What follows belongs to an exercise in optimizing a design on an open flow for small area and a short achievable clock period; a production flow would make more cautious choices.
Only simulation tests tie the RTL to the original design; equivalence was not proved.
Not every run is shown, and edits may drop behaviour that the tests do not exercise.

### Cells coloured by class, run 1

The bar under the picture is 200 um long. Fill, decap, tap and diode cells in grey.
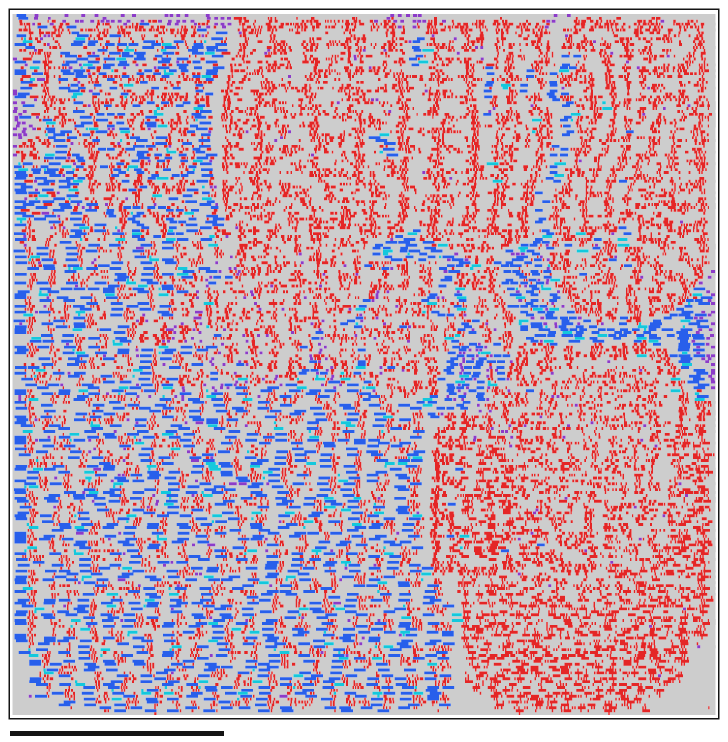
### Where the registers sit, run 1

The bar under the picture is 200 um long. Other sequential cells in the stronger grey, the rest of the logic in the fainter grey.
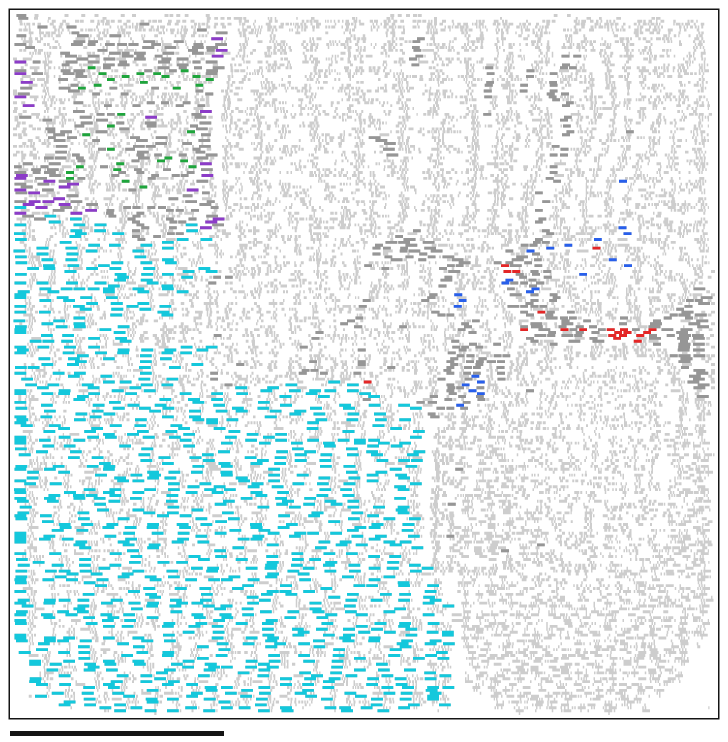
### Routed metal, one colour a layer, run 1

The bar under the picture is 200 um long.
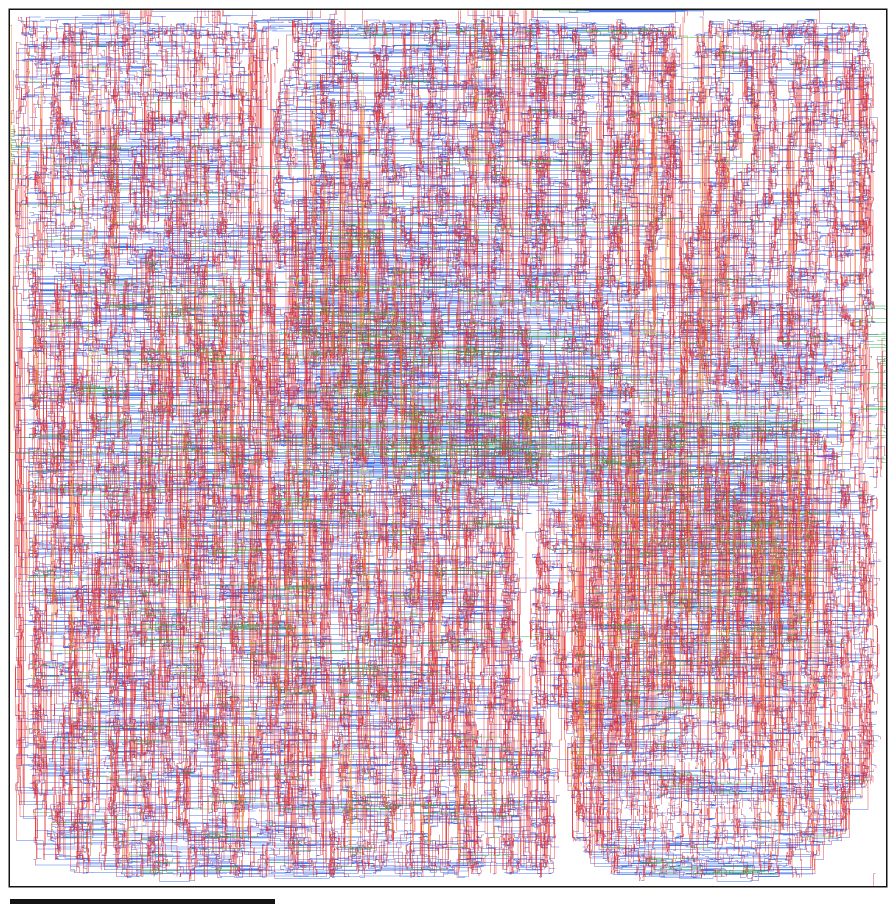
### Zoomed window, run 1

Window x 150 to 180, y 481 to 511 um. Cells in grey, sequential cells in the stronger grey; small squares are vias.
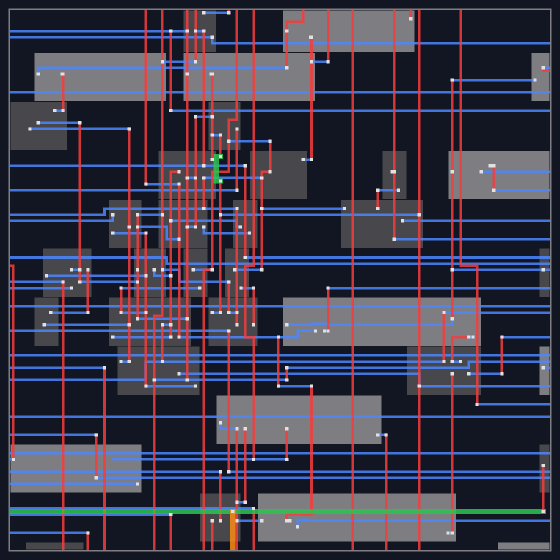
File: flow/run.sh
#!/bin/bash
# synth_recipe.tcl (not shown) runs the flow's synth.tcl, then flattens the netlist and writes it again
# the make line also repeats each setting of config.mk as NAME=value (left out here)
make -C /OpenROAD-flow-scripts/flow DESIGN_CONFIG=/design/flow/config.mk WORK_HOME=/design/flow/orfs CLKGATE_MAP_FILE= SYNTH_SCRIPT=/design/flow/synth_recipe.tcl finish
File: flow/config.mk
export PLATFORM = sky130hd
export DESIGN_NAME = riscv_core
export DESIGN_NICKNAME = riscv_core
export VERILOG_FILES = /design/flow/design.v
export SDC_FILE = /design/flow/constraint.sdc
export NUM_CORES = 4
export LEC_CHECK = 0
export ABC_CLOCK_PERIOD_IN_PS = 25000
export CAP_MARGIN = 20
export CELL_PAD_IN_SITES_DETAIL_PLACEMENT = 1
export CELL_PAD_IN_SITES_GLOBAL_PLACEMENT = 2
export CORE_MARGIN = 2
export CORE_UTILIZATION = 30
export PLACE_DENSITY = 0.5
export SLEW_MARGIN = 20
File: flow/constraint.sdc
create_clock -name core_clock -period 110.0 [get_ports {clk}]
set_input_delay 22.0000 -clock core_clock [delete_from_list [all_inputs] [get_ports {clk}]]
set_output_delay 22.0000 -clock core_clock [all_outputs]
set_load 0.01 [all_outputs]
File: flow/design.v
module riscv_core
(
	input  wire        clk,
	input  wire        rst,
	output wire [31:0] ib_addr,
	input  wire [31:0] ib_data,
	output wire        ib_valid,
	input  wire        ib_ready,
	output wire [31:0] db_addr,
	output wire [ 3:0] db_lanes,
	input  wire [31:0] db_din,
	output wire [31:0] db_dout,
	output wire        db_wr,
	output wire        db_valid,
	input  wire        db_ready
);
localparam P1 = 20;
localparam P2 = 9;
reg  [31:1] pc;
reg  [31:0] fi0, fi1;
reg  [31:1] fa0, fa1;
reg         rp, wp;
reg  [ 1:0] cnt;
reg         skip;
wire        jmp;
wire [31:1] jmp_addr;
wire        hazard;
wire        ready = !hazard;
wire        f_full  = cnt[1];
wire        f_valid = cnt != 2'b00;
wire [31:0] f_instr = rp ? fi1 : fi0;
wire [31:1] f_addr  = rp ? fa1 : fa0;
assign ib_addr  = {pc, 1'b0};
assign ib_valid = !f_full;
wire [31:1] bp_jimm = {{12{ib_data[31]}}, ib_data[19:12], ib_data[20], ib_data[30:21]};
wire [31:1] bp_bimm = {{20{ib_data[31]}}, ib_data[7], ib_data[30:25], ib_data[11:8]};
wire        bp_jal  = ib_data[6:0] == 7'h6F;
wire        bp_br   = ib_data[6:0] == 7'h63 && ib_data[31];
wire [31:1] bp_next = pc + (bp_jal ? bp_jimm : bp_br ? bp_bimm : 31'd2);
wire        f_take  = ib_valid && ib_ready && !skip;
always @(posedge clk or posedge rst)
begin
	if (rst)
	begin
		pc   <= 31'd0;
		rp   <= 1'b0;
		wp   <= 1'b0;
		cnt  <= 2'd0;
		skip <= 1'b0;
	end
	else if (jmp)
	begin
		pc   <= jmp_addr;
		wp   <= rp;
		cnt  <= 2'd0;
		skip <= !f_full;
	end
	else
	begin
		if (ib_valid && ib_ready)
		begin
			skip <= 1'b0;
			if (!skip)
			begin
				pc <= bp_next;
				wp <= !wp;
				if (!ready || !f_valid)
					cnt <= cnt + 2'd1;
			end
		end
		if (f_valid && ready)
		begin
			rp <= !rp;
			if (!ib_ready || !ib_valid || skip)
				cnt <= cnt - 2'd1;
		end
	end
end
always @(posedge clk)
begin
	if (f_take && !jmp && !rst)
	begin
		if (wp) fa1 <= pc;
		else    fa0 <= pc;
	end
	if (f_take && !jmp)
	begin
		if (wp) fi1 <= ib_data;
		else    fi0 <= ib_data;
	end
end
reg         d_valid;
reg  [ 4:0] d_rd, d_rs1, d_rs2;
reg  [31:0] d_a, d_b, d_sd;
reg  [ 3:0] d_lanes;
reg         d_wr, d_isjal, d_isbr, d_mem, d_st;
reg  [31:1] d_jaddr, d_addr4;
reg         c_add, c_sub, c_and, c_or, c_xor, c_sll, c_srl;
reg         c_lt, c_ge, c_eq, c_ne, c_sgn, c_mul;
reg         c_div, c_rem, c_negq, c_negr;
reg         e_valid;
reg         w1_we;
reg  [ 4:0] w1_rd;
reg         w2_we;
reg  [ 4:0] w2_rd;
wire [31:0] w2_val;
wire [ 6:0] op  = f_instr[6:0];
wire [ 2:0] f3  = f_instr[14:12];
wire [ 4:0] rd  = f_instr[11:7];
wire [ 4:0] rs1 = f_instr[19:15];
wire [ 4:0] rs2 = f_instr[24:20];
wire [31:0] i_imm = {{20{f_instr[31]}}, f_instr[31:20]};
wire [31:0] s_imm = {{20{f_instr[31]}}, f_instr[31:25], f_instr[11:7]};
wire [31:0] u_imm = {f_instr[31:12], 12'h000};
wire [31:1] j_imm = {{12{f_instr[31]}}, f_instr[19:12], f_instr[20], f_instr[30:21]};
wire [31:1] b_imm = {{20{f_instr[31]}}, f_instr[7], f_instr[30:25], f_instr[11:8]};
reg  [31:0] rf [1:31];
always @(posedge clk)
	if (w2_we)
		rf[w2_rd] <= w2_val;
wire [31:0] rv1 = rs1 == 5'd0 ? 32'h0 : rf[rs1];
wire [31:0] rv2 = rs2 == 5'd0 ? 32'h0 : rf[rs2];
wire [31:0] fw1 = (w2_we && w2_rd == rs1) ? w2_val : rv1;
wire [31:0] fw2 = (w2_we && w2_rd == rs2) ? w2_val : rv2;
reg [4:0] alu_op;
always @*
begin
	casex ({f_instr[30], f_instr[25], f_instr[14:12], f_instr[6:0]})
		12'bxx_000_0010011: alu_op = 5'h00;
		12'bxx_xxx_0000011: alu_op = 5'h00;
		12'bxx_010_0010011: alu_op = 5'h0D;
		12'bxx_011_0010011: alu_op = 5'h0E;
		12'bxx_100_0010011: alu_op = 5'h04;
		12'bxx_110_0010011: alu_op = 5'h03;
		12'bxx_111_0010011: alu_op = 5'h02;
		12'bxx_001_0010011: alu_op = 5'h05;
		12'b0x_101_0010011: alu_op = 5'h06;
		12'b1x_101_0010011: alu_op = 5'h07;
		12'b00_000_0110011: alu_op = 5'h00;
		12'b10_000_0110011: alu_op = 5'h01;
		12'bx0_010_0110011: alu_op = 5'h0D;
		12'bx0_011_0110011: alu_op = 5'h0E;
		12'bx0_100_0110011: alu_op = 5'h04;
		12'bx0_110_0110011: alu_op = 5'h03;
		12'bx0_111_0110011: alu_op = 5'h02;
		12'bx0_001_0110011: alu_op = 5'h05;
		12'b00_101_0110011: alu_op = 5'h06;
		12'b10_101_0110011: alu_op = 5'h07;
		12'bxx_xxx_0110111: alu_op = 5'h08;
		12'bxx_xxx_0010111: alu_op = 5'h09;
		12'bxx_xxx_110x111: alu_op = 5'h0A;
		12'bxx_000_1100011: alu_op = 5'h0B;
		12'bxx_001_1100011: alu_op = 5'h0C;
		12'bxx_100_1100011: alu_op = 5'h0D;
		12'bxx_101_1100011: alu_op = 5'h0F;
		12'bxx_110_1100011: alu_op = 5'h0E;
		12'bxx_111_1100011: alu_op = 5'h10;
		12'b01_000_0110011: alu_op = 5'h18;
		12'b01_001_0110011: alu_op = 5'h19;
		12'b01_010_0110011: alu_op = 5'h1A;
		12'b01_011_0110011: alu_op = 5'h1B;
		12'b01_100_0110011: alu_op = 5'h1C;
		12'b01_101_0110011: alu_op = 5'h1D;
		12'b01_110_0110011: alu_op = 5'h1E;
		12'b01_111_0110011: alu_op = 5'h1F;
		12'bxx_xxx_0100011: alu_op = 5'h11;
		default:            alu_op = 5'h00;
	endcase
end
wire o_lui   = alu_op == 5'h08;
wire o_auipc = alu_op == 5'h09;
wire o_jal   = alu_op == 5'h0A;
wire o_mulh  = alu_op == 5'h19 || alu_op == 5'h1A || alu_op == 5'h1B;
wire o_saddr = alu_op == 5'h11;
wire o_div   = alu_op == 5'h1C || alu_op == 5'h1D || alu_op == 5'h1E || alu_op == 5'h1F;
wire o_sdiv  = alu_op == 5'h1C || alu_op == 5'h1E;
wire o_rem   = alu_op == 5'h1E || alu_op == 5'h1F;
wire        neg1 = o_sdiv && fw1[31];
wire        neg2 = o_sdiv && fw2[31];
wire [31:0] mag1 = neg1 ? -fw1 : fw1;
wire [31:0] mag2 = neg2 ? -fw2 : fw2;
wire [31:0] addr32 = {f_addr, 1'b0};
wire [31:0] opa =
	(o_lui || o_mulh)   ? 32'h0 :
	(o_auipc || o_jal)  ? addr32 :
	o_div               ? mag1 :
	fw1;
wire [31:0] opb =
	(o_lui || o_auipc)  ? u_imm :
	(o_jal || o_mulh)   ? 32'h0 :
	o_saddr             ? s_imm :
	o_div               ? mag2 :
	f_instr[5]          ? fw2 : i_imm;
wire        is_lw = {f3, op} == 10'b010_0000011;
wire        is_sb = {f3, op} == 10'b000_0100011;
wire        is_sh = {f3, op} == 10'b001_0100011;
wire        is_sw = {f3, op} == 10'b010_0100011;
wire [ 1:0] sa    = fw1[1:0] + s_imm[1:0];
wire [31:0] sdat  = is_sb ? {4{fw2[7:0]}} : is_sh ? {2{fw2[15:0]}} : fw2;
wire [31:0] sdrot =
	sa == 2'd0 ? sdat :
	sa == 2'd1 ? {sdat[23:0], sdat[31:24]} :
	sa == 2'd2 ? {sdat[15:0], sdat[31:16]} :
	             {sdat[ 7:0], sdat[31: 8]};
reg  [ 3:0] lanes;
always @*
begin
	if (is_sb)
		lanes = 4'b0001 << sa;
	else if (is_sh)
		lanes = sa == 2'd0 ? 4'b0011 : sa == 2'd1 ? 4'b0110 : sa == 2'd2 ? 4'b1100 : 4'b1000;
	else if (is_sw)
		lanes = sa == 2'd0 ? 4'b1111 : sa == 2'd1 ? 4'b1110 : sa == 2'd2 ? 4'b1100 : 4'b1000;
	else
		lanes = 4'b1111;
end
wire d_acc = f_valid && !jmp && !hazard;
always @(posedge clk or posedge rst)
begin
	if (rst)
		d_valid <= 1'b0;
	else
		d_valid <= d_acc;
end
always @(posedge clk)
begin
	d_rd    <= rd;
	d_rs1   <= rs1;
	d_rs2   <= rs2;
	d_a     <= opa;
	d_b     <= opb;
	d_sd    <= sdrot;
	d_lanes <= lanes;
	d_wr    <= rd != 5'd0 && op != 7'h63 && op != 7'h23 && op != 7'h0F;
	d_isjal <= op == 7'h6F;
	d_isbr  <= op == 7'h63;
	d_mem   <= is_lw || is_sb || is_sh || is_sw;
	d_st    <= is_sb || is_sh || is_sw;
	d_jaddr <= f_addr + (op == 7'h63 ? b_imm : j_imm);
	d_addr4 <= f_addr + 31'd2;
	c_add <= alu_op == 5'h00 || o_lui || o_auipc || o_jal || o_mulh || o_saddr;
	c_sub <= alu_op == 5'h01;
	c_and <= alu_op == 5'h02;
	c_or  <= alu_op == 5'h03;
	c_xor <= alu_op == 5'h04;
	c_sll <= alu_op == 5'h05;
	c_srl <= alu_op == 5'h06 || alu_op == 5'h07;
	c_lt  <= alu_op == 5'h0D || alu_op == 5'h0E;
	c_ge  <= alu_op == 5'h0F || alu_op == 5'h10;
	c_sgn <= alu_op == 5'h0D || alu_op == 5'h0F;
	c_eq  <= alu_op == 5'h0B;
	c_ne  <= alu_op == 5'h0C;
	c_mul <= alu_op == 5'h18;
	c_div <= o_div;
	c_rem <= o_rem;
	c_negq <= o_sdiv && (fw1[31] ^ fw2[31]) && fw2 != 32'h0;
	c_negr <= o_sdiv && fw1[31];
end
wire h_d = d_rd != 5'd0 && d_valid && (d_rd == rs1 || d_rd == rs2) && f_valid;
wire h_e = w1_rd != 5'd0 && e_valid &&
	(((w1_rd == rs1 || w1_rd == rs2) && f_valid) ||
	 ((w1_rd == d_rs1 || w1_rd == d_rs2) && d_valid));
assign hazard = h_d || h_e;
reg         q_jmp;
reg  [31:1] q_jaddr;
assign jmp      = q_jmp;
assign jmp_addr = q_jaddr;
wire        e_go = d_valid && !q_jmp;
wire        sub   = c_sub || c_lt || c_ge;
wire [32:0] sum   = {c_sgn & d_a[31], d_a} + ({c_sgn & d_b[31], d_b} ^ {33{sub}}) + {32'h0, sub};
wire        lt    = sum[32];
wire        eq    = d_a == d_b;
wire [31:0] prod  = d_a * d_b;
wire [31:0] res_e =
	({32{c_add | c_sub}} & sum[31:0]) |
	({32{c_and}} & (d_a & d_b)) |
	({32{c_or }} & (d_a | d_b)) |
	({32{c_xor}} & (d_a ^ d_b)) |
	({32{c_sll}} & (d_a << d_b[4:0])) |
	({32{c_srl}} & (d_a >> d_b[4:0])) |
	({32{c_mul}} & prod) |
	{31'h0, (c_lt & lt) | (c_ge & ~lt) | (c_eq & eq) | (c_ne & ~eq)};
wire        cond = res_e[0];
always @(posedge clk or posedge rst)
begin
	if (rst)
	begin
		q_jmp   <= 1'b0;
		w1_we   <= 1'b0;
		e_valid <= 1'b0;
	end
	else
	begin
		q_jmp   <= e_go && ((d_isjal && d_jaddr != f_addr) ||
		                    (d_isbr && (d_jaddr != f_addr || !cond)));
		w1_we   <= e_go && d_wr;
		e_valid <= e_go;
	end
end
always @(posedge clk)
begin
	q_jaddr <= (d_isbr && !cond) ? d_addr4 : d_jaddr;
	w1_rd   <= d_rd;
	w2_rd   <= w1_rd;
	w2_we   <= w1_we;    
end
reg         bus_valid;
reg  [31:0] bus_addr, bus_dout;
reg  [ 3:0] bus_lanes;
reg         bus_wr;
always @(posedge clk or posedge rst)
begin
	if (rst)
		bus_valid <= 1'b0;
	else if (!bus_valid)
		bus_valid <= d_valid && d_mem;
	else if (db_ready)
		bus_valid <= 1'b0;
end
always @(posedge clk)
begin
	if (!bus_valid)
	begin
		bus_addr  <= sum[31:0];
		bus_dout  <= d_sd;
		bus_lanes <= d_lanes;
		bus_wr    <= d_st;
	end
end
assign db_addr  = bus_addr;
assign db_dout  = bus_dout;
assign db_lanes = bus_lanes;
assign db_wr    = bus_wr;
assign db_valid = bus_valid;
reg  [31-P1:0] s1_r;
reg  [P1-1:0]  s1_a;
reg  [31:P1]   s1_q;
reg  [31:0]    s1_b;
reg            s1_div, s1_rem, s1_negq, s1_negr;
reg  [31-P2:0] s2_r;
reg  [P2-1:0]  s2_a;
reg  [31:P2]   s2_q;
reg  [31:0]    s2_b;
reg            s2_div, s2_rem, s2_negq, s2_negr;
wire [32:0] hz0, hz1, hz2;    
assign hz0[32] = 1'b1;
assign hz1[32] = 1'b1;
assign hz2[32] = 1'b1;
genvar k;
generate
	for (k = 31; k >= 0; k = k - 1)
	begin : hzg
		assign hz0[k] = hz0[k+1] & ~d_b[k];
		assign hz1[k] = hz1[k+1] & ~s1_b[k];
		assign hz2[k] = hz2[k+1] & ~s2_b[k];
	end
endgenerate
wire [31:0] qv;    
genvar i;
generate
	for (i = 31; i >= 0; i = i - 1)
	begin : row
		localparam W = 32 - i;
		wire [W-1:0] x;
		wire [W-1:0] b;
		wire         hz;
		wire [W-1:0] r;
		wire         q;
		if (i == 31)
		begin : s
			assign x = d_a[31];
			assign b = d_b[0];
			assign hz = hz0[32-i];
		end
		else if (i >= P1)
		begin : s
			assign x = {row[i+1].r, d_a[i]};
			assign b = d_b[W-1:0];
			assign hz = hz0[32-i];
		end
		else if (i == P1 - 1)
		begin : s
			assign x = {s1_r, s1_a[i]};
			assign b = s1_b[W-1:0];
			assign hz = hz1[32-i];
		end
		else if (i >= P2)
		begin : s
			assign x = {row[i+1].r, s1_a[i]};
			assign b = s1_b[W-1:0];
			assign hz = hz1[32-i];
		end
		else if (i == P2 - 1)
		begin : s
			assign x = {s2_r, s2_a[i]};
			assign b = s2_b[W-1:0];
			assign hz = hz2[32-i];
		end
		else
		begin : s
			assign x = {row[i+1].r, s2_a[i]};
			assign b = s2_b[W-1:0];
			assign hz = hz2[32-i];
		end
		wire [W:0] t = {1'b0, x} - {1'b0, b};
		assign q = hz & ~t[W];
		assign r = q ? t[W-1:0] : x;
		assign qv[i] = q;
	end
endgenerate
wire [31:0] res1 = {s1_r, s1_a};    
wire [31:0] res2 = {s2_r, s2_a};    
always @(posedge clk)
begin
	if (c_div)
	begin
		s1_r <= row[P1].r;
		s1_a <= d_a[P1-1:0];
	end
	else
		{s1_r, s1_a} <= res_e;
	s1_q    <= qv[31:P1];
	s1_b    <= d_b;
	s1_div  <= c_div;
	s1_rem  <= c_rem;
	s1_negq <= c_negq;
	s1_negr <= c_negr;
	if (s1_div)
	begin
		s2_r <= row[P2].r;
		s2_a <= s1_a[P2-1:0];
	end
	else
		{s2_r, s2_a} <= res1;
	s2_q    <= {s1_q, qv[P1-1:P2]};
	s2_b    <= s1_b;
	s2_div  <= s1_div;
	s2_rem  <= s1_rem;
	s2_negq <= s1_negq;
	s2_negr <= s1_negr;
end
wire [31:0] quo  = {s2_q, qv[P2-1:0]};
wire [31:0] rmd  = row[0].r;
wire [31:0] dres = s2_rem ? (s2_negr ? -rmd : rmd) : (s2_negq ? -quo : quo);
assign w2_val = s2_div ? dres : res2;
endmodule
==> results.cfg, run 1 <==
[timing]
final_max_slew_viol_count = 0
setup_viol = 0
worst_slew_pin_slew_ns = 1.35
rsz0062_at_grt = no
highest_clock_frequency_the_design_can_meet_mhz = 22.4
maxSlewHeadroom_pct = 10.2
period_needed_ns = 44.74
timing.final.ws_setup_ns = 65.27
fin_crit_sh_pct = 40.7
timing_hold_violations_final = 0
worst_setup_skew_after_layout_ns = 0.0996
final.setup.tns_ns = 0

[place]
numPortBuffers = 137
placed_cell_area_um2 = 139000
gp_congestion = 0.923
dp_worst_setup_slack_ns = 65.29
detailed_place_hpwl_um = 490000

[clock_network]
number_of_buffers_created_by_cts = 203
cts-root-buf = sky130_fd_sc_hd__clkbuf_16
tritoncts = built
tritoncts_num_sinks = 1640
cts_hold_repair.buffers = 0
clk-insertion-delay-late_ns = 0.96
post-cts-setup-buffers = 0
post_cts_resized = 0
cts_buffer_depth = 4
htree_levels = 4
path_clk_slew_ns = 0.06

[cells_and_area]
final.fill_count = 49872
design_area_um2 = 146000
largest_register_ffs = 992
syn_to_final_growth_pct = 12.3
layout-drive-gt1-share_pct = 7.49
finalNetCount = 16467
largest_register = rf

[floorplan]
height_of_the_die_um = 662
floorplan.initialDensity_pct = 30.1
floorplan.rows = 241
ios = 171
design.die.area_um2 = 438000
overall_die_width_um = 662
core_region_area_um2 = 431000

[logic_synthesis]
yosysMostFrequentCell = sky130_fd_sc_hd__nand2_1
synth_enable_flop_cells = 1187
syn_inst = 15202
yosysWarningCount = 1
mapped_nets = 16543
flops_latches_synth = 1640
synth_largest_area_cell = sky130_fd_sc_hd__edfxtp_1
post-synth-top-area-fraction_pct = 27.4
synth_cell_types = 121
synth.top_cells.by_area = sky130_fd_sc_hd__edfxtp_1 27%, sky130_fd_sc_hd__nand2_1 9.0%, sky130_fd_sc_hd__ha_1 8.0%, sky130_fd_sc_hd__fa_1 6.8%, sky130_fd_sc_hd__dfxtp_1 6.4%
netlist_top_cells_count = 3107 x sky130_fd_sc_hd__nand2_1, 1187 x sky130_fd_sc_hd__edfxtp_1, 1070 x sky130_fd_sc_hd__nand3_1, 1034 x sky130_fd_sc_hd__inv_1, 921 x sky130_fd_sc_hd__nor2_1
synth-async-reset-ratio_pct = 2.50
synthesis.area_per_instance_um2 = 8.54
synth-main-ff-cell = sky130_fd_sc_hd__edfxtp_1
syn-cell-area_um2 = 130000
synth-seq-area-share_pct = 34.6

[setup_path]
timing.critical_path.arrival_ns = 45.45
crit_path_start_kind = flip-flop
worst_path_largest_cell_delay_ns = 0.66
timing.critical_path.required_ns = 110.72
critical-path-slowest-cell = sky130_fd_sc_hd__o41ai_1
worst_path_most_repeated_cell = sky130_fd_sc_hd__o21ai_0
timing_worst_setup_path_type = flip-flop to flip-flop
worst_setup_path_end_kind = flip-flop
crit_path_max_fanout = 27
critical_path.top_delay_family = compound AO/OA/AOI/OAI gates
critical_path.n_buffers_inverters = 12

[detailed_routing]
drt-vias-per-instance = 5.70
route.detailed.drc = 0
drtPass1Iterations = 6
drtIter0Drc = 8916
antenna_violating_nets_post_route = 0

[global_routing]
grt_start_max_net_pins = 113
globalRoute.totalOverflow = 0
antenna_found_initial = 49
grt_first_pass_wirelength_um = 957000
first_global_vias = 125189

[run]
max_cap_violations = 0

[worst_hold_path]
holdCritPathClass = flip-flop to flip-flop

[status]
result_of_the_run = no timing/DRC/antenna violations
About 'Cells coloured by class':
Blue marks flip-flops, cells 1640. Purple marks other buffers and delay cells, cells 566. Cyan marks clock drivers and dummy loads, cells 367. Red marks all other logic, cells 12715.

About 'Where the registers sit':
Red marks `s1_a`, flops 20, where right middle. Blue marks `s2_q`, flops 23, where right middle. Cyan marks `rf`, flops 992. Green marks `d_addr4`, flops 31, where top left. Purple marks `fi1`, flops 32, where top left.
Another 542 sequential cells are not coloured.
storage element area: 44900 um2
share of the core filled with cells: 33.8%
sequential portion of the cell area: 30.8%

About 'Routed metal, one colour a layer':
Blue marks met1, wire length 298 mm. Purple marks met5, wire length 38.6 um. Red marks met2, wire length 322 mm. Orange marks met4, wire length 29.6 mm. Green marks met3, wire length 32.0 mm.
Final Routed Wirelength: 682000 um
routed wirelength normalized by instance count: 32.5 um
total number of vias: 119808
GR Util All Layers: 30.5%

About 'Zoomed window':
Blue marks met1. Orange marks met4. Green marks met3. Red marks met2.
28 logic cells have their middle in the window. Netlist names of flops here include `d_jaddr` (3), `fi0` (2). Most frequent: inv_1 (5). Sequential cells in the window: 8.

## run 1: cell usage in the layout, fill, tap and decap left out, types with 194 or more instances in the layout
| master | n |
|---|---|
| sky130_fd_sc_hd__nand2_1 | 3107 |
| sky130_fd_sc_hd__edfxtp_1 | 1187 |
| sky130_fd_sc_hd__nand3_1 | 1068 |
| sky130_fd_sc_hd__inv_1 | 1025 |
| sky130_fd_sc_hd__nor2_1 | 879 |
| sky130_fd_sc_hd__ha_1 | 829 |
| sky130_fd_sc_hd__o21ai_0 | 690 |
| sky130_fd_sc_hd__a21oi_1 | 684 |
| sky130_fd_sc_hd__xnor2_1 | 454 |
| sky130_fd_sc_hd__fa_1 | 442 |
| sky130_fd_sc_hd__buf_4 | 412 |
| sky130_fd_sc_hd__dfxtp_1 | 400 |
| sky130_fd_sc_hd__a311oi_1 | 360 |
| sky130_fd_sc_hd__a21o_1 | 237 |
| sky130_fd_sc_hd__xor2_1 | 213 |
| sky130_fd_sc_hd__clkbuf_16 | 210 |
| sky130_fd_sc_hd__mux2i_1 | 195 |
| sky130_fd_sc_hd__and3_1 | 194 |
## run 1: area by class of cell
class	count	area, um2	area share [%]
well taps	5710	7140	4.90
clock inverters	101	847	0.581
repair buffers	566	4790	3.29
multi-input cells	11654	78500	53.8
inverters	1061	4030	2.77
flip-flops and latches	1640	44900	30.8
clock buffers	266	5570	3.82
diodes	23	57.6	0.0395
## run 1: metrics by stage
step | hold WS (ns) | std cells
finish | 0.329 | 21021
global route | 0.322 | 21005
CTS | 0.322 | 20997
detailed placement | 0.314 | 20630
global placement | 0.310 | 20630
floorplan | 0.310 | 15202
## run 1: per-layer routing
metal | global-route usage (%) | part of all wire (%)
met1 | 39.7 | 44
met2 | 51.5 | 47
met3 | 3.43 | 4.7
met4 | 11.6 | 4.3
met5 | 0 | 0.0056
## run 1: path summary, 6_finish.rpt
| check | endpoint | slack, ns | cells after the start | startpoint |
|---|---|---|---|---|
| worst max-delay path | s2_r[12]$_DFF_P_ | 65.27 | 189 | s1_b[30]$_DFF_P_ |
| worst min-delay path | s1_rem$_DFF_P_ | 0.33 | 0 | c_rem$_DFF_P_ |
| worst max register to register | s2_r[12]$_DFF_P_ | 65.27 | 189 | s1_b[30]$_DFF_P_ |
| worst min register to register | s1_rem$_DFF_P_ | 0.33 | 0 | c_rem$_DFF_P_ |
| max in group asynchronous | q_jmp$_DFF_PP0_ | 87.81 | 3 | rst |
| min in group asynchronous | wp$_DFFE_PP0P_ | 21.63 | 3 | rst |
## run 1: logic make-up (layout without fill, tap and decap cells)
family,Yosys count,in the layout,synth area share [%]
and+or+nand+nor,6089,6089,20.6
AOI/OAI and AO/OA,3258,3258,17.0
buffers and inverters,1908,1994,5.56
DFF,1640,1640,34.6
adders and majority gates,1274,1274,14.8
xor gates and xnor gates,667,667,4.50
muxes,365,365,2.99
other,1,24,0.00289
### Final layout, run 1

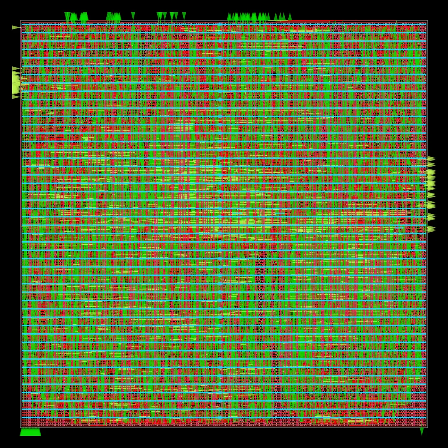

==> run 1 -> run 2 <==
==> flow/flow/run.sh (new file) <==
#!/bin/bash
# Standard synthesis and layout (standard.sh), with ORFS's repair_timing asked for
# extra setup margin and free to resize cells across footprints. The SDC is the design's.
set -euo pipefail
bash standard.sh SETUP_SLACK_MARGIN=75 MATCH_CELL_FOOTPRINT=0 finish > make.log 2>&1
==> flow/standard.sh (new file) <==
#!/bin/bash
# synth_recipe.tcl (not shown) runs the flow's synth.tcl, then flattens the netlist and writes it again
# the make line also repeats each setting of config.mk as NAME=value (left out here)
make -C /OpenROAD-flow-scripts/flow DESIGN_CONFIG=/design/flow/config.mk WORK_HOME=/design/flow/orfs CLKGATE_MAP_FILE= SYNTH_SCRIPT=/design/flow/synth_recipe.tcl "${@:-finish}"
removed: flow/run.sh
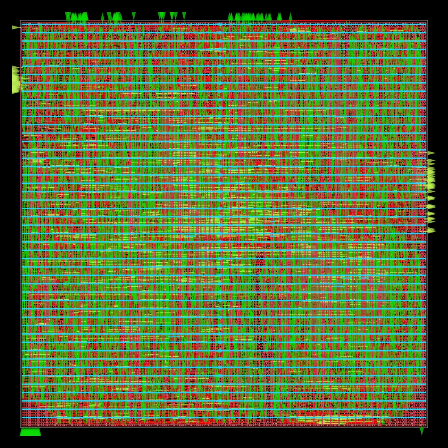
*Final layout, run 2*
Boundary Pins: 171
overall die width: 662 um
share of the core filled with cells: 34.4%
area of the die: 438000 um2
post-route insts no fill: 21138

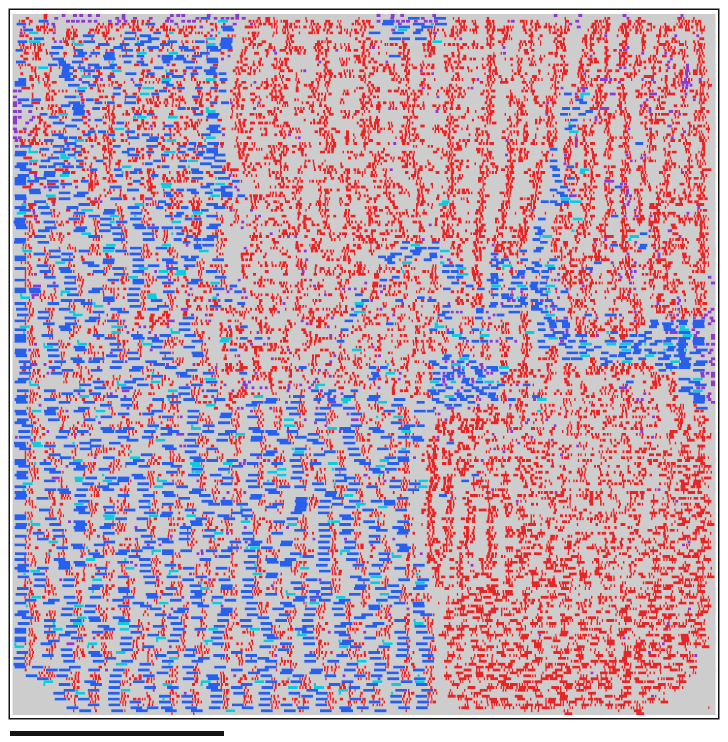
*Cells coloured by class, run 2*
The bar under the picture is 200 um long. Fill, decap, tap and diode cells in grey.
Blue marks flip-flops, cells 1640. Red marks all other logic, cells 12715. Purple marks other buffers and delay cells, cells 682. Cyan marks clock drivers and dummy loads, cells 380.

==> run 2 against run 1 <==
Compared with the run above:
- largest cell class unchanged
- worst hold slack worse by 0.0067 ns
- sequential cell count is the same
- die area stayed put
- cell area rose by 1.6%
==> results.cfg, run 2 <==
[status]
result_of_the_run = no timing/DRC/antenna violations

[clock_network]
tritoncts_num_sinks = 1640
path_clk_slew_ns = 0.07
cts_buffer_depth = 4
clk-insertion-delay-late_ns = 0.94
tritoncts = built
number_of_buffers_created_by_cts = 206
cts-root-buf = sky130_fd_sc_hd__clkbuf_16
htree_levels = 4
cts_hold_repair.buffers = 0

[detailed_routing]
drt-vias-per-instance = 5.69
route.detailed.drc = 0
drtIter0Drc = 9279
vias = 120245
totalWireLength_um = 690000
drtPass1Iterations = 6
antenna_violating_nets_post_route = 0
wl_per_cell_um = 32.6

[setup_path]
timing_worst_setup_path_type = flip-flop to flip-flop
critical-path-slowest-cell = sky130_fd_sc_hd__a211oi_2
timing.critical_path.required_ns = 110.69
crit_path_start_kind = flip-flop
timing.critical_path.arrival_ns = 34.23
worst_path_largest_cell_delay_ns = 0.75
crit_path_max_fanout = 44
worst_setup_path_end_kind = flip-flop
worst_path_most_repeated_cell = sky130_fd_sc_hd__buf_4

[timing]
period_needed_ns = 33.54
fin_crit_sh_pct = 30.5
timing_hold_violations_final = 0
holdWs_ns = 0.322
rsz0062_at_grt = no
final.setup.tns_ns = 0
maxSlewHeadroom_pct = 4.31
final_max_slew_viol_count = 0
worst_slew_pin_slew_ns = 1.43
worst_setup_skew_after_layout_ns = 0.113
setup_viol = 0
highest_clock_frequency_the_design_can_meet_mhz = 29.8

[place]
placed_cell_area_um2 = 139000
detailed_place_hpwl_um = 492000
numPortBuffers = 137
gp_congestion = 0.935

[logic_synthesis]
synthesis.area_per_instance_um2 = 8.54
synth-seq-area-share_pct = 34.6
syn_inst = 15202
flops_latches_synth = 1640
synth.top_cells.by_area = sky130_fd_sc_hd__edfxtp_1 27%, sky130_fd_sc_hd__nand2_1 9.0%, sky130_fd_sc_hd__ha_1 8.0%, sky130_fd_sc_hd__fa_1 6.8%, sky130_fd_sc_hd__dfxtp_1 6.4%
yosysMostFrequentCell = sky130_fd_sc_hd__nand2_1
synth_enable_flop_cells = 1187
synth_top_family_by_area = simple AND/OR/NAND/NOR gates
yosysWarningCount = 1
synth-main-ff-cell = sky130_fd_sc_hd__edfxtp_1
area_share_of_fa_ha_maj_cells_after_synthesis_pct = 14.8
synth_cell_types = 121
synth-async-reset-ratio_pct = 2.50
synth_largest_area_cell = sky130_fd_sc_hd__edfxtp_1
share_of_synthesized_cell_area_in_and_or_nand_and_nor_gates_pct = 20.6
synthXorXnorAreaFrac_pct = 4.50
mapped_nets = 16543
netlist_top_cells_count = 3107 x sky130_fd_sc_hd__nand2_1, 1187 x sky130_fd_sc_hd__edfxtp_1, 1070 x sky130_fd_sc_hd__nand3_1, 1034 x sky130_fd_sc_hd__inv_1, 921 x sky130_fd_sc_hd__nor2_1
syn-cell-area_um2 = 130000
synth-compound-area-share_pct = 17.0
post-synth-top-area-fraction_pct = 27.4
synth.mux.area_fraction_pct = 2.99

[floorplan]
floorplan.initialDensity_pct = 30.1
floorplan.rows = 241
core_region_area_um2 = 431000

[cells_and_area]
design_area_um2 = 148000
finalNetCount = 16586
largest_register = rf
layout.cells.most_common = sky130_fd_sc_hd__nand2_1
final.fill_count = 49608
syn_to_final_growth_pct = 14.1
area_of_the_multi_input_gates_um2 = 79400
largest_register_ffs = 992
layout-drive-gt1-share_pct = 9.38
most-common-layout-cells = 3105 x sky130_fd_sc_hd__nand2_1, 1187 x sky130_fd_sc_hd__edfxtp_1, 1066 x sky130_fd_sc_hd__nand3_1, 1025 x sky130_fd_sc_hd__inv_1, 872 x sky130_fd_sc_hd__nor2_1
storage_element_area_um2 = 44900

[global_routing]
antenna_found_initial = 56
grt_first_pass_wirelength_um = 966000
grt_start_max_net_pins = 99
globalRoute.totalOverflow = 0
track_usage_pct = 30.8
first_global_vias = 125156

[worst_hold_path]
holdCritPathClass = flip-flop to flip-flop

[run]
max_cap_violations = 0
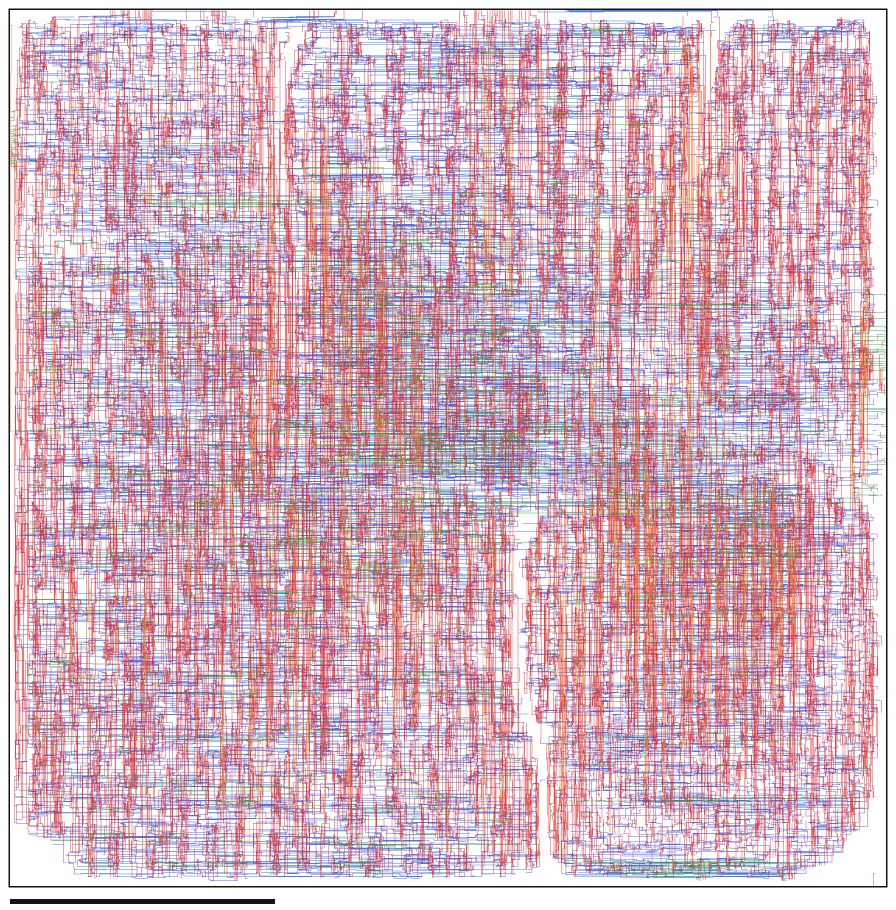
*Routed metal, one colour a layer, run 2*
The bar under the picture is 200 um long.
Orange marks met4, wire length 33.6 mm. Green marks met3, wire length 35.6 mm. Red marks met2, wire length 324 mm. Blue marks met1, wire length 296 mm. Purple marks met5, wire length 100 um.

==> run 2: layout make-up <==
type                            count  area share, %
Multi-Input combinational cell  11654           53.6
Clock inverter                    110          0.776
Clock buffer                      270           3.82
Tap cell                         5710           4.82
Timing Repair Buffer              682           3.92
Sequential cell                  1640           30.3
Inverter                         1061           2.73
Antenna cell                       11         0.0186
==> run 2: cells by family (layout without fill, tap and decap cells) <==
kind of cell    Yosys count  in the layout
buf+inv                1908           2123
simple gates           6089           6089
other cells               1             12
xor+xnor                667            667
flops                  1640           1640
fa+ha+maj              1274           1274
compound gates         3258           3258
mux                     365            365
==> run 2: per-layer routing <==
metal	wire length [um]	part of all wire, %	global-route usage (%)
met3	35600	5.2	4.10
met2	324000	47	51.9
met1	296000	43	39.6
met4	33600	4.9	12.6
met5	100	0.015	0
==> run 2: repair_timing <==
action / 4_1_cts / 5_1_grt
resized for setup: 183 / 123
buffers inserted: 68 / 40
cloned: 2 / 2
pin swaps: 54 / 79
endpoints found under the setup margin: 61 / 119
==> run 2: critical path, delay by kind of cell (launching register included) <==
kind	cells	cell delay (ns)
compound gates	60	17.63
simple gates	25	6.87
fa+ha+maj	10	3.48
buf+inv	16	3.34
flops	1	0.73
xor+xnor	1	0.54
mux	1	0.47
==> run 2: through the flow <==
step / util, % / setup slack, ns / instances
finish: 34.4 / 76.46 / 21138
global route: 34.4 / 74.92 / 21130
CTS: 34.2 / 75.00 / 21083
detailed placement: 32.3 / 64.54 / 20633
global placement: 32.3 / 64.98 / 20630
floorplan: - / 75.00 / 15202
==> run 2: worst paths after layout <==
kind	start	cells after the start	to	slack, ns
setup / recovery	s2_b[0]$_DFF_P_	113	d_a[29]$_SDFF_PP0_	76.46
hold / removal	s1_q[28]$_DFF_P_	0	s2_q[28]$_DFF_P_	0.32
hold reg to reg	s1_q[28]$_DFF_P_	0	s2_q[28]$_DFF_P_	0.32
min in group asynchronous	rst	3	pc[21]$_DFFE_PP0P_	21.64
setup reg to reg	s2_b[0]$_DFF_P_	113	d_a[29]$_SDFF_PP0_	76.46
max in group asynchronous	rst	3	rp$_DFFE_PP0P_	87.85
### Where the registers sit, run 2

The bar under the picture is 200 um long. Other sequential cells in the stronger grey, the rest of the logic in the fainter grey.
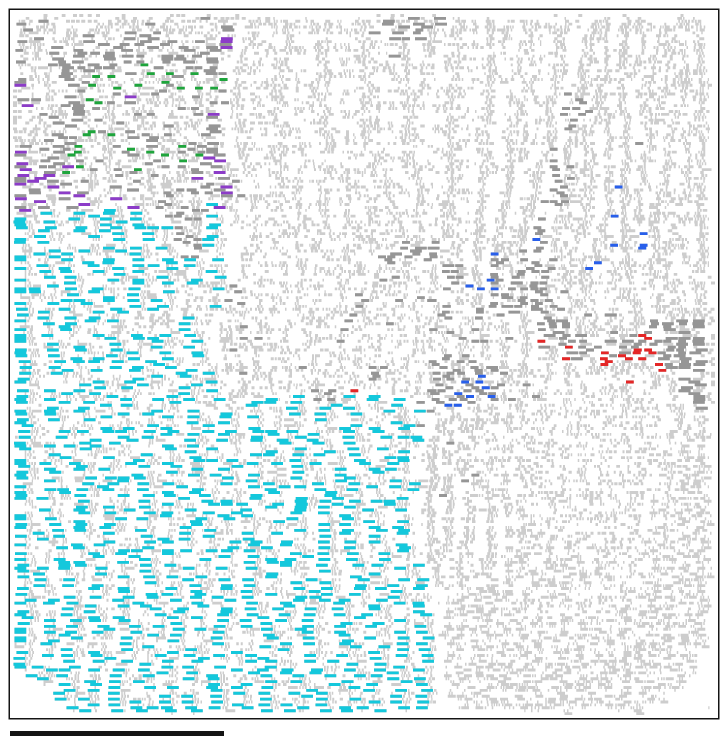

## Run 3: files that changed since run 2, shown whole
==> flow/design.v <==
module riscv_core
(
	input  wire        clk,
	input  wire        rst,
	output wire [31:0] ib_addr,
	input  wire [31:0] ib_data,
	output wire        ib_valid,
	input  wire        ib_ready,
	output wire [31:0] db_addr,
	output wire [ 3:0] db_lanes,
	input  wire [31:0] db_din,
	output wire [31:0] db_dout,
	output wire        db_wr,
	output wire        db_valid,
	input  wire        db_ready
);
reg  [31:1] pc;
reg  [31:0] fi0, fi1;
reg  [31:1] fa0, fa1;
reg         rp, wp;
reg  [ 1:0] cnt;
reg         skip;
wire        jmp;
wire [31:1] jmp_addr;
wire        hazard;
wire        ready = !hazard;
wire        f_full  = cnt[1];
wire        f_valid = cnt != 2'b00;
wire [31:0] f_instr = rp ? fi1 : fi0;
wire [31:1] f_addr  = rp ? fa1 : fa0;
assign ib_addr  = {pc, 1'b0};
assign ib_valid = !f_full;
wire [19:1] bp_jlo  = {ib_data[19:12], ib_data[20], ib_data[30:21]};
wire [11:1] bp_blo  = {ib_data[7], ib_data[30:25], ib_data[11:8]};
wire [19:0] bp_sj   = {1'b0, pc[19:1]} + {1'b0, bp_jlo};
wire [11:0] bp_sb   = {1'b0, pc[11:1]} + {1'b0, bp_blo};
wire [31:20] pc_jp  = pc[31:20] + 12'd1;
wire [31:20] pc_jm  = pc[31:20] - 12'd1;
wire [31:12] pc_bm  = pc[31:12] - 20'd1;
wire [31:1]  pc_p4  = pc + 31'd2;
wire [31:20] bp_jhi = ib_data[31] ? (bp_sj[19] ? pc[31:20] : pc_jm) : (bp_sj[19] ? pc_jp : pc[31:20]);
wire [31:12] bp_bhi = bp_sb[11] ? pc[31:12] : pc_bm;
wire        bp_jal  = ib_data[6:0] == 7'h6F;
wire        bp_br   = ib_data[6:0] == 7'h63 && ib_data[31];
wire [31:1] bp_next = bp_jal ? {bp_jhi, bp_sj[18:0]} : bp_br ? {bp_bhi, bp_sb[10:0]} : pc_p4;
wire        f_take  = ib_valid && ib_ready && !skip;
always @(posedge clk or posedge rst)
begin
	if (rst)
	begin
		pc   <= 31'd0;
		rp   <= 1'b0;
		wp   <= 1'b0;
		cnt  <= 2'd0;
		skip <= 1'b0;
	end
	else if (jmp)
	begin
		pc   <= jmp_addr;
		wp   <= rp;
		cnt  <= 2'd0;
		skip <= !f_full;
	end
	else
	begin
		if (ib_valid && ib_ready)
		begin
			skip <= 1'b0;
			if (!skip)
			begin
				pc <= bp_next;
				wp <= !wp;
				if (!ready || !f_valid)
					cnt <= cnt + 2'd1;
			end
		end
		if (f_valid && ready)
		begin
			rp <= !rp;
			if (!ib_ready || !ib_valid || skip)
				cnt <= cnt - 2'd1;
		end
	end
end
always @(posedge clk)
begin
	if (f_take && !jmp)
	begin
		if (wp) fa1 <= pc;
		else    fa0 <= pc;
	end
	if (!f_full)
	begin
		if (wp) fi1 <= ib_data;
		else    fi0 <= ib_data;
	end
end
reg         d_valid;
reg  [ 4:0] d_rd, d_rs1, d_rs2;
reg  [31:0] d_a, d_b, d_sd;
reg  [ 3:0] d_lanes;
reg         d_wr, d_isjal, d_isbr, d_mem, d_st;
reg  [31:1] d_jaddr, d_addr4;
reg         c_add, c_sub, c_and, c_or, c_xor, c_sll, c_srl;
reg         c_lt, c_ge, c_eq, c_ne, c_sgn, c_mul;
reg         c_div, c_rem, c_negq, c_negr;
reg         e_valid;
reg         w1_we;
reg  [ 4:0] w1_rd;
reg         w2_we;
reg  [ 4:0] w2_rd;
wire [31:0] w2_val;
wire [ 6:0] op  = f_instr[6:0];
wire [ 2:0] f3  = f_instr[14:12];
wire [ 4:0] rd  = f_instr[11:7];
wire [ 4:0] rs1 = f_instr[19:15];
wire [ 4:0] rs2 = f_instr[24:20];
wire [31:0] i_imm = {{20{f_instr[31]}}, f_instr[31:20]};
wire [31:0] s_imm = {{20{f_instr[31]}}, f_instr[31:25], f_instr[11:7]};
wire [31:0] u_imm = {f_instr[31:12], 12'h000};
wire [31:1] j_imm = {{12{f_instr[31]}}, f_instr[19:12], f_instr[20], f_instr[30:21]};
wire [31:1] b_imm = {{20{f_instr[31]}}, f_instr[7], f_instr[30:25], f_instr[11:8]};
reg  [31:0] rf [1:31];
always @(posedge clk)
	if (w2_we)
		rf[w2_rd] <= w2_val;
wire        hit1 = w2_we && w2_rd == rs1;
wire        hit2 = w2_we && w2_rd == rs2;
wire [31:0] oh1  = 32'h1 << rs1;
wire [31:0] oh2  = 32'h1 << rs2;
reg  [31:0] fw1, fw2;
integer n;
always @*
begin
	fw1 = {32{hit1}} & w2_val;
	fw2 = {32{hit2}} & w2_val;
	for (n = 1; n < 32; n = n + 1)
	begin
		fw1 = fw1 | ({32{oh1[n] & !hit1}} & rf[n]);
		fw2 = fw2 | ({32{oh2[n] & !hit2}} & rf[n]);
	end
end
reg [4:0] alu_op;
always @*
begin
	casex ({f_instr[30], f_instr[25], f_instr[14:12], f_instr[6:0]})
		12'bxx_000_0010011: alu_op = 5'h00;
		12'bxx_xxx_0000011: alu_op = 5'h00;
		12'bxx_010_0010011: alu_op = 5'h0D;
		12'bxx_011_0010011: alu_op = 5'h0E;
		12'bxx_100_0010011: alu_op = 5'h04;
		12'bxx_110_0010011: alu_op = 5'h03;
		12'bxx_111_0010011: alu_op = 5'h02;
		12'bxx_001_0010011: alu_op = 5'h05;
		12'b0x_101_0010011: alu_op = 5'h06;
		12'b1x_101_0010011: alu_op = 5'h07;
		12'b00_000_0110011: alu_op = 5'h00;
		12'b10_000_0110011: alu_op = 5'h01;
		12'bx0_010_0110011: alu_op = 5'h0D;
		12'bx0_011_0110011: alu_op = 5'h0E;
		12'bx0_100_0110011: alu_op = 5'h04;
		12'bx0_110_0110011: alu_op = 5'h03;
		12'bx0_111_0110011: alu_op = 5'h02;
		12'bx0_001_0110011: alu_op = 5'h05;
		12'b00_101_0110011: alu_op = 5'h06;
		12'b10_101_0110011: alu_op = 5'h07;
		12'bxx_xxx_0110111: alu_op = 5'h08;
		12'bxx_xxx_0010111: alu_op = 5'h09;
		12'bxx_xxx_110x111: alu_op = 5'h0A;
		12'bxx_000_1100011: alu_op = 5'h0B;
		12'bxx_001_1100011: alu_op = 5'h0C;
		12'bxx_100_1100011: alu_op = 5'h0D;
		12'bxx_101_1100011: alu_op = 5'h0F;
		12'bxx_110_1100011: alu_op = 5'h0E;
		12'bxx_111_1100011: alu_op = 5'h10;
		12'b01_000_0110011: alu_op = 5'h18;
		12'b01_001_0110011: alu_op = 5'h19;
		12'b01_010_0110011: alu_op = 5'h1A;
		12'b01_011_0110011: alu_op = 5'h1B;
		12'b01_100_0110011: alu_op = 5'h1C;
		12'b01_101_0110011: alu_op = 5'h1D;
		12'b01_110_0110011: alu_op = 5'h1E;
		12'b01_111_0110011: alu_op = 5'h1F;
		12'bxx_xxx_0100011: alu_op = 5'h11;
		default:            alu_op = 5'h00;
	endcase
end
wire o_lui   = alu_op == 5'h08;
wire o_auipc = alu_op == 5'h09;
wire o_jal   = alu_op == 5'h0A;
wire o_mulh  = alu_op == 5'h19 || alu_op == 5'h1A || alu_op == 5'h1B;
wire o_saddr = alu_op == 5'h11;
wire o_div   = alu_op == 5'h1C || alu_op == 5'h1D || alu_op == 5'h1E || alu_op == 5'h1F;
wire o_sdiv  = alu_op == 5'h1C || alu_op == 5'h1E;
wire o_rem   = alu_op == 5'h1E || alu_op == 5'h1F;
wire        neg1 = o_sdiv && fw1[31];
wire        neg2 = o_sdiv && fw2[31];
wire [31:0] mag1 = neg1 ? -fw1 : fw1;
wire [31:0] mag2 = neg2 ? -fw2 : fw2;
wire [31:0] addr32 = {f_addr, 1'b0};
wire [31:0] opa =
	(o_lui || o_mulh)   ? 32'h0 :
	(o_auipc || o_jal)  ? addr32 :
	o_div               ? mag1 :
	fw1;
wire [31:0] opb =
	(o_lui || o_auipc)  ? u_imm :
	(o_jal || o_mulh)   ? 32'h0 :
	o_saddr             ? s_imm :
	o_div               ? mag2 :
	f_instr[5]          ? fw2 : i_imm;
wire        is_lw = {f3, op} == 10'b010_0000011;
wire        is_sb = {f3, op} == 10'b000_0100011;
wire        is_sh = {f3, op} == 10'b001_0100011;
wire        is_sw = {f3, op} == 10'b010_0100011;
wire [ 1:0] sa    = fw1[1:0] + s_imm[1:0];
wire [31:0] sdat  = is_sb ? {4{fw2[7:0]}} : is_sh ? {2{fw2[15:0]}} : fw2;
wire [31:0] sdrot =
	sa == 2'd0 ? sdat :
	sa == 2'd1 ? {sdat[23:0], sdat[31:24]} :
	sa == 2'd2 ? {sdat[15:0], sdat[31:16]} :
	             {sdat[ 7:0], sdat[31: 8]};
reg  [ 3:0] lanes;
always @*
begin
	if (is_sb)
		lanes = 4'b0001 << sa;
	else if (is_sh)
		lanes = sa == 2'd0 ? 4'b0011 : sa == 2'd1 ? 4'b0110 : sa == 2'd2 ? 4'b1100 : 4'b1000;
	else if (is_sw)
		lanes = sa == 2'd0 ? 4'b1111 : sa == 2'd1 ? 4'b1110 : sa == 2'd2 ? 4'b1100 : 4'b1000;
	else
		lanes = 4'b1111;
end
wire d_acc = f_valid && !jmp && !hazard;
always @(posedge clk or posedge rst)
begin
	if (rst)
		d_valid <= 1'b0;
	else
		d_valid <= d_acc;
end
always @(posedge clk)
begin
	d_rd    <= rd;
	d_rs1   <= rs1;
	d_rs2   <= rs2;
	d_a     <= opa;
	d_b     <= opb;
	d_sd    <= sdrot;
	d_lanes <= lanes;
	d_wr    <= rd != 5'd0 && op != 7'h63 && op != 7'h23 && op != 7'h0F;
	d_isjal <= op == 7'h6F;
	d_isbr  <= op == 7'h63;
	d_mem   <= is_lw || is_sb || is_sh || is_sw;
	d_st    <= is_sb || is_sh || is_sw;
	d_jaddr <= f_addr + (op == 7'h63 ? b_imm : j_imm);
	d_addr4 <= f_addr + 31'd2;
	c_add <= alu_op == 5'h00 || o_lui || o_auipc || o_jal || o_mulh || o_saddr;
	c_sub <= alu_op == 5'h01;
	c_and <= alu_op == 5'h02;
	c_or  <= alu_op == 5'h03;
	c_xor <= alu_op == 5'h04;
	c_sll <= alu_op == 5'h05;
	c_srl <= alu_op == 5'h06 || alu_op == 5'h07;
	c_lt  <= alu_op == 5'h0D || alu_op == 5'h0E;
	c_ge  <= alu_op == 5'h0F || alu_op == 5'h10;
	c_sgn <= alu_op == 5'h0D || alu_op == 5'h0F;
	c_eq  <= alu_op == 5'h0B;
	c_ne  <= alu_op == 5'h0C;
	c_mul <= alu_op == 5'h18;
	c_div <= o_div;
	c_rem <= o_rem;
	c_negq <= o_sdiv && (fw1[31] ^ fw2[31]) && fw2 != 32'h0;
	c_negr <= o_sdiv && fw1[31];
end
wire h_d = d_rd != 5'd0 && d_valid && (d_rd == rs1 || d_rd == rs2) && f_valid;
wire h_e = w1_rd != 5'd0 && e_valid &&
	(((w1_rd == rs1 || w1_rd == rs2) && f_valid) ||
	 ((w1_rd == d_rs1 || w1_rd == d_rs2) && d_valid));
assign hazard = h_d || h_e;
reg         q_jmp;
reg  [31:1] q_jaddr;
assign jmp      = q_jmp;
assign jmp_addr = q_jaddr;
wire        e_go = d_valid && !q_jmp;
wire        sub   = c_sub || c_lt || c_ge;
wire [32:0] sum   = {c_sgn & d_a[31], d_a} + ({c_sgn & d_b[31], d_b} ^ {33{sub}}) + {32'h0, sub};
wire        lt    = sum[32];
wire        eq    = d_a == d_b;
wire [31:0] prod  = d_a * d_b;
wire [31:0] res_e =
	({32{c_add | c_sub}} & sum[31:0]) |
	({32{c_and}} & (d_a & d_b)) |
	({32{c_or }} & (d_a | d_b)) |
	({32{c_xor}} & (d_a ^ d_b)) |
	({32{c_sll}} & (d_a << d_b[4:0])) |
	({32{c_srl}} & (d_a >> d_b[4:0])) |
	({32{c_mul}} & prod) |
	{31'h0, (c_lt & lt) | (c_ge & ~lt) | (c_eq & eq) | (c_ne & ~eq)};
wire        cond = res_e[0];
always @(posedge clk or posedge rst)
begin
	if (rst)
	begin
		q_jmp   <= 1'b0;
		w1_we   <= 1'b0;
		e_valid <= 1'b0;
	end
	else
	begin
		q_jmp   <= e_go && ((d_isjal && d_jaddr != f_addr) ||
		                    (d_isbr && (d_jaddr != f_addr || !cond)));
		w1_we   <= e_go && d_wr;
		e_valid <= e_go;
	end
end
always @(posedge clk)
begin
	q_jaddr <= (d_isbr && !cond) ? d_addr4 : d_jaddr;
	w1_rd   <= d_rd;
	w2_rd   <= w1_rd;
	w2_we   <= w1_we;    
end
reg         bus_valid;
reg  [31:0] bus_addr, bus_dout;
reg  [ 3:0] bus_lanes;
reg         bus_wr;
always @(posedge clk or posedge rst)
begin
	if (rst)
		bus_valid <= 1'b0;
	else if (!bus_valid)
		bus_valid <= d_valid && d_mem;
	else if (db_ready)
		bus_valid <= 1'b0;
end
always @(posedge clk)
begin
	if (!bus_valid)
	begin
		bus_addr  <= sum[31:0];
		bus_dout  <= d_sd;
		bus_lanes <= d_lanes;
		bus_wr    <= d_st;
	end
end
assign db_addr  = bus_addr;
assign db_dout  = bus_dout;
assign db_lanes = bus_lanes;
assign db_wr    = bus_wr;
assign db_valid = bus_valid;
reg  [13:0] s1_r;
reg  [17:0] s1_a;
reg  [31:18] s1_q;
reg  [31:0] s1_b;
reg  [33:0] s1_b3;
reg         s1_div, s1_rem, s1_negq, s1_negr;
reg  [23:0] s2_r;
reg  [7:0] s2_a;
reg  [31:8] s2_q;
reg  [31:0] s2_b;
reg  [33:0] s2_b3;
reg         s2_div, s2_rem, s2_negq, s2_negr;
wire [32:0] hz0;
assign hz0[32] = 1'b1;
genvar k0;
generate for (k0 = 31; k0 >= 0; k0 = k0 - 1) begin : ghz0 assign hz0[k0] = hz0[k0+1] & ~d_b[k0]; end endgenerate
wire [34:0] h30;
assign h30[34] = 1'b1;
generate for (k0 = 33; k0 >= 0; k0 = k0 - 1) begin : gh30 assign h30[k0] = h30[k0+1] & ~d_b3[k0]; end endgenerate
wire [32:0] hz1;
assign hz1[32] = 1'b1;
genvar k1;
generate for (k1 = 31; k1 >= 0; k1 = k1 - 1) begin : ghz1 assign hz1[k1] = hz1[k1+1] & ~s1_b[k1]; end endgenerate
wire [34:0] h31;
assign h31[34] = 1'b1;
generate for (k1 = 33; k1 >= 0; k1 = k1 - 1) begin : gh31 assign h31[k1] = h31[k1+1] & ~s1_b3[k1]; end endgenerate
wire [32:0] hz2;
assign hz2[32] = 1'b1;
genvar k2;
generate for (k2 = 31; k2 >= 0; k2 = k2 - 1) begin : ghz2 assign hz2[k2] = hz2[k2+1] & ~s2_b[k2]; end endgenerate
wire [34:0] h32;
assign h32[34] = 1'b1;
generate for (k2 = 33; k2 >= 0; k2 = k2 - 1) begin : gh32 assign h32[k2] = h32[k2+1] & ~s2_b3[k2]; end endgenerate
wire [33:0] d_b3 = {2'b00, d_b} + {1'b0, d_b, 1'b0};    
wire [31:0] qv;
wire [0:0] x31 = d_a[31:31];
wire [1:0] t1_31 = {1'b0, x31} - {1'b0, d_b[0:0]};
wire g1_31 = hz0[1] & ~t1_31[1];
wire [0:0] r31 = g1_31 ? t1_31[0:0] : x31;
assign qv[31] = g1_31;
wire [1:0] x30 = {r31, d_a[30:30]};
wire [2:0] t1_30 = {1'b0, x30} - {1'b0, d_b[1:0]};
wire g1_30 = hz0[2] & ~t1_30[2];
wire [1:0] r30 = g1_30 ? t1_30[1:0] : x30;
assign qv[30] = g1_30;
wire [2:0] x29 = {r30, d_a[29:29]};
wire [3:0] t1_29 = {1'b0, x29} - {1'b0, d_b[2:0]};
wire g1_29 = hz0[3] & ~t1_29[3];
wire [2:0] r29 = g1_29 ? t1_29[2:0] : x29;
assign qv[29] = g1_29;
wire [3:0] x28 = {r29, d_a[28:28]};
wire [4:0] t1_28 = {1'b0, x28} - {1'b0, d_b[3:0]};
wire g1_28 = hz0[4] & ~t1_28[4];
wire [3:0] r28 = g1_28 ? t1_28[3:0] : x28;
assign qv[28] = g1_28;
wire [5:0] x26 = {r28, d_a[27:26]};
wire [6:0] t1_26 = {1'b0, x26} - {1'b0, d_b[5:0]};
wire g1_26 = hz0[6] & ~t1_26[6];
wire [6:0] t2_26 = {1'b0, x26} - {1'b0, d_b[4:0], 1'b0};
wire [6:0] t3_26 = {1'b0, x26} - {1'b0, d_b3[5:0]};
wire g2_26 = hz0[5] & ~t2_26[6];
wire g3_26 = h30[6] & ~t3_26[6];
wire [5:0] r26 = g3_26 ? t3_26[5:0] : g2_26 ? t2_26[5:0] : g1_26 ? t1_26[5:0] : x26;
assign qv[27] = g2_26;
assign qv[26] = g3_26 | (g1_26 & ~g2_26);
wire [7:0] x24 = {r26, d_a[25:24]};
wire [8:0] t1_24 = {1'b0, x24} - {1'b0, d_b[7:0]};
wire g1_24 = hz0[8] & ~t1_24[8];
wire [8:0] t2_24 = {1'b0, x24} - {1'b0, d_b[6:0], 1'b0};
wire [8:0] t3_24 = {1'b0, x24} - {1'b0, d_b3[7:0]};
wire g2_24 = hz0[7] & ~t2_24[8];
wire g3_24 = h30[8] & ~t3_24[8];
wire [7:0] r24 = g3_24 ? t3_24[7:0] : g2_24 ? t2_24[7:0] : g1_24 ? t1_24[7:0] : x24;
assign qv[25] = g2_24;
assign qv[24] = g3_24 | (g1_24 & ~g2_24);
wire [9:0] x22 = {r24, d_a[23:22]};
wire [10:0] t1_22 = {1'b0, x22} - {1'b0, d_b[9:0]};
wire g1_22 = hz0[10] & ~t1_22[10];
wire [10:0] t2_22 = {1'b0, x22} - {1'b0, d_b[8:0], 1'b0};
wire [10:0] t3_22 = {1'b0, x22} - {1'b0, d_b3[9:0]};
wire g2_22 = hz0[9] & ~t2_22[10];
wire g3_22 = h30[10] & ~t3_22[10];
wire [9:0] r22 = g3_22 ? t3_22[9:0] : g2_22 ? t2_22[9:0] : g1_22 ? t1_22[9:0] : x22;
assign qv[23] = g2_22;
assign qv[22] = g3_22 | (g1_22 & ~g2_22);
wire [11:0] x20 = {r22, d_a[21:20]};
wire [12:0] t1_20 = {1'b0, x20} - {1'b0, d_b[11:0]};
wire g1_20 = hz0[12] & ~t1_20[12];
wire [12:0] t2_20 = {1'b0, x20} - {1'b0, d_b[10:0], 1'b0};
wire [12:0] t3_20 = {1'b0, x20} - {1'b0, d_b3[11:0]};
wire g2_20 = hz0[11] & ~t2_20[12];
wire g3_20 = h30[12] & ~t3_20[12];
wire [11:0] r20 = g3_20 ? t3_20[11:0] : g2_20 ? t2_20[11:0] : g1_20 ? t1_20[11:0] : x20;
assign qv[21] = g2_20;
assign qv[20] = g3_20 | (g1_20 & ~g2_20);
wire [13:0] x18 = {r20, d_a[19:18]};
wire [14:0] t1_18 = {1'b0, x18} - {1'b0, d_b[13:0]};
wire g1_18 = hz0[14] & ~t1_18[14];
wire [14:0] t2_18 = {1'b0, x18} - {1'b0, d_b[12:0], 1'b0};
wire [14:0] t3_18 = {1'b0, x18} - {1'b0, d_b3[13:0]};
wire g2_18 = hz0[13] & ~t2_18[14];
wire g3_18 = h30[14] & ~t3_18[14];
wire [13:0] r18 = g3_18 ? t3_18[13:0] : g2_18 ? t2_18[13:0] : g1_18 ? t1_18[13:0] : x18;
assign qv[19] = g2_18;
assign qv[18] = g3_18 | (g1_18 & ~g2_18);
wire [15:0] x16 = {s1_r, s1_a[17:16]};
wire [16:0] t1_16 = {1'b0, x16} - {1'b0, s1_b[15:0]};
wire g1_16 = hz1[16] & ~t1_16[16];
wire [16:0] t2_16 = {1'b0, x16} - {1'b0, s1_b[14:0], 1'b0};
wire [16:0] t3_16 = {1'b0, x16} - {1'b0, s1_b3[15:0]};
wire g2_16 = hz1[15] & ~t2_16[16];
wire g3_16 = h31[16] & ~t3_16[16];
wire [15:0] r16 = g3_16 ? t3_16[15:0] : g2_16 ? t2_16[15:0] : g1_16 ? t1_16[15:0] : x16;
assign qv[17] = g2_16;
assign qv[16] = g3_16 | (g1_16 & ~g2_16);
wire [17:0] x14 = {r16, s1_a[15:14]};
wire [18:0] t1_14 = {1'b0, x14} - {1'b0, s1_b[17:0]};
wire g1_14 = hz1[18] & ~t1_14[18];
wire [18:0] t2_14 = {1'b0, x14} - {1'b0, s1_b[16:0], 1'b0};
wire [18:0] t3_14 = {1'b0, x14} - {1'b0, s1_b3[17:0]};
wire g2_14 = hz1[17] & ~t2_14[18];
wire g3_14 = h31[18] & ~t3_14[18];
wire [17:0] r14 = g3_14 ? t3_14[17:0] : g2_14 ? t2_14[17:0] : g1_14 ? t1_14[17:0] : x14;
assign qv[15] = g2_14;
assign qv[14] = g3_14 | (g1_14 & ~g2_14);
wire [19:0] x12 = {r14, s1_a[13:12]};
wire [20:0] t1_12 = {1'b0, x12} - {1'b0, s1_b[19:0]};
wire g1_12 = hz1[20] & ~t1_12[20];
wire [20:0] t2_12 = {1'b0, x12} - {1'b0, s1_b[18:0], 1'b0};
wire [20:0] t3_12 = {1'b0, x12} - {1'b0, s1_b3[19:0]};
wire g2_12 = hz1[19] & ~t2_12[20];
wire g3_12 = h31[20] & ~t3_12[20];
wire [19:0] r12 = g3_12 ? t3_12[19:0] : g2_12 ? t2_12[19:0] : g1_12 ? t1_12[19:0] : x12;
assign qv[13] = g2_12;
assign qv[12] = g3_12 | (g1_12 & ~g2_12);
wire [20:0] x11 = {r12, s1_a[11:11]};
wire [21:0] t1_11 = {1'b0, x11} - {1'b0, s1_b[20:0]};
wire g1_11 = hz1[21] & ~t1_11[21];
wire [20:0] r11 = g1_11 ? t1_11[20:0] : x11;
assign qv[11] = g1_11;
wire [21:0] x10 = {r11, s1_a[10:10]};
wire [22:0] t1_10 = {1'b0, x10} - {1'b0, s1_b[21:0]};
wire g1_10 = hz1[22] & ~t1_10[22];
wire [21:0] r10 = g1_10 ? t1_10[21:0] : x10;
assign qv[10] = g1_10;
wire [22:0] x9 = {r10, s1_a[9:9]};
wire [23:0] t1_9 = {1'b0, x9} - {1'b0, s1_b[22:0]};
wire g1_9 = hz1[23] & ~t1_9[23];
wire [22:0] r9 = g1_9 ? t1_9[22:0] : x9;
assign qv[9] = g1_9;
wire [23:0] x8 = {r9, s1_a[8:8]};
wire [24:0] t1_8 = {1'b0, x8} - {1'b0, s1_b[23:0]};
wire g1_8 = hz1[24] & ~t1_8[24];
wire [23:0] r8 = g1_8 ? t1_8[23:0] : x8;
assign qv[8] = g1_8;
wire [25:0] x6 = {s2_r, s2_a[7:6]};
wire [26:0] t1_6 = {1'b0, x6} - {1'b0, s2_b[25:0]};
wire g1_6 = hz2[26] & ~t1_6[26];
wire [26:0] t2_6 = {1'b0, x6} - {1'b0, s2_b[24:0], 1'b0};
wire [26:0] t3_6 = {1'b0, x6} - {1'b0, s2_b3[25:0]};
wire g2_6 = hz2[25] & ~t2_6[26];
wire g3_6 = h32[26] & ~t3_6[26];
wire [25:0] r6 = g3_6 ? t3_6[25:0] : g2_6 ? t2_6[25:0] : g1_6 ? t1_6[25:0] : x6;
assign qv[7] = g2_6;
assign qv[6] = g3_6 | (g1_6 & ~g2_6);
wire [27:0] x4 = {r6, s2_a[5:4]};
wire [28:0] t1_4 = {1'b0, x4} - {1'b0, s2_b[27:0]};
wire g1_4 = hz2[28] & ~t1_4[28];
wire [28:0] t2_4 = {1'b0, x4} - {1'b0, s2_b[26:0], 1'b0};
wire [28:0] t3_4 = {1'b0, x4} - {1'b0, s2_b3[27:0]};
wire g2_4 = hz2[27] & ~t2_4[28];
wire g3_4 = h32[28] & ~t3_4[28];
wire [27:0] r4 = g3_4 ? t3_4[27:0] : g2_4 ? t2_4[27:0] : g1_4 ? t1_4[27:0] : x4;
assign qv[5] = g2_4;
assign qv[4] = g3_4 | (g1_4 & ~g2_4);
wire [28:0] x3 = {r4, s2_a[3:3]};
wire [29:0] t1_3 = {1'b0, x3} - {1'b0, s2_b[28:0]};
wire g1_3 = hz2[29] & ~t1_3[29];
wire [28:0] r3 = g1_3 ? t1_3[28:0] : x3;
assign qv[3] = g1_3;
wire [29:0] x2 = {r3, s2_a[2:2]};
wire [30:0] t1_2 = {1'b0, x2} - {1'b0, s2_b[29:0]};
wire g1_2 = hz2[30] & ~t1_2[30];
wire [29:0] r2 = g1_2 ? t1_2[29:0] : x2;
assign qv[2] = g1_2;
wire [30:0] x1 = {r2, s2_a[1:1]};
wire [31:0] t1_1 = {1'b0, x1} - {1'b0, s2_b[30:0]};
wire g1_1 = hz2[31] & ~t1_1[31];
wire [30:0] r1 = g1_1 ? t1_1[30:0] : x1;
assign qv[1] = g1_1;
wire [31:0] x0 = {r1, s2_a[0:0]};
wire [32:0] t1_0 = {1'b0, x0} - {1'b0, s2_b[31:0]};
wire g1_0 = hz2[32] & ~t1_0[32];
wire [31:0] r0 = g1_0 ? t1_0[31:0] : x0;
assign qv[0] = g1_0;
wire [31:0] res1 = {s1_r, s1_a};    
wire [31:0] res2 = {s2_r, s2_a};    
always @(posedge clk)
begin
	if (c_div)
	begin
		s1_r <= r18;
		s1_a <= d_a[17:0];
	end
	else
		{s1_r, s1_a} <= res_e;
	s1_q    <= qv[31:18];
	s1_b    <= d_b;
	s1_b3   <= d_b3;
	s1_div <= c_div;
	s1_rem <= c_rem;
	s1_negq <= c_negq;
	s1_negr <= c_negr;
	if (s1_div)
	begin
		s2_r <= r8;
		s2_a <= s1_a[7:0];
	end
	else
		{s2_r, s2_a} <= res1;
	s2_q    <= {s1_q, qv[17:8]};
	s2_b    <= s1_b;
	s2_b3   <= s1_b3;
	s2_div <= s1_div;
	s2_rem <= s1_rem;
	s2_negq <= s1_negq;
	s2_negr <= s1_negr;
end
wire [31:0] quo  = {s2_q, qv[7:0]};
wire [31:0] rmd  = r0;
wire [31:0] dres = s2_rem ? (s2_negr ? -rmd : rmd) : (s2_negq ? -quo : quo);
assign w2_val = s2_div ? dres : res2;
endmodule
==> flow/flow/run.sh <==
#!/bin/bash
# Standard synthesis and layout (standard.sh), with ORFS's repair_timing asked for
# extra setup margin and free to resize cells across footprints. The SDC is the design's.
set -euo pipefail
bash standard.sh SETUP_SLACK_MARGIN=85 MATCH_CELL_FOOTPRINT=0 finish > make.log 2>&1
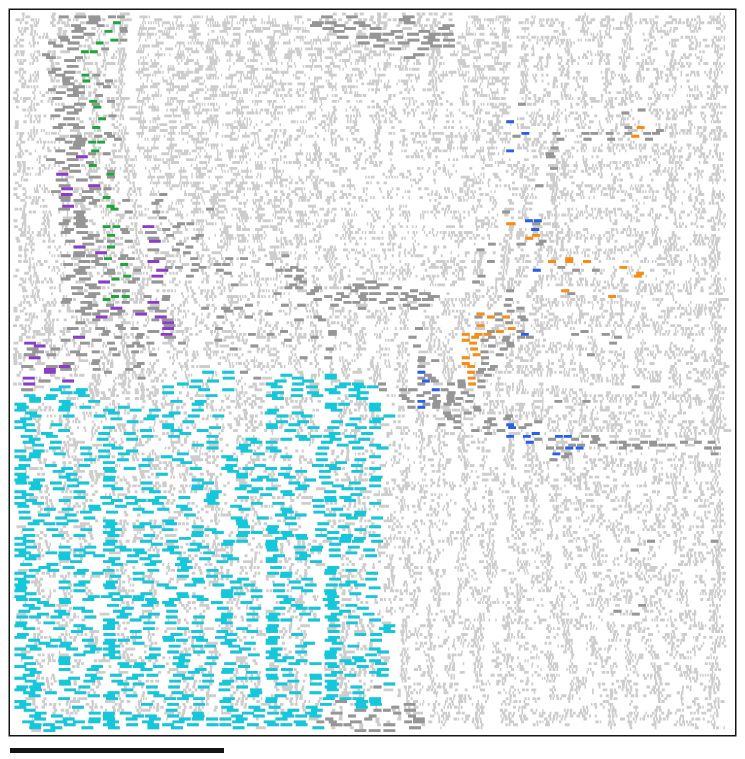
*Where the registers sit, run 3*
The bar under the picture is 200 um long. Other sequential cells in the stronger grey, the rest of the logic in the fainter grey.
Orange marks `s1_b3`, flops 34. Green marks `d_addr4`, flops 31, where top left. Purple marks `fi1`, flops 32, where left middle. Cyan marks `rf`, flops 992. Blue marks `s2_q`, flops 24.
Another 596 sequential cells are not coloured.
sequential portion of the cell area: 29.4%
share of the core filled with cells: 34.9%
storage element area: 46400 um2

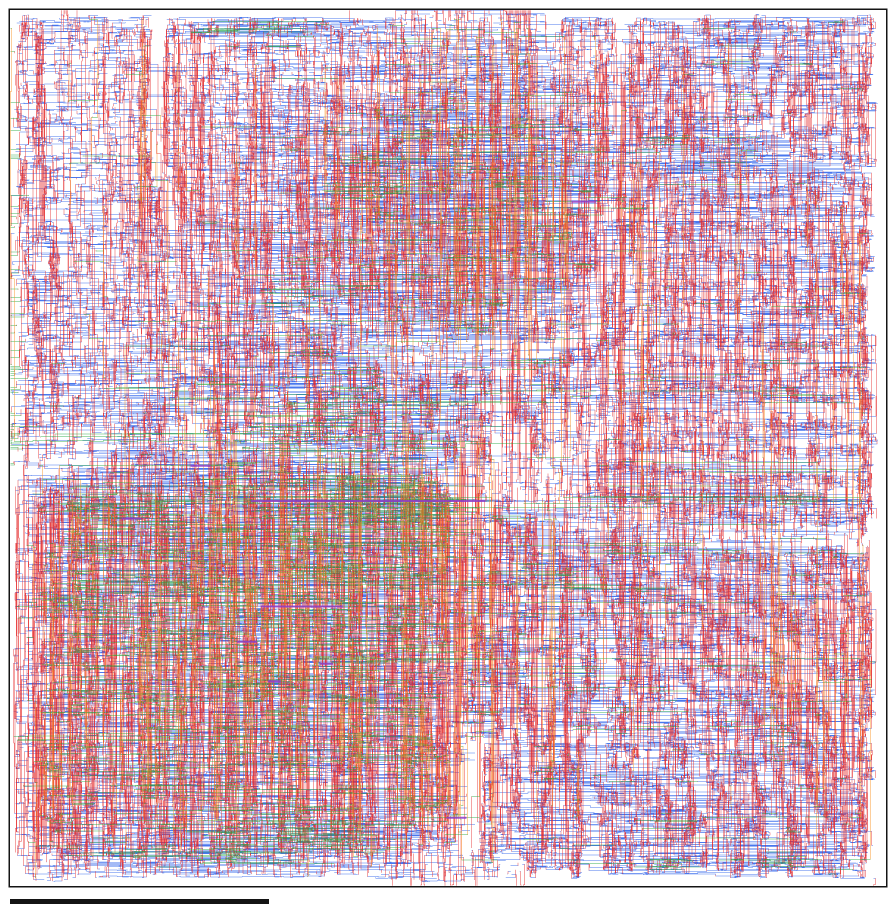
*Routed metal, one colour a layer, run 3*
The bar under the picture is 200 um long.
Blue marks met1, wire length 343 mm. Green marks met3, wire length 56.4 mm. Red marks met2, wire length 364 mm. Purple marks met5, wire length 331 um. Orange marks met4, wire length 47.8 mm.
Final Routed Wirelength: 811000 um
total number of vias: 129514
routed wirelength normalized by instance count: 37.9 um
GR Util All Layers: 34.1%

==> run 3 against run 2 <==
Compared with the run above:
- final cell count is 1.2% higher
- non-clock buffer count is 151 higher
- worst hold slack worse by 0.025 ns
- routed wire length is 18% higher
- setup slack better by 8.6 ns
- clock skew is 0.059 ns higher
- register-to-register slack better by 9.3 ns
- sequential share of layout area is 0.98 points lower
- sequential cell count is 69 higher
==> results.cfg, run 3 <==
[worst_hold_path]
worstHoldPathCells = 0
holdCritPathClass = flip-flop to flip-flop
timing.hold.worst_endpoint = s2_a[3]$_DFF_P_
hold_start = s1_a[3]$_DFF_P_

[clock_network]
htree_levels = 4
tritoncts = built
clk-insertion-delay-late_ns = 1.05
cts-root-buf = sky130_fd_sc_hd__clkbuf_16
tritoncts_num_sinks = 1709
cts_hold_repair.buffers = 0
cts_buffer_depth = 4
number_of_buffers_created_by_cts = 206
path_clk_slew_ns = 0.06

[logic_synthesis]
post-synth-top-area-fraction_pct = 26.2
flops_latches_synth = 1709
syn-cell-area_um2 = 136000
synth_largest_area_cell = sky130_fd_sc_hd__edfxtp_1
synth_cell_types = 117
synth-main-ff-cell = sky130_fd_sc_hd__edfxtp_1
syn_inst = 14739
synth-seq-area-share_pct = 34.1
synthesis.area_per_instance_um2 = 9.22
synth-async-reset-ratio_pct = 2.40
yosysMostFrequentCell = sky130_fd_sc_hd__nand2_1
synth.top_cells.by_area = sky130_fd_sc_hd__edfxtp_1 26%, sky130_fd_sc_hd__ha_1 9.5%, sky130_fd_sc_hd__dfxtp_1 7.1%, sky130_fd_sc_hd__fa_1 6.7%, sky130_fd_sc_hd__nand2_1 3.7%
netlist_top_cells_count = 1337 x sky130_fd_sc_hd__nand2_1, 1187 x sky130_fd_sc_hd__edfxtp_1, 1172 x sky130_fd_sc_hd__inv_1, 1156 x sky130_fd_sc_hd__nor2_1, 1027 x sky130_fd_sc_hd__ha_1
mapped_nets = 16289
synth_enable_flop_cells = 1187
yosysWarningCount = 1

[setup_path]
worst-r2r-setup-slack_ns = 85.76
timing.critical_path.arrival_ns = 25.71
worst_r2r_path_depth = 82
worst_setup_path_end_kind = flip-flop
crit_path_start_kind = input pin
worst_r2r_startpoint = s2_b3[0]$_DFF_P_
worstReg2RegEnd = d_sd[24]$_DFF_P_
timing.critical_path.required_ns = 110.77
crit_path_max_fanout = 7
timing_worst_setup_path_type = input pin to flip-flop

[run]
max_cap_violations = 0

[floorplan]
core_region_area_um2 = 452000
floorplan.rows = 247
ios = 171
floorplan.initialDensity_pct = 30.1

[timing]
worst_slew_pin_slew_ns = 1.32
timing_hold_violations_final = 0
worst_setup_skew_after_layout_ns = 0.172
setup_viol = 0
period_needed_ns = 24.94
rsz0062_at_grt = yes
holdWs_ns = 0.297
highest_clock_frequency_the_design_can_meet_mhz = 40.1
maxSlewHeadroom_pct = 11.2
final.setup.tns_ns = 0
fin_crit_sh_pct = 22.7
final_max_slew_viol_count = 0

[detailed_routing]
route.detailed.drc = 0
drtIter0Drc = 14232
drtPass1Iterations = 7
drt-vias-per-instance = 6.06
antenna_violating_nets_post_route = 0

[cells_and_area]
layout.cells.most_common = sky130_fd_sc_hd__nand2_1
most-common-layout-cells = 1331 x sky130_fd_sc_hd__nand2_1, 1187 x sky130_fd_sc_hd__edfxtp_1, 1160 x sky130_fd_sc_hd__inv_1, 1060 x sky130_fd_sc_hd__nor2_1, 1020 x sky130_fd_sc_hd__ha_1
largest_register_ffs = 992
layout-drive-gt1-share_pct = 11.3
finalNetCount = 16649
largest_register = rf
reg_top3 = rf: 992 flops, s1_b3: 34 flops, s2_b3: 34 flops
syn_to_final_growth_pct = 16.3

[place]
detailed_place_hpwl_um = 588000
numPortBuffers = 137
gp_congestion = 0.985
place.detailed.instances = 20746

[global_routing]
first_global_vias = 131021
grt_first_pass_wirelength_um = 1100000
antenna_found_initial = 79
grt_start_max_net_pins = 60
globalRoute.totalOverflow = 0

[status]
result_of_the_run = no timing/DRC/antenna violations
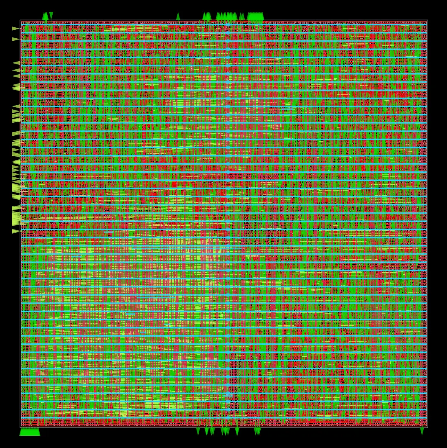
*Final layout, run 3*
design area: 158000 um2
height of the die: 677 um
post-route insts no fill: 21385
area of the die: 458000 um2
overall die width: 677 um

-- run 3: kinds of logic (layout without fill, tap and decap cells) --
| kind of cell | after synthesis | count (layout) | synth area share, % |
|---|---|---|---|
| compound gates | 4319 | 4319 | 22.2 |
| xor+xnor | 813 | 813 | 5.24 |
| fa+ha+maj | 1482 | 1482 | 16.2 |
| buf+inv | 1878 | 2408 | 5.24 |
| flops | 1709 | 1709 | 34.1 |
| mux | 364 | 364 | 2.86 |
| other cells | 1 | 139 | 0.00276 |
| simple gates | 4173 | 4175 | 14.2 |
-- run 3: repair_timing --
action	in CTS	in global routing
setup endpoints to repair	886	244
resized for setup	201	236
setup buffers	52	60
cloned	4	2
pin swaps	47	74
-- run 3: worst max path at each step --
stage / from / to / slack, ns / cells after the start
finish: ib_data[22] / pc[26]$_DFFE_PP0P_ / 85.06 / 21
global route: s1_a[16]$_DFF_P_ / s2_r[6]$_DFF_P_ / 84.85 / 131
CTS: s1_a[16]$_DFF_P_ / s2_r[6]$_DFF_P_ / 84.94 / 126
detailed placement: s1_b3[0]$_DFF_P_ / s2_r[6]$_DFF_P_ / 76.79 / 125
global placement: s1_b3[0]$_DFF_P_ / s2_r[6]$_DFF_P_ / 77.11 / 125
floorplan: ib_data[22] / pc[26]$_DFFE_PP0P_ / 84.66 / 21
-- run 3: worst max-delay path: stages --
cell and delay (ns):
sky130_fd_sc_hd__buf_8 0.11, sky130_fd_sc_hd__ha_4 0.20, sky130_fd_sc_hd__a21o_1 0.18, sky130_fd_sc_hd__a21o_1 0.19, sky130_fd_sc_hd__a21o_1 0.20, sky130_fd_sc_hd__a21oi_2 0.16, sky130_fd_sc_hd__o21a_1 0.16, sky130_fd_sc_hd__o21bai_1 0.08
sky130_fd_sc_hd__a21o_1 0.19, sky130_fd_sc_hd__a21oi_4 0.16, sky130_fd_sc_hd__o21a_1 0.15, sky130_fd_sc_hd__o21bai_2 0.07, sky130_fd_sc_hd__a21o_1 0.18, sky130_fd_sc_hd__a21o_1 0.20, sky130_fd_sc_hd__a21oi_2 0.19, sky130_fd_sc_hd__o21ai_2 0.10
sky130_fd_sc_hd__a211oi_2 0.26, sky130_fd_sc_hd__xnor2_1 0.17, sky130_fd_sc_hd__a21oi_2 0.11, sky130_fd_sc_hd__or2_4 0.33, sky130_fd_sc_hd__mux2_4 0.30
-- run 3: layer usage --
metal / vias up / track usage, % / wire length (um)
met5: - / 0.271 / 331
met4: 18 / 17.6 / 47800
met2: 5734 / 54.2 / 364000
met1: 66887 / 44.4 / 343000
met3: 1509 / 5.71 / 56400
li1: 55366 / - / -
-- run 3: stage by stage --
stage	utilization, %	setup WS, ns	cell area, um2
2_1_floorplan	-	84.66	136000
3_3_place_gp	32.7	77.11	148000
3_5_place_dp	32.7	76.79	148000
4_1_cts	34.5	84.94	156000
5_1_grt	34.9	84.85	158000
6_report	34.9	85.06	158000
-- run 3: layout make-up --
| cell class | instances | area [um2] |
|---|---|---|
| Inverter | 1194 | 4520 |
| Antenna cell | 138 | 345 |
| Clock inverter | 114 | 1500 |
| Clock buffer | 266 | 5570 |
| Timing Repair inverter | 1 | 5.00 |
| Tap cell | 5976 | 7480 |
| Multi-Input combinational cell | 11154 | 85100 |
| Timing Repair Buffer | 833 | 6980 |
| Fill cell | 51111 | 294000 |
| Sequential cell | 1709 | 46400 |
### Cells coloured by class, run 3

The bar under the picture is 200 um long. Fill, decap, tap and diode cells in grey.
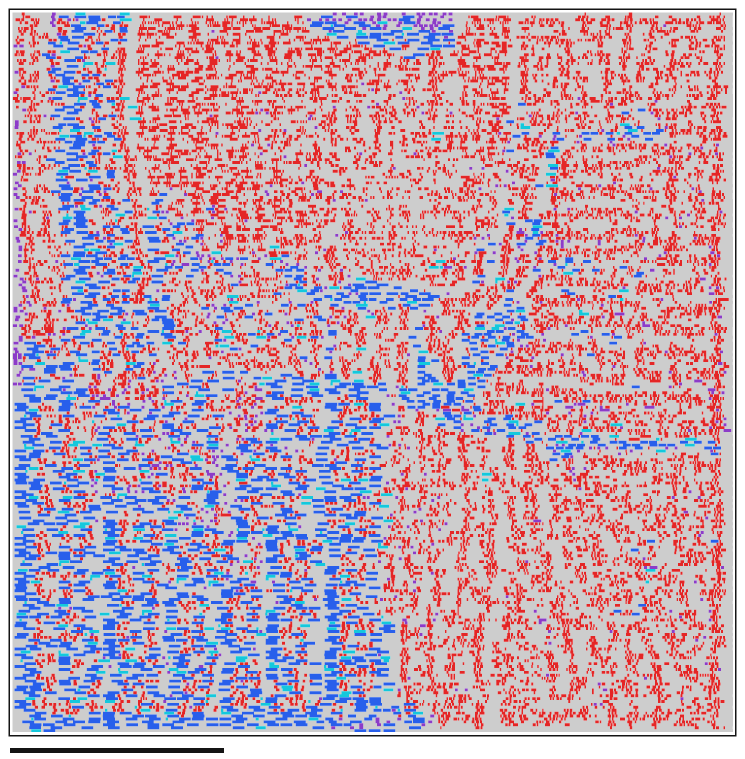

==> run 3 -> run 4 <==
--- a/flow/design.v
+++ b/flow/design.v
@@ -356,9 +356,7 @@
 reg  [31:0] s1_b;
-reg  [33:0] s1_b3;
 reg         s1_div, s1_rem, s1_negq, s1_negr;
-reg  [23:0] s2_r;
-reg  [7:0] s2_a;
-reg  [31:8] s2_q;
+reg  [22:0] s2_r;
+reg  [8:0] s2_a;
+reg  [31:9] s2_q;
 reg  [31:0] s2_b;
-reg  [33:0] s2_b3;
 reg         s2_div, s2_rem, s2_negq, s2_negr;
@@ -368,5 +366,2 @@
 generate for (k0 = 31; k0 >= 0; k0 = k0 - 1) begin : ghz0 assign hz0[k0] = hz0[k0+1] & ~d_b[k0]; end endgenerate
-wire [34:0] h30;
-assign h30[34] = 1'b1;
-generate for (k0 = 33; k0 >= 0; k0 = k0 - 1) begin : gh30 assign h30[k0] = h30[k0+1] & ~d_b3[k0]; end endgenerate
 wire [32:0] hz1;
@@ -375,5 +370,2 @@
 generate for (k1 = 31; k1 >= 0; k1 = k1 - 1) begin : ghz1 assign hz1[k1] = hz1[k1+1] & ~s1_b[k1]; end endgenerate
-wire [34:0] h31;
-assign h31[34] = 1'b1;
-generate for (k1 = 33; k1 >= 0; k1 = k1 - 1) begin : gh31 assign h31[k1] = h31[k1+1] & ~s1_b3[k1]; end endgenerate
 wire [32:0] hz2;
@@ -382,5 +374,2 @@
 generate for (k2 = 31; k2 >= 0; k2 = k2 - 1) begin : ghz2 assign hz2[k2] = hz2[k2+1] & ~s2_b[k2]; end endgenerate
-wire [34:0] h32;
-assign h32[34] = 1'b1;
-generate for (k2 = 33; k2 >= 0; k2 = k2 - 1) begin : gh32 assign h32[k2] = h32[k2+1] & ~s2_b3[k2]; end endgenerate
 wire [33:0] d_b3 = {2'b00, d_b} + {1'b0, d_b, 1'b0};    
@@ -407,82 +396,82 @@
 assign qv[28] = g1_28;
-wire [5:0] x26 = {r28, d_a[27:26]};
+wire [4:0] x27 = {r28, d_a[27:27]};
+wire [5:0] t1_27 = {1'b0, x27} - {1'b0, d_b[4:0]};
+wire g1_27 = hz0[5] & ~t1_27[5];
+wire [4:0] r27 = g1_27 ? t1_27[4:0] : x27;
+assign qv[27] = g1_27;
+wire [5:0] x26 = {r27, d_a[26:26]};
 wire [6:0] t1_26 = {1'b0, x26} - {1'b0, d_b[5:0]};
 wire g1_26 = hz0[6] & ~t1_26[6];
-wire [6:0] t2_26 = {1'b0, x26} - {1'b0, d_b[4:0], 1'b0};
-wire [6:0] t3_26 = {1'b0, x26} - {1'b0, d_b3[5:0]};
-wire g2_26 = hz0[5] & ~t2_26[6];
-wire g3_26 = h30[6] & ~t3_26[6];
-wire [5:0] r26 = g3_26 ? t3_26[5:0] : g2_26 ? t2_26[5:0] : g1_26 ? t1_26[5:0] : x26;
-assign qv[27] = g2_26;
-assign qv[26] = g3_26 | (g1_26 & ~g2_26);
-wire [7:0] x24 = {r26, d_a[25:24]};
+wire [5:0] r26 = g1_26 ? t1_26[5:0] : x26;
+assign qv[26] = g1_26;
+wire [6:0] x25 = {r26, d_a[25:25]};
+wire [7:0] t1_25 = {1'b0, x25} - {1'b0, d_b[6:0]};
+wire g1_25 = hz0[7] & ~t1_25[7];
+wire [6:0] r25 = g1_25 ? t1_25[6:0] : x25;
+assign qv[25] = g1_25;
+wire [7:0] x24 = {r25, d_a[24:24]};
 wire [8:0] t1_24 = {1'b0, x24} - {1'b0, d_b[7:0]};
 wire g1_24 = hz0[8] & ~t1_24[8];
-wire [8:0] t2_24 = {1'b0, x24} - {1'b0, d_b[6:0], 1'b0};
-wire [8:0] t3_24 = {1'b0, x24} - {1'b0, d_b3[7:0]};
-wire g2_24 = hz0[7] & ~t2_24[8];
-wire g3_24 = h30[8] & ~t3_24[8];
-wire [7:0] r24 = g3_24 ? t3_24[7:0] : g2_24 ? t2_24[7:0] : g1_24 ? t1_24[7:0] : x24;
-assign qv[25] = g2_24;
-assign qv[24] = g3_24 | (g1_24 & ~g2_24);
-wire [9:0] x22 = {r24, d_a[23:22]};
+wire [7:0] r24 = g1_24 ? t1_24[7:0] : x24;
+assign qv[24] = g1_24;
+wire [8:0] x23 = {r24, d_a[23:23]};
+wire [9:0] t1_23 = {1'b0, x23} - {1'b0, d_b[8:0]};
+wire g1_23 = hz0[9] & ~t1_23[9];
+wire [8:0] r23 = g1_23 ? t1_23[8:0] : x23;
+assign qv[23] = g1_23;
+wire [9:0] x22 = {r23, d_a[22:22]};
 wire [10:0] t1_22 = {1'b0, x22} - {1'b0, d_b[9:0]};
 wire g1_22 = hz0[10] & ~t1_22[10];
-wire [10:0] t2_22 = {1'b0, x22} - {1'b0, d_b[8:0], 1'b0};
-wire [10:0] t3_22 = {1'b0, x22} - {1'b0, d_b3[9:0]};
-wire g2_22 = hz0[9] & ~t2_22[10];
-wire g3_22 = h30[10] & ~t3_22[10];
-wire [9:0] r22 = g3_22 ? t3_22[9:0] : g2_22 ? t2_22[9:0] : g1_22 ? t1_22[9:0] : x22;
-assign qv[23] = g2_22;
-assign qv[22] = g3_22 | (g1_22 & ~g2_22);
-wire [11:0] x20 = {r22, d_a[21:20]};
+wire [9:0] r22 = g1_22 ? t1_22[9:0] : x22;
+assign qv[22] = g1_22;
+wire [10:0] x21 = {r22, d_a[21:21]};
+wire [11:0] t1_21 = {1'b0, x21} - {1'b0, d_b[10:0]};
+wire g1_21 = hz0[11] & ~t1_21[11];
+wire [10:0] r21 = g1_21 ? t1_21[10:0] : x21;
+assign qv[21] = g1_21;
+wire [11:0] x20 = {r21, d_a[20:20]};
 wire [12:0] t1_20 = {1'b0, x20} - {1'b0, d_b[11:0]};
 wire g1_20 = hz0[12] & ~t1_20[12];
-wire [12:0] t2_20 = {1'b0, x20} - {1'b0, d_b[10:0], 1'b0};
-wire [12:0] t3_20 = {1'b0, x20} - {1'b0, d_b3[11:0]};
-wire g2_20 = hz0[11] & ~t2_20[12];
-wire g3_20 = h30[12] & ~t3_20[12];
-wire [11:0] r20 = g3_20 ? t3_20[11:0] : g2_20 ? t2_20[11:0] : g1_20 ? t1_20[11:0] : x20;
-assign qv[21] = g2_20;
-assign qv[20] = g3_20 | (g1_20 & ~g2_20);
-wire [13:0] x18 = {r20, d_a[19:18]};
+wire [11:0] r20 = g1_20 ? t1_20[11:0] : x20;
+assign qv[20] = g1_20;
+wire [12:0] x19 = {r20, d_a[19:19]};
+wire [13:0] t1_19 = {1'b0, x19} - {1'b0, d_b[12:0]};
+wire g1_19 = hz0[13] & ~t1_19[13];
+wire [12:0] r19 = g1_19 ? t1_19[12:0] : x19;
+assign qv[19] = g1_19;
+wire [13:0] x18 = {r19, d_a[18:18]};
 wire [14:0] t1_18 = {1'b0, x18} - {1'b0, d_b[13:0]};
 wire g1_18 = hz0[14] & ~t1_18[14];
-wire [14:0] t2_18 = {1'b0, x18} - {1'b0, d_b[12:0], 1'b0};
-wire [14:0] t3_18 = {1'b0, x18} - {1'b0, d_b3[13:0]};
-wire g2_18 = hz0[13] & ~t2_18[14];
-wire g3_18 = h30[14] & ~t3_18[14];
-wire [13:0] r18 = g3_18 ? t3_18[13:0] : g2_18 ? t2_18[13:0] : g1_18 ? t1_18[13:0] : x18;
-assign qv[19] = g2_18;
-assign qv[18] = g3_18 | (g1_18 & ~g2_18);
-wire [15:0] x16 = {s1_r, s1_a[17:16]};
+wire [13:0] r18 = g1_18 ? t1_18[13:0] : x18;
+assign qv[18] = g1_18;
+wire [14:0] x17 = {s1_r, s1_a[17:17]};
+wire [15:0] t1_17 = {1'b0, x17} - {1'b0, s1_b[14:0]};
+wire g1_17 = hz1[15] & ~t1_17[15];
+wire [14:0] r17 = g1_17 ? t1_17[14:0] : x17;
+assign qv[17] = g1_17;
+wire [15:0] x16 = {r17, s1_a[16:16]};
 wire [16:0] t1_16 = {1'b0, x16} - {1'b0, s1_b[15:0]};
 wire g1_16 = hz1[16] & ~t1_16[16];
-wire [16:0] t2_16 = {1'b0, x16} - {1'b0, s1_b[14:0], 1'b0};
-wire [16:0] t3_16 = {1'b0, x16} - {1'b0, s1_b3[15:0]};
-wire g2_16 = hz1[15] & ~t2_16[16];
-wire g3_16 = h31[16] & ~t3_16[16];
-wire [15:0] r16 = g3_16 ? t3_16[15:0] : g2_16 ? t2_16[15:0] : g1_16 ? t1_16[15:0] : x16;
-assign qv[17] = g2_16;
-assign qv[16] = g3_16 | (g1_16 & ~g2_16);
-wire [17:0] x14 = {r16, s1_a[15:14]};
+wire [15:0] r16 = g1_16 ? t1_16[15:0] : x16;
+assign qv[16] = g1_16;
+wire [16:0] x15 = {r16, s1_a[15:15]};
+wire [17:0] t1_15 = {1'b0, x15} - {1'b0, s1_b[16:0]};
+wire g1_15 = hz1[17] & ~t1_15[17];
+wire [16:0] r15 = g1_15 ? t1_15[16:0] : x15;
+assign qv[15] = g1_15;
+wire [17:0] x14 = {r15, s1_a[14:14]};
 wire [18:0] t1_14 = {1'b0, x14} - {1'b0, s1_b[17:0]};
 wire g1_14 = hz1[18] & ~t1_14[18];
-wire [18:0] t2_14 = {1'b0, x14} - {1'b0, s1_b[16:0], 1'b0};
-wire [18:0] t3_14 = {1'b0, x14} - {1'b0, s1_b3[17:0]};
-wire g2_14 = hz1[17] & ~t2_14[18];
-wire g3_14 = h31[18] & ~t3_14[18];
-wire [17:0] r14 = g3_14 ? t3_14[17:0] : g2_14 ? t2_14[17:0] : g1_14 ? t1_14[17:0] : x14;
-assign qv[15] = g2_14;
-assign qv[14] = g3_14 | (g1_14 & ~g2_14);
-wire [19:0] x12 = {r14, s1_a[13:12]};
+wire [17:0] r14 = g1_14 ? t1_14[17:0] : x14;
+assign qv[14] = g1_14;
+wire [18:0] x13 = {r14, s1_a[13:13]};
+wire [19:0] t1_13 = {1'b0, x13} - {1'b0, s1_b[18:0]};
+wire g1_13 = hz1[19] & ~t1_13[19];
+wire [18:0] r13 = g1_13 ? t1_13[18:0] : x13;
+assign qv[13] = g1_13;
+wire [19:0] x12 = {r13, s1_a[12:12]};
 wire [20:0] t1_12 = {1'b0, x12} - {1'b0, s1_b[19:0]};
 wire g1_12 = hz1[20] & ~t1_12[20];
-wire [20:0] t2_12 = {1'b0, x12} - {1'b0, s1_b[18:0], 1'b0};
-wire [20:0] t3_12 = {1'b0, x12} - {1'b0, s1_b3[19:0]};
-wire g2_12 = hz1[19] & ~t2_12[20];
-wire g3_12 = h31[20] & ~t3_12[20];
-wire [19:0] r12 = g3_12 ? t3_12[19:0] : g2_12 ? t2_12[19:0] : g1_12 ? t1_12[19:0] : x12;
-assign qv[13] = g2_12;
-assign qv[12] = g3_12 | (g1_12 & ~g2_12);
+wire [19:0] r12 = g1_12 ? t1_12[19:0] : x12;
+assign qv[12] = g1_12;
 wire [20:0] x11 = {r12, s1_a[11:11]};
@@ -502,27 +491,27 @@
 assign qv[9] = g1_9;
-wire [23:0] x8 = {r9, s1_a[8:8]};
-wire [24:0] t1_8 = {1'b0, x8} - {1'b0, s1_b[23:0]};
-wire g1_8 = hz1[24] & ~t1_8[24];
+wire [23:0] x8 = {s2_r, s2_a[8:8]};
+wire [24:0] t1_8 = {1'b0, x8} - {1'b0, s2_b[23:0]};
+wire g1_8 = hz2[24] & ~t1_8[24];
 wire [23:0] r8 = g1_8 ? t1_8[23:0] : x8;
 assign qv[8] = g1_8;
-wire [25:0] x6 = {s2_r, s2_a[7:6]};
+wire [24:0] x7 = {r8, s2_a[7:7]};
+wire [25:0] t1_7 = {1'b0, x7} - {1'b0, s2_b[24:0]};
+wire g1_7 = hz2[25] & ~t1_7[25];
+wire [24:0] r7 = g1_7 ? t1_7[24:0] : x7;
+assign qv[7] = g1_7;
+wire [25:0] x6 = {r7, s2_a[6:6]};
 wire [26:0] t1_6 = {1'b0, x6} - {1'b0, s2_b[25:0]};
 wire g1_6 = hz2[26] & ~t1_6[26];
-wire [26:0] t2_6 = {1'b0, x6} - {1'b0, s2_b[24:0], 1'b0};
-wire [26:0] t3_6 = {1'b0, x6} - {1'b0, s2_b3[25:0]};
-wire g2_6 = hz2[25] & ~t2_6[26];
-wire g3_6 = h32[26] & ~t3_6[26];
-wire [25:0] r6 = g3_6 ? t3_6[25:0] : g2_6 ? t2_6[25:0] : g1_6 ? t1_6[25:0] : x6;
-assign qv[7] = g2_6;
-assign qv[6] = g3_6 | (g1_6 & ~g2_6);
-wire [27:0] x4 = {r6, s2_a[5:4]};
+wire [25:0] r6 = g1_6 ? t1_6[25:0] : x6;
+assign qv[6] = g1_6;
+wire [26:0] x5 = {r6, s2_a[5:5]};
+wire [27:0] t1_5 = {1'b0, x5} - {1'b0, s2_b[26:0]};
+wire g1_5 = hz2[27] & ~t1_5[27];
+wire [26:0] r5 = g1_5 ? t1_5[26:0] : x5;
+assign qv[5] = g1_5;
+wire [27:0] x4 = {r5, s2_a[4:4]};
 wire [28:0] t1_4 = {1'b0, x4} - {1'b0, s2_b[27:0]};
 wire g1_4 = hz2[28] & ~t1_4[28];
-wire [28:0] t2_4 = {1'b0, x4} - {1'b0, s2_b[26:0], 1'b0};
-wire [28:0] t3_4 = {1'b0, x4} - {1'b0, s2_b3[27:0]};
-wire g2_4 = hz2[27] & ~t2_4[28];
-wire g3_4 = h32[28] & ~t3_4[28];
-wire [27:0] r4 = g3_4 ? t3_4[27:0] : g2_4 ? t2_4[27:0] : g1_4 ? t1_4[27:0] : x4;
-assign qv[5] = g2_4;
-assign qv[4] = g3_4 | (g1_4 & ~g2_4);
+wire [27:0] r4 = g1_4 ? t1_4[27:0] : x4;
+assign qv[4] = g1_4;
 wire [28:0] x3 = {r4, s2_a[3:3]};
@@ -560,3 +549,2 @@
 	s1_b    <= d_b;
-	s1_b3   <= d_b3;
 	s1_div <= c_div;
@@ -567,4 +555,4 @@
 	begin
-		s2_r <= r8;
-		s2_a <= s1_a[7:0];
+		s2_r <= r9;
+		s2_a <= s1_a[8:0];
 	end
@@ -572,5 +560,4 @@
 		{s2_r, s2_a} <= res1;
-	s2_q    <= {s1_q, qv[17:8]};
+	s2_q    <= {s1_q, qv[17:9]};
 	s2_b    <= s1_b;
-	s2_b3   <= s1_b3;
 	s2_div <= s1_div;
@@ -580,3 +567,3 @@
 end
-wire [31:0] quo  = {s2_q, qv[7:0]};
+wire [31:0] quo  = {s2_q, qv[8:0]};
 wire [31:0] rmd  = r0;
--- a/flow/flow/run.sh
+++ b/flow/flow/run.sh
@@ -4,2 +4,2 @@
 set -euo pipefail
-bash standard.sh SETUP_SLACK_MARGIN=85 MATCH_CELL_FOOTPRINT=0 finish > make.log 2>&1
+bash standard.sh SETUP_SLACK_MARGIN=80 MATCH_CELL_FOOTPRINT=0 finish > make.log 2>&1
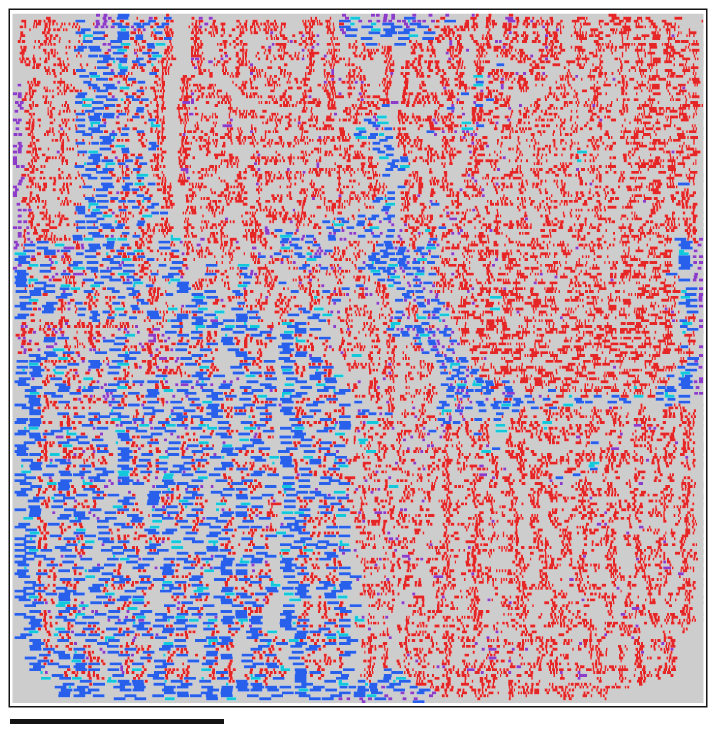
*Cells coloured by class, run 4*
The bar under the picture is 200 um long. Fill, decap, tap and diode cells in grey.
Cyan marks clock drivers and dummy loads, cells 358. Blue marks flip-flops, cells 1642. Red marks all other logic, cells 11064. Purple marks other buffers and delay cells, cells 822.
Core Rows: 237
core area: 417000 um2
share of the core filled with cells: 35.2%

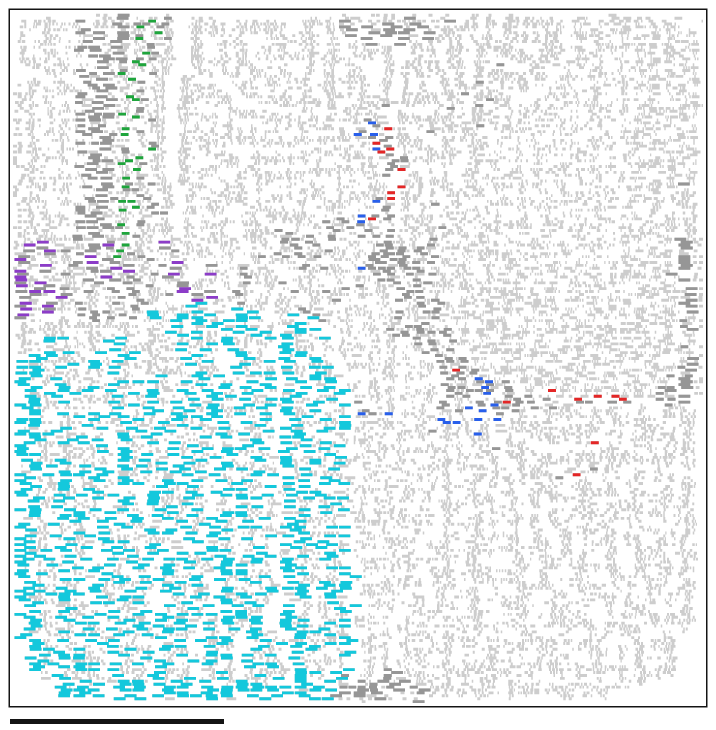
*Where the registers sit, run 4*
The bar under the picture is 200 um long. Other sequential cells in the stronger grey, the rest of the logic in the fainter grey.
Purple marks `fi1`, flops 32, where left middle. Blue marks `s2_q`, flops 23. Green marks `d_addr4`, flops 31, where top left. Red marks `s1_a`, flops 18. Cyan marks `rf`, flops 992.

==> run 4 against run 3 <==
Compared with the run above:
- critical path type is now flip-flop to flip-flop
- worst hold slack better by 0.030 ns
- sequential cell count is 67 lower
- clock-buffer cell count is 27 lower
- final cell count is 9.0% lower
- via count is 8.6% lower
- sequential share of layout area is 1.3 points higher
- critical endpoint is now d_b[30]$_DFF_P_
- global-route usage is 0.17 points lower
- still clean on timing, DRC and antenna
==> results.cfg, run 4 <==
[floorplan]
ios = 171
height_of_the_die_um = 651
floorplan.initialDensity_pct = 30.1
overall_die_width_um = 651
design.die.area_um2 = 424000

[global_routing]
globalRoute.totalOverflow = 0
track_usage_pct = 33.9
grt_start_max_net_pins = 106
antenna_found_initial = 72
grt_first_pass_wirelength_um = 1010000
first_global_vias = 119419

[logic_synthesis]
netlist_top_cells_count = 1192 x sky130_fd_sc_hd__nand2_1, 1187 x sky130_fd_sc_hd__edfxtp_1, 1087 x sky130_fd_sc_hd__nor2_1, 1057 x sky130_fd_sc_hd__inv_1, 840 x sky130_fd_sc_hd__ha_1
synth_cell_types = 117
synth.mux.area_fraction_pct = 3.34
post-synth-top-area-fraction_pct = 28.4
yosysMostFrequentCell = sky130_fd_sc_hd__nand2_1
synthesis.area_per_instance_um2 = 9.41
syn-cell-area_um2 = 126000
share_of_synthesized_cell_area_in_and_or_nand_and_nor_gates_pct = 13.8
yosysWarningCount = 1
synth_top_family_by_area = compound AO/OA/AOI/OAI gates
synth-main-ff-cell = sky130_fd_sc_hd__edfxtp_1
synth_largest_area_cell = sky130_fd_sc_hd__edfxtp_1
flops_latches_synth = 1642
mapped_nets = 14701
synth_enable_flop_cells = 1187
synth-compound-area-share_pct = 21.5
synth.top_cells.by_area = sky130_fd_sc_hd__edfxtp_1 28%, sky130_fd_sc_hd__ha_1 8.4%, sky130_fd_sc_hd__fa_1 7.1%, sky130_fd_sc_hd__dfxtp_1 6.6%, sky130_fd_sc_hd__a22oi_1 3.6%
synth-seq-area-share_pct = 35.8
syn_inst = 13349
synth-async-reset-ratio_pct = 2.50
area_share_of_fa_ha_maj_cells_after_synthesis_pct = 15.4
synthXorXnorAreaFrac_pct = 4.85

[detailed_routing]
totalWireLength_um = 745000
drtIter0Drc = 13661
drt-vias-per-instance = 6.09
route.detailed.drc = 0
wl_per_cell_um = 38.3
antenna_violating_nets_post_route = 0
vias = 118427
drtPass1Iterations = 10

[timing]
final.setup.tns_ns = 0
fin_crit_sh_pct = 26.4
final_max_slew_viol_count = 0
worst_slew_pin_slew_ns = 1.27
rsz0062_at_grt = yes
timing.final.ws_setup_ns = 80.96
highest_clock_frequency_the_design_can_meet_mhz = 34.4
timing_hold_violations_final = 0
setup_viol = 0
maxSlewHeadroom_pct = 15.1
worst_setup_skew_after_layout_ns = 0.119
period_needed_ns = 29.04
holdWs_ns = 0.328

[clock_network]
cts_buffer_depth = 4
clk-insertion-delay-late_ns = 1.00
cts_hold_repair.buffers = 0
tritoncts_num_sinks = 1642
cts-root-buf = sky130_fd_sc_hd__clkbuf_16
tritoncts = built
number_of_buffers_created_by_cts = 197
path_clk_slew_ns = 0.06
htree_levels = 4

[cells_and_area]
most-common-layout-cells = 1187 x sky130_fd_sc_hd__edfxtp_1, 1183 x sky130_fd_sc_hd__nand2_1, 1047 x sky130_fd_sc_hd__inv_1, 970 x sky130_fd_sc_hd__nor2_1, 835 x sky130_fd_sc_hd__ha_1
largest_register_ffs = 992
area_of_the_multi_input_gates_um2 = 76800
final.fill_count = 46818
layout.cells.most_common = sky130_fd_sc_hd__edfxtp_1
layout-drive-gt1-share_pct = 12.5
syn_to_final_growth_pct = 16.7
layoutNonFillerInstCount = 19458
finalNetCount = 15079
storage_element_area_um2 = 45000
largest_register = rf
design_area_um2 = 147000

[setup_path]
timing_worst_setup_path_type = flip-flop to flip-flop
crit_path_max_fanout = 45
timing.critical_path.arrival_ns = 29.82
crit_path_start_kind = flip-flop
timing.critical_path.required_ns = 110.79
critical-path-slowest-cell = sky130_fd_sc_hd__or4_1
worst_path_largest_cell_delay_ns = 0.61
worst_path_most_repeated_cell = sky130_fd_sc_hd__buf_4
worst_setup_path_end_kind = flip-flop

[place]
dp_worst_setup_slack_ns = 72.07
place.detailed.instances = 18887
numPortBuffers = 137
gp_congestion = 0.960
detailed_place_hpwl_um = 537000
placed_cell_area_um2 = 137000

[worst_hold_path]
holdCritPathClass = flip-flop to flip-flop

[run]
max_cap_violations = 0

[status]
result_of_the_run = no timing/DRC/antenna violations
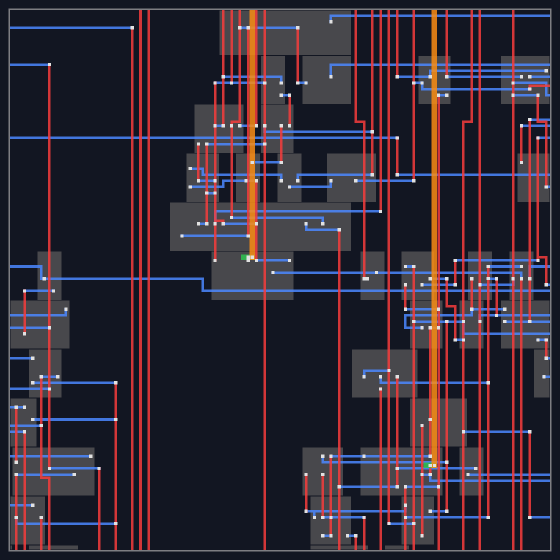
*Zoomed window, run 4*
Window x 148 to 178, y 473 to 503 um. Cells in grey, sequential cells in the stronger grey; small squares are vias.
Orange marks met4. Red marks met2. Blue marks met1. Green marks met3.
Sequential cells in the window: 0. 34 logic cells have their middle in the window. Most frequent: inv_1 (5), ha_1 (5), a21oi_1 (4).

[run 4: timing repair]
action	CTS	global route
pin swaps	42	84
setup endpoints to repair	1134	728
buffers inserted	61	65
gates cloned	3	6
resized for setup	265	200
[run 4: final timing paths]
path	start	end	slack, ns	depth (start not counted)
min in group asynchronous	rst	pc[31]$_DFFE_PP0P_	21.60	3
setup reg to reg	s2_b[15]$_DFF_P_	d_b[30]$_DFF_P_	80.96	104
max in group asynchronous	rst	rp$_DFFE_PP0P_	87.93	3
hold reg to reg	s1_a[0]$_DFF_P_	s2_a[0]$_DFF_P_	0.33	0
hold / removal	s1_a[0]$_DFF_P_	s2_a[0]$_DFF_P_	0.33	0
setup / recovery	s2_b[15]$_DFF_P_	d_b[30]$_DFF_P_	80.96	104
[run 4: cell type report]
class / count / share of cell area, %
multi-input cells: 9981 / 52.4
flip-flops and latches: 1642 / 30.7
repair buffers: 822 / 4.78
well taps: 5497 / 4.69
clock buffers: 239 / 3.57
inverters: 1083 / 2.80
clock inverters: 119 / 0.923
diodes: 75 / 0.128
[run 4: critical path: cells and delay by family, from the launching register on]
kind | cells | cell delay (ns)
xor+xnor | 1 | 0.22
compound gates | 45 | 11.90
simple gates | 28 | 7.26
fa+ha+maj | 9 | 3.45
flops | 1 | 0.32
buf+inv | 17 | 3.67
mux | 4 | 1.65
[run 4: logic make-up after synthesis]
group | count (synthesis)
flip-flops | 1642
other | 1
buffers and inverters | 1732
AND/OR/NAND/NOR | 3736
multiplexers | 388
adder cells (fa/ha/maj) | 1284
AO/OA/AOI/OAI | 3871
XOR/XNOR | 695
[run 4: layer usage]
layer	global-route usage (%)	vias to the layer above	wire length, um
met2	53.7	5515	333000
met4	18.2	20	47600
met3	5.68	1467	53700
li1	-	50106	-
met5	0	-	131
met1	44.1	61319	311000
### Final layout, run 4

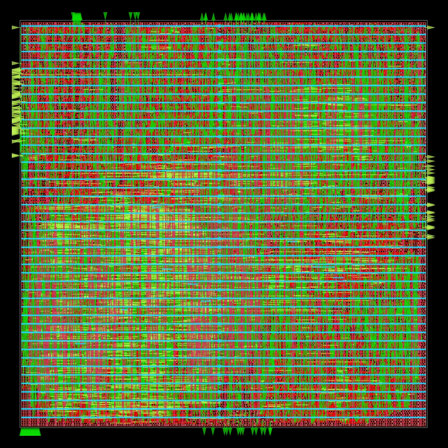

## Run 5: large edit since run 4, in outline
flow/design.v: 572 -> 605 lines; modules unchanged: 0
  riscv_core: edited, 572 -> 605 lines
==> flow/flow/run.sh (replaced) <==
#!/bin/bash
# Standard synthesis and layout (standard.sh), with ORFS's repair_timing asked for
# extra setup margin and free to resize cells across footprints. The SDC is the design's.
set -euo pipefail
bash standard.sh SETUP_SLACK_MARGIN=85 MATCH_CELL_FOOTPRINT=0 finish > make.log 2>&1
--- a/flow/config.mk
+++ b/flow/config.mk
@@ -6,5 +6,5 @@
 export NUM_CORES = 4
 export LEC_CHECK = 0
-export ABC_CLOCK_PERIOD_IN_PS = 25000
+export ABC_AREA = 1
 export CAP_MARGIN = 20
 export CELL_PAD_IN_SITES_DETAIL_PLACEMENT = 1
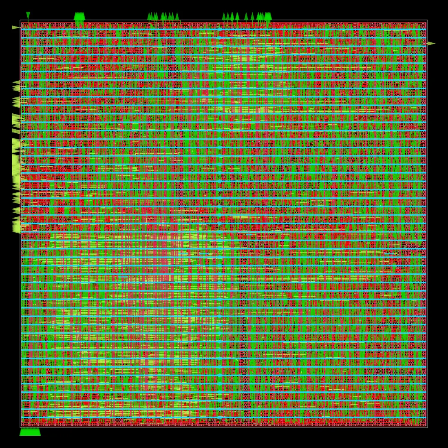
*Final layout, run 5*
design area: 152000 um2
Core Rows: 239
Final Routed Wirelength: 686000 um
area of the die: 432000 um2

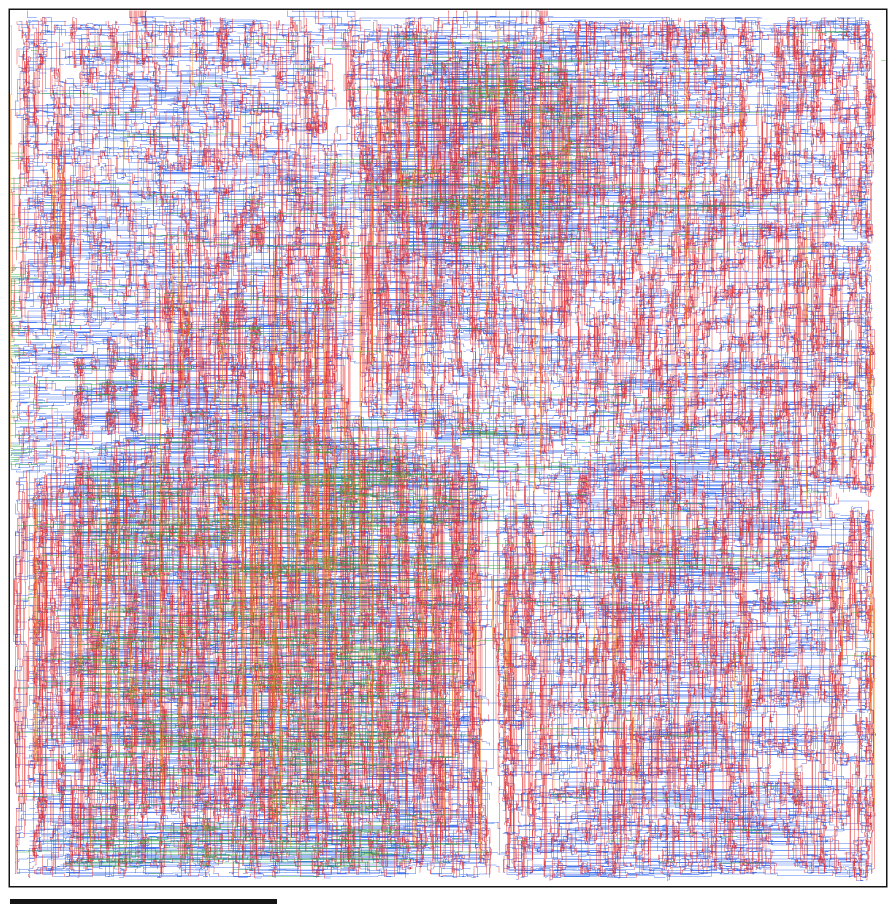
*Routed metal, one colour a layer, run 5*
The bar under the picture is 200 um long.
Blue marks met1, wire length 309 mm. Red marks met2, wire length 308 mm. Green marks met3, wire length 41.2 mm. Orange marks met4, wire length 28.0 mm. Purple marks met5, wire length 59.8 um.

==> run 5 against run 4 <==
Compared with the run above:
- synthesized area increased by 1.9%
- clock-buffer cell count increased by 33
- first-iteration DRC count decreased by 20%
- global-route usage shrank 3.4 points
- clock skew increased by 0.062 ns
- register-to-register slack better by 5.0 ns
==> results.cfg, run 5 <==
[logic_synthesis]
synth_cell_types = 104
yosysMostFrequentCell = sky130_fd_sc_hd__nand2_1
flops_latches_synth = 1669
synth.top_cells.by_area = sky130_fd_sc_hd__edfxtp_1 28%, sky130_fd_sc_hd__nand2_1 11%, sky130_fd_sc_hd__ha_1 8.2%, sky130_fd_sc_hd__fa_1 7.0%, sky130_fd_sc_hd__inv_1 6.9%
synth-async-reset-ratio_pct = 4.13
synth-seq-area-share_pct = 35.7

[cells_and_area]
syn_to_final_growth_pct = 19.2
postLayoutCoreUtil_pct = 36.0

[floorplan]
ios = 171
height_of_the_die_um = 657

[clock_network]
cts_hold_repair.buffers = 0
path_clk_slew_ns = 0.06
htree_levels = 4
tritoncts = built
cts-root-buf = sky130_fd_sc_hd__clkbuf_16

[detailed_routing]
drt-vias-per-instance = 5.40
vias = 120324

[setup_path]
timing.critical_path.required_ns = 88.00
cp.depth = 8
critical_path.n_buffers_inverters = 4
worst_path_largest_cell_delay_ns = 0.45

[timing]
final.setup.tns_ns = 0
worst_slew_pin_slew_ns = 1.34
holdWs_ns = 0.275
setup_viol = 0
highest_clock_frequency_the_design_can_meet_mhz = 40.2
rsz0062_at_grt = yes

[global_routing]
antenna_found_initial = 55
grt_first_pass_wirelength_um = 942000
globalRoute.totalOverflow = 0

[run]
max_cap_violations = 0

[place]
detailed_place_hpwl_um = 499000

[status]
result_of_the_run = no timing/DRC/antenna violations

[worst_hold_path]
timing.hold.worst_endpoint = s2_a[0]$_DFF_P_
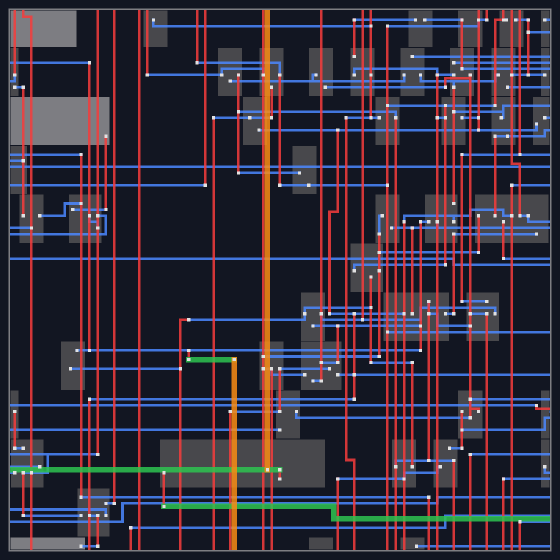
*Zoomed window, run 5*
Window x 149 to 179, y 478 to 508 um. Cells in grey, sequential cells in the stronger grey; small squares are vias.
Blue marks met1. Red marks met2. Green marks met3. Orange marks met4.
Most frequent: nor2_1 (11), inv_1 (11). Sequential cells in the window: 2. Netlist names of flops here include `d_addr4` (2). 38 logic cells have their middle in the window.

[run 5: changes by cell type after synthesis, sizes merged, moves of 261 or more]
cell | before | now
o21ai | 636 | 1020
nand3 | 294 | 738
a22oi | 607 | 16
o22ai | 52 | 313
inv | 1066 | 2410
xnor2 | 487 | 224
nand2 | 1193 | 3845
[run 5: metrics by stage]
stage | std cells | instance area, um2
floorplan | 15799 | 128000
global placement | 21432 | 137000
detailed placement | 21434 | 137000
CTS | 21952 | 147000
global route | 22241 | 152000
finish | 22264 | 152000
[run 5: worst max-delay path by stage]
stage	end	slack (ns)
finish	ib_addr[27]	85.14
global route	s1_r[0]$_DFF_P_	84.47
CTS	ib_addr[27]	84.89
detailed placement	s1_r[1]$_DFF_P_	77.57
global placement	s1_r[1]$_DFF_P_	78.05
floorplan	fa0[10]$_DFFE_PP_	85.06
[run 5: routing by layer]
layer	vias to the layer above	part of all wire [%]	global-route usage (%)	routed length, um
li1	54113	-	-	-
met1	61647	45	42.1	309000
met2	3698	45	48.8	308000
met3	856	6.0	3.88	41200
met4	10	4.1	11.2	28000
met5	-	0.0086	0	59
[run 5: repair_timing]
action / CTS / global route
gates cloned: 24 / 21
pin swaps: 96 / 314
resized for setup: 501 / 710
buffers inserted: 123 / 217
endpoints found under the setup margin: 1168 / 849
[run 5: cell type report]
type	count	area (um2)	share of cell area, %
diodes	73	183	0.120
clock buffers	272	5630	3.69
clock inverters	99	1010	0.663
inverters	2422	9310	6.10
multi-input cells	11141	75200	49.3
flip-flops and latches	1669	45700	30.0
well taps	5663	7090	4.65
repair buffers	919	8370	5.49
repair inverters	6	48.8	0.0320
[run 5: cell families (layout without fill, tap and decap cells)]
kind of cell             Yosys count  count (layout)  synth area share, %
AND/OR/NAND/NOR                 5973            5989                 19.8
AO/OA/AOI/OAI                   3167            3168                 15.2
buffers and inverters           3006            3718                 9.30
flip-flops                      1669            1669                 35.7
adder cells (fa/ha/maj)         1281            1281                 15.1
XOR/XNOR                         680             680                 4.66
multiplexers                      22              22                0.177
other                              1              74              0.00293

[separate check: timing with driven ports]
No port has a modelled driver above. Below, the same layouts with a new extraction and two added sets of constraints. Step 1 assumes that a clkbuf_16 drives the clock port and a buf_2 every other input. Step 2 also shifts input and output timing later by t, the mid clock arrival at the registers, as if the neighbouring blocks saw the same clock. Three values: no drivers, after step 1, after step 2; two values: the first two.
| run | shift t [ns] | setup slack, ns | hold slack, ns | worst slew at a driven data input, ns |
|---|---|---|---|---|
| run 1 | 1.033 | 65.265 / 65.265 / 65.265 | 0.329 / 0.329 / 0.329 | 0.09 |
| run 2 | 1.010 | 76.456 / 76.456 / 76.456 | 0.322 / 0.322 / 0.322 | 0.08 |
| run 3 | 1.083 | 85.061 / 85.137 / 84.053 | 0.297 / 0.297 / 0.297 | 0.07 |
| run 4 | 1.046 | 80.963 / 80.963 / 80.963 | 0.328 / 0.328 / 0.328 | 0.08 |
| run 5 | 1.048 | 85.136 / 85.017 / 84.227 | 0.275 / 0.275 / 0.275 | 0.05 |
After both steps setup and hold are still met in every run listed. The setup slack of run 3, which loses most, moves by +0.076 ns with the drivers and by -1.008 ns with both steps.
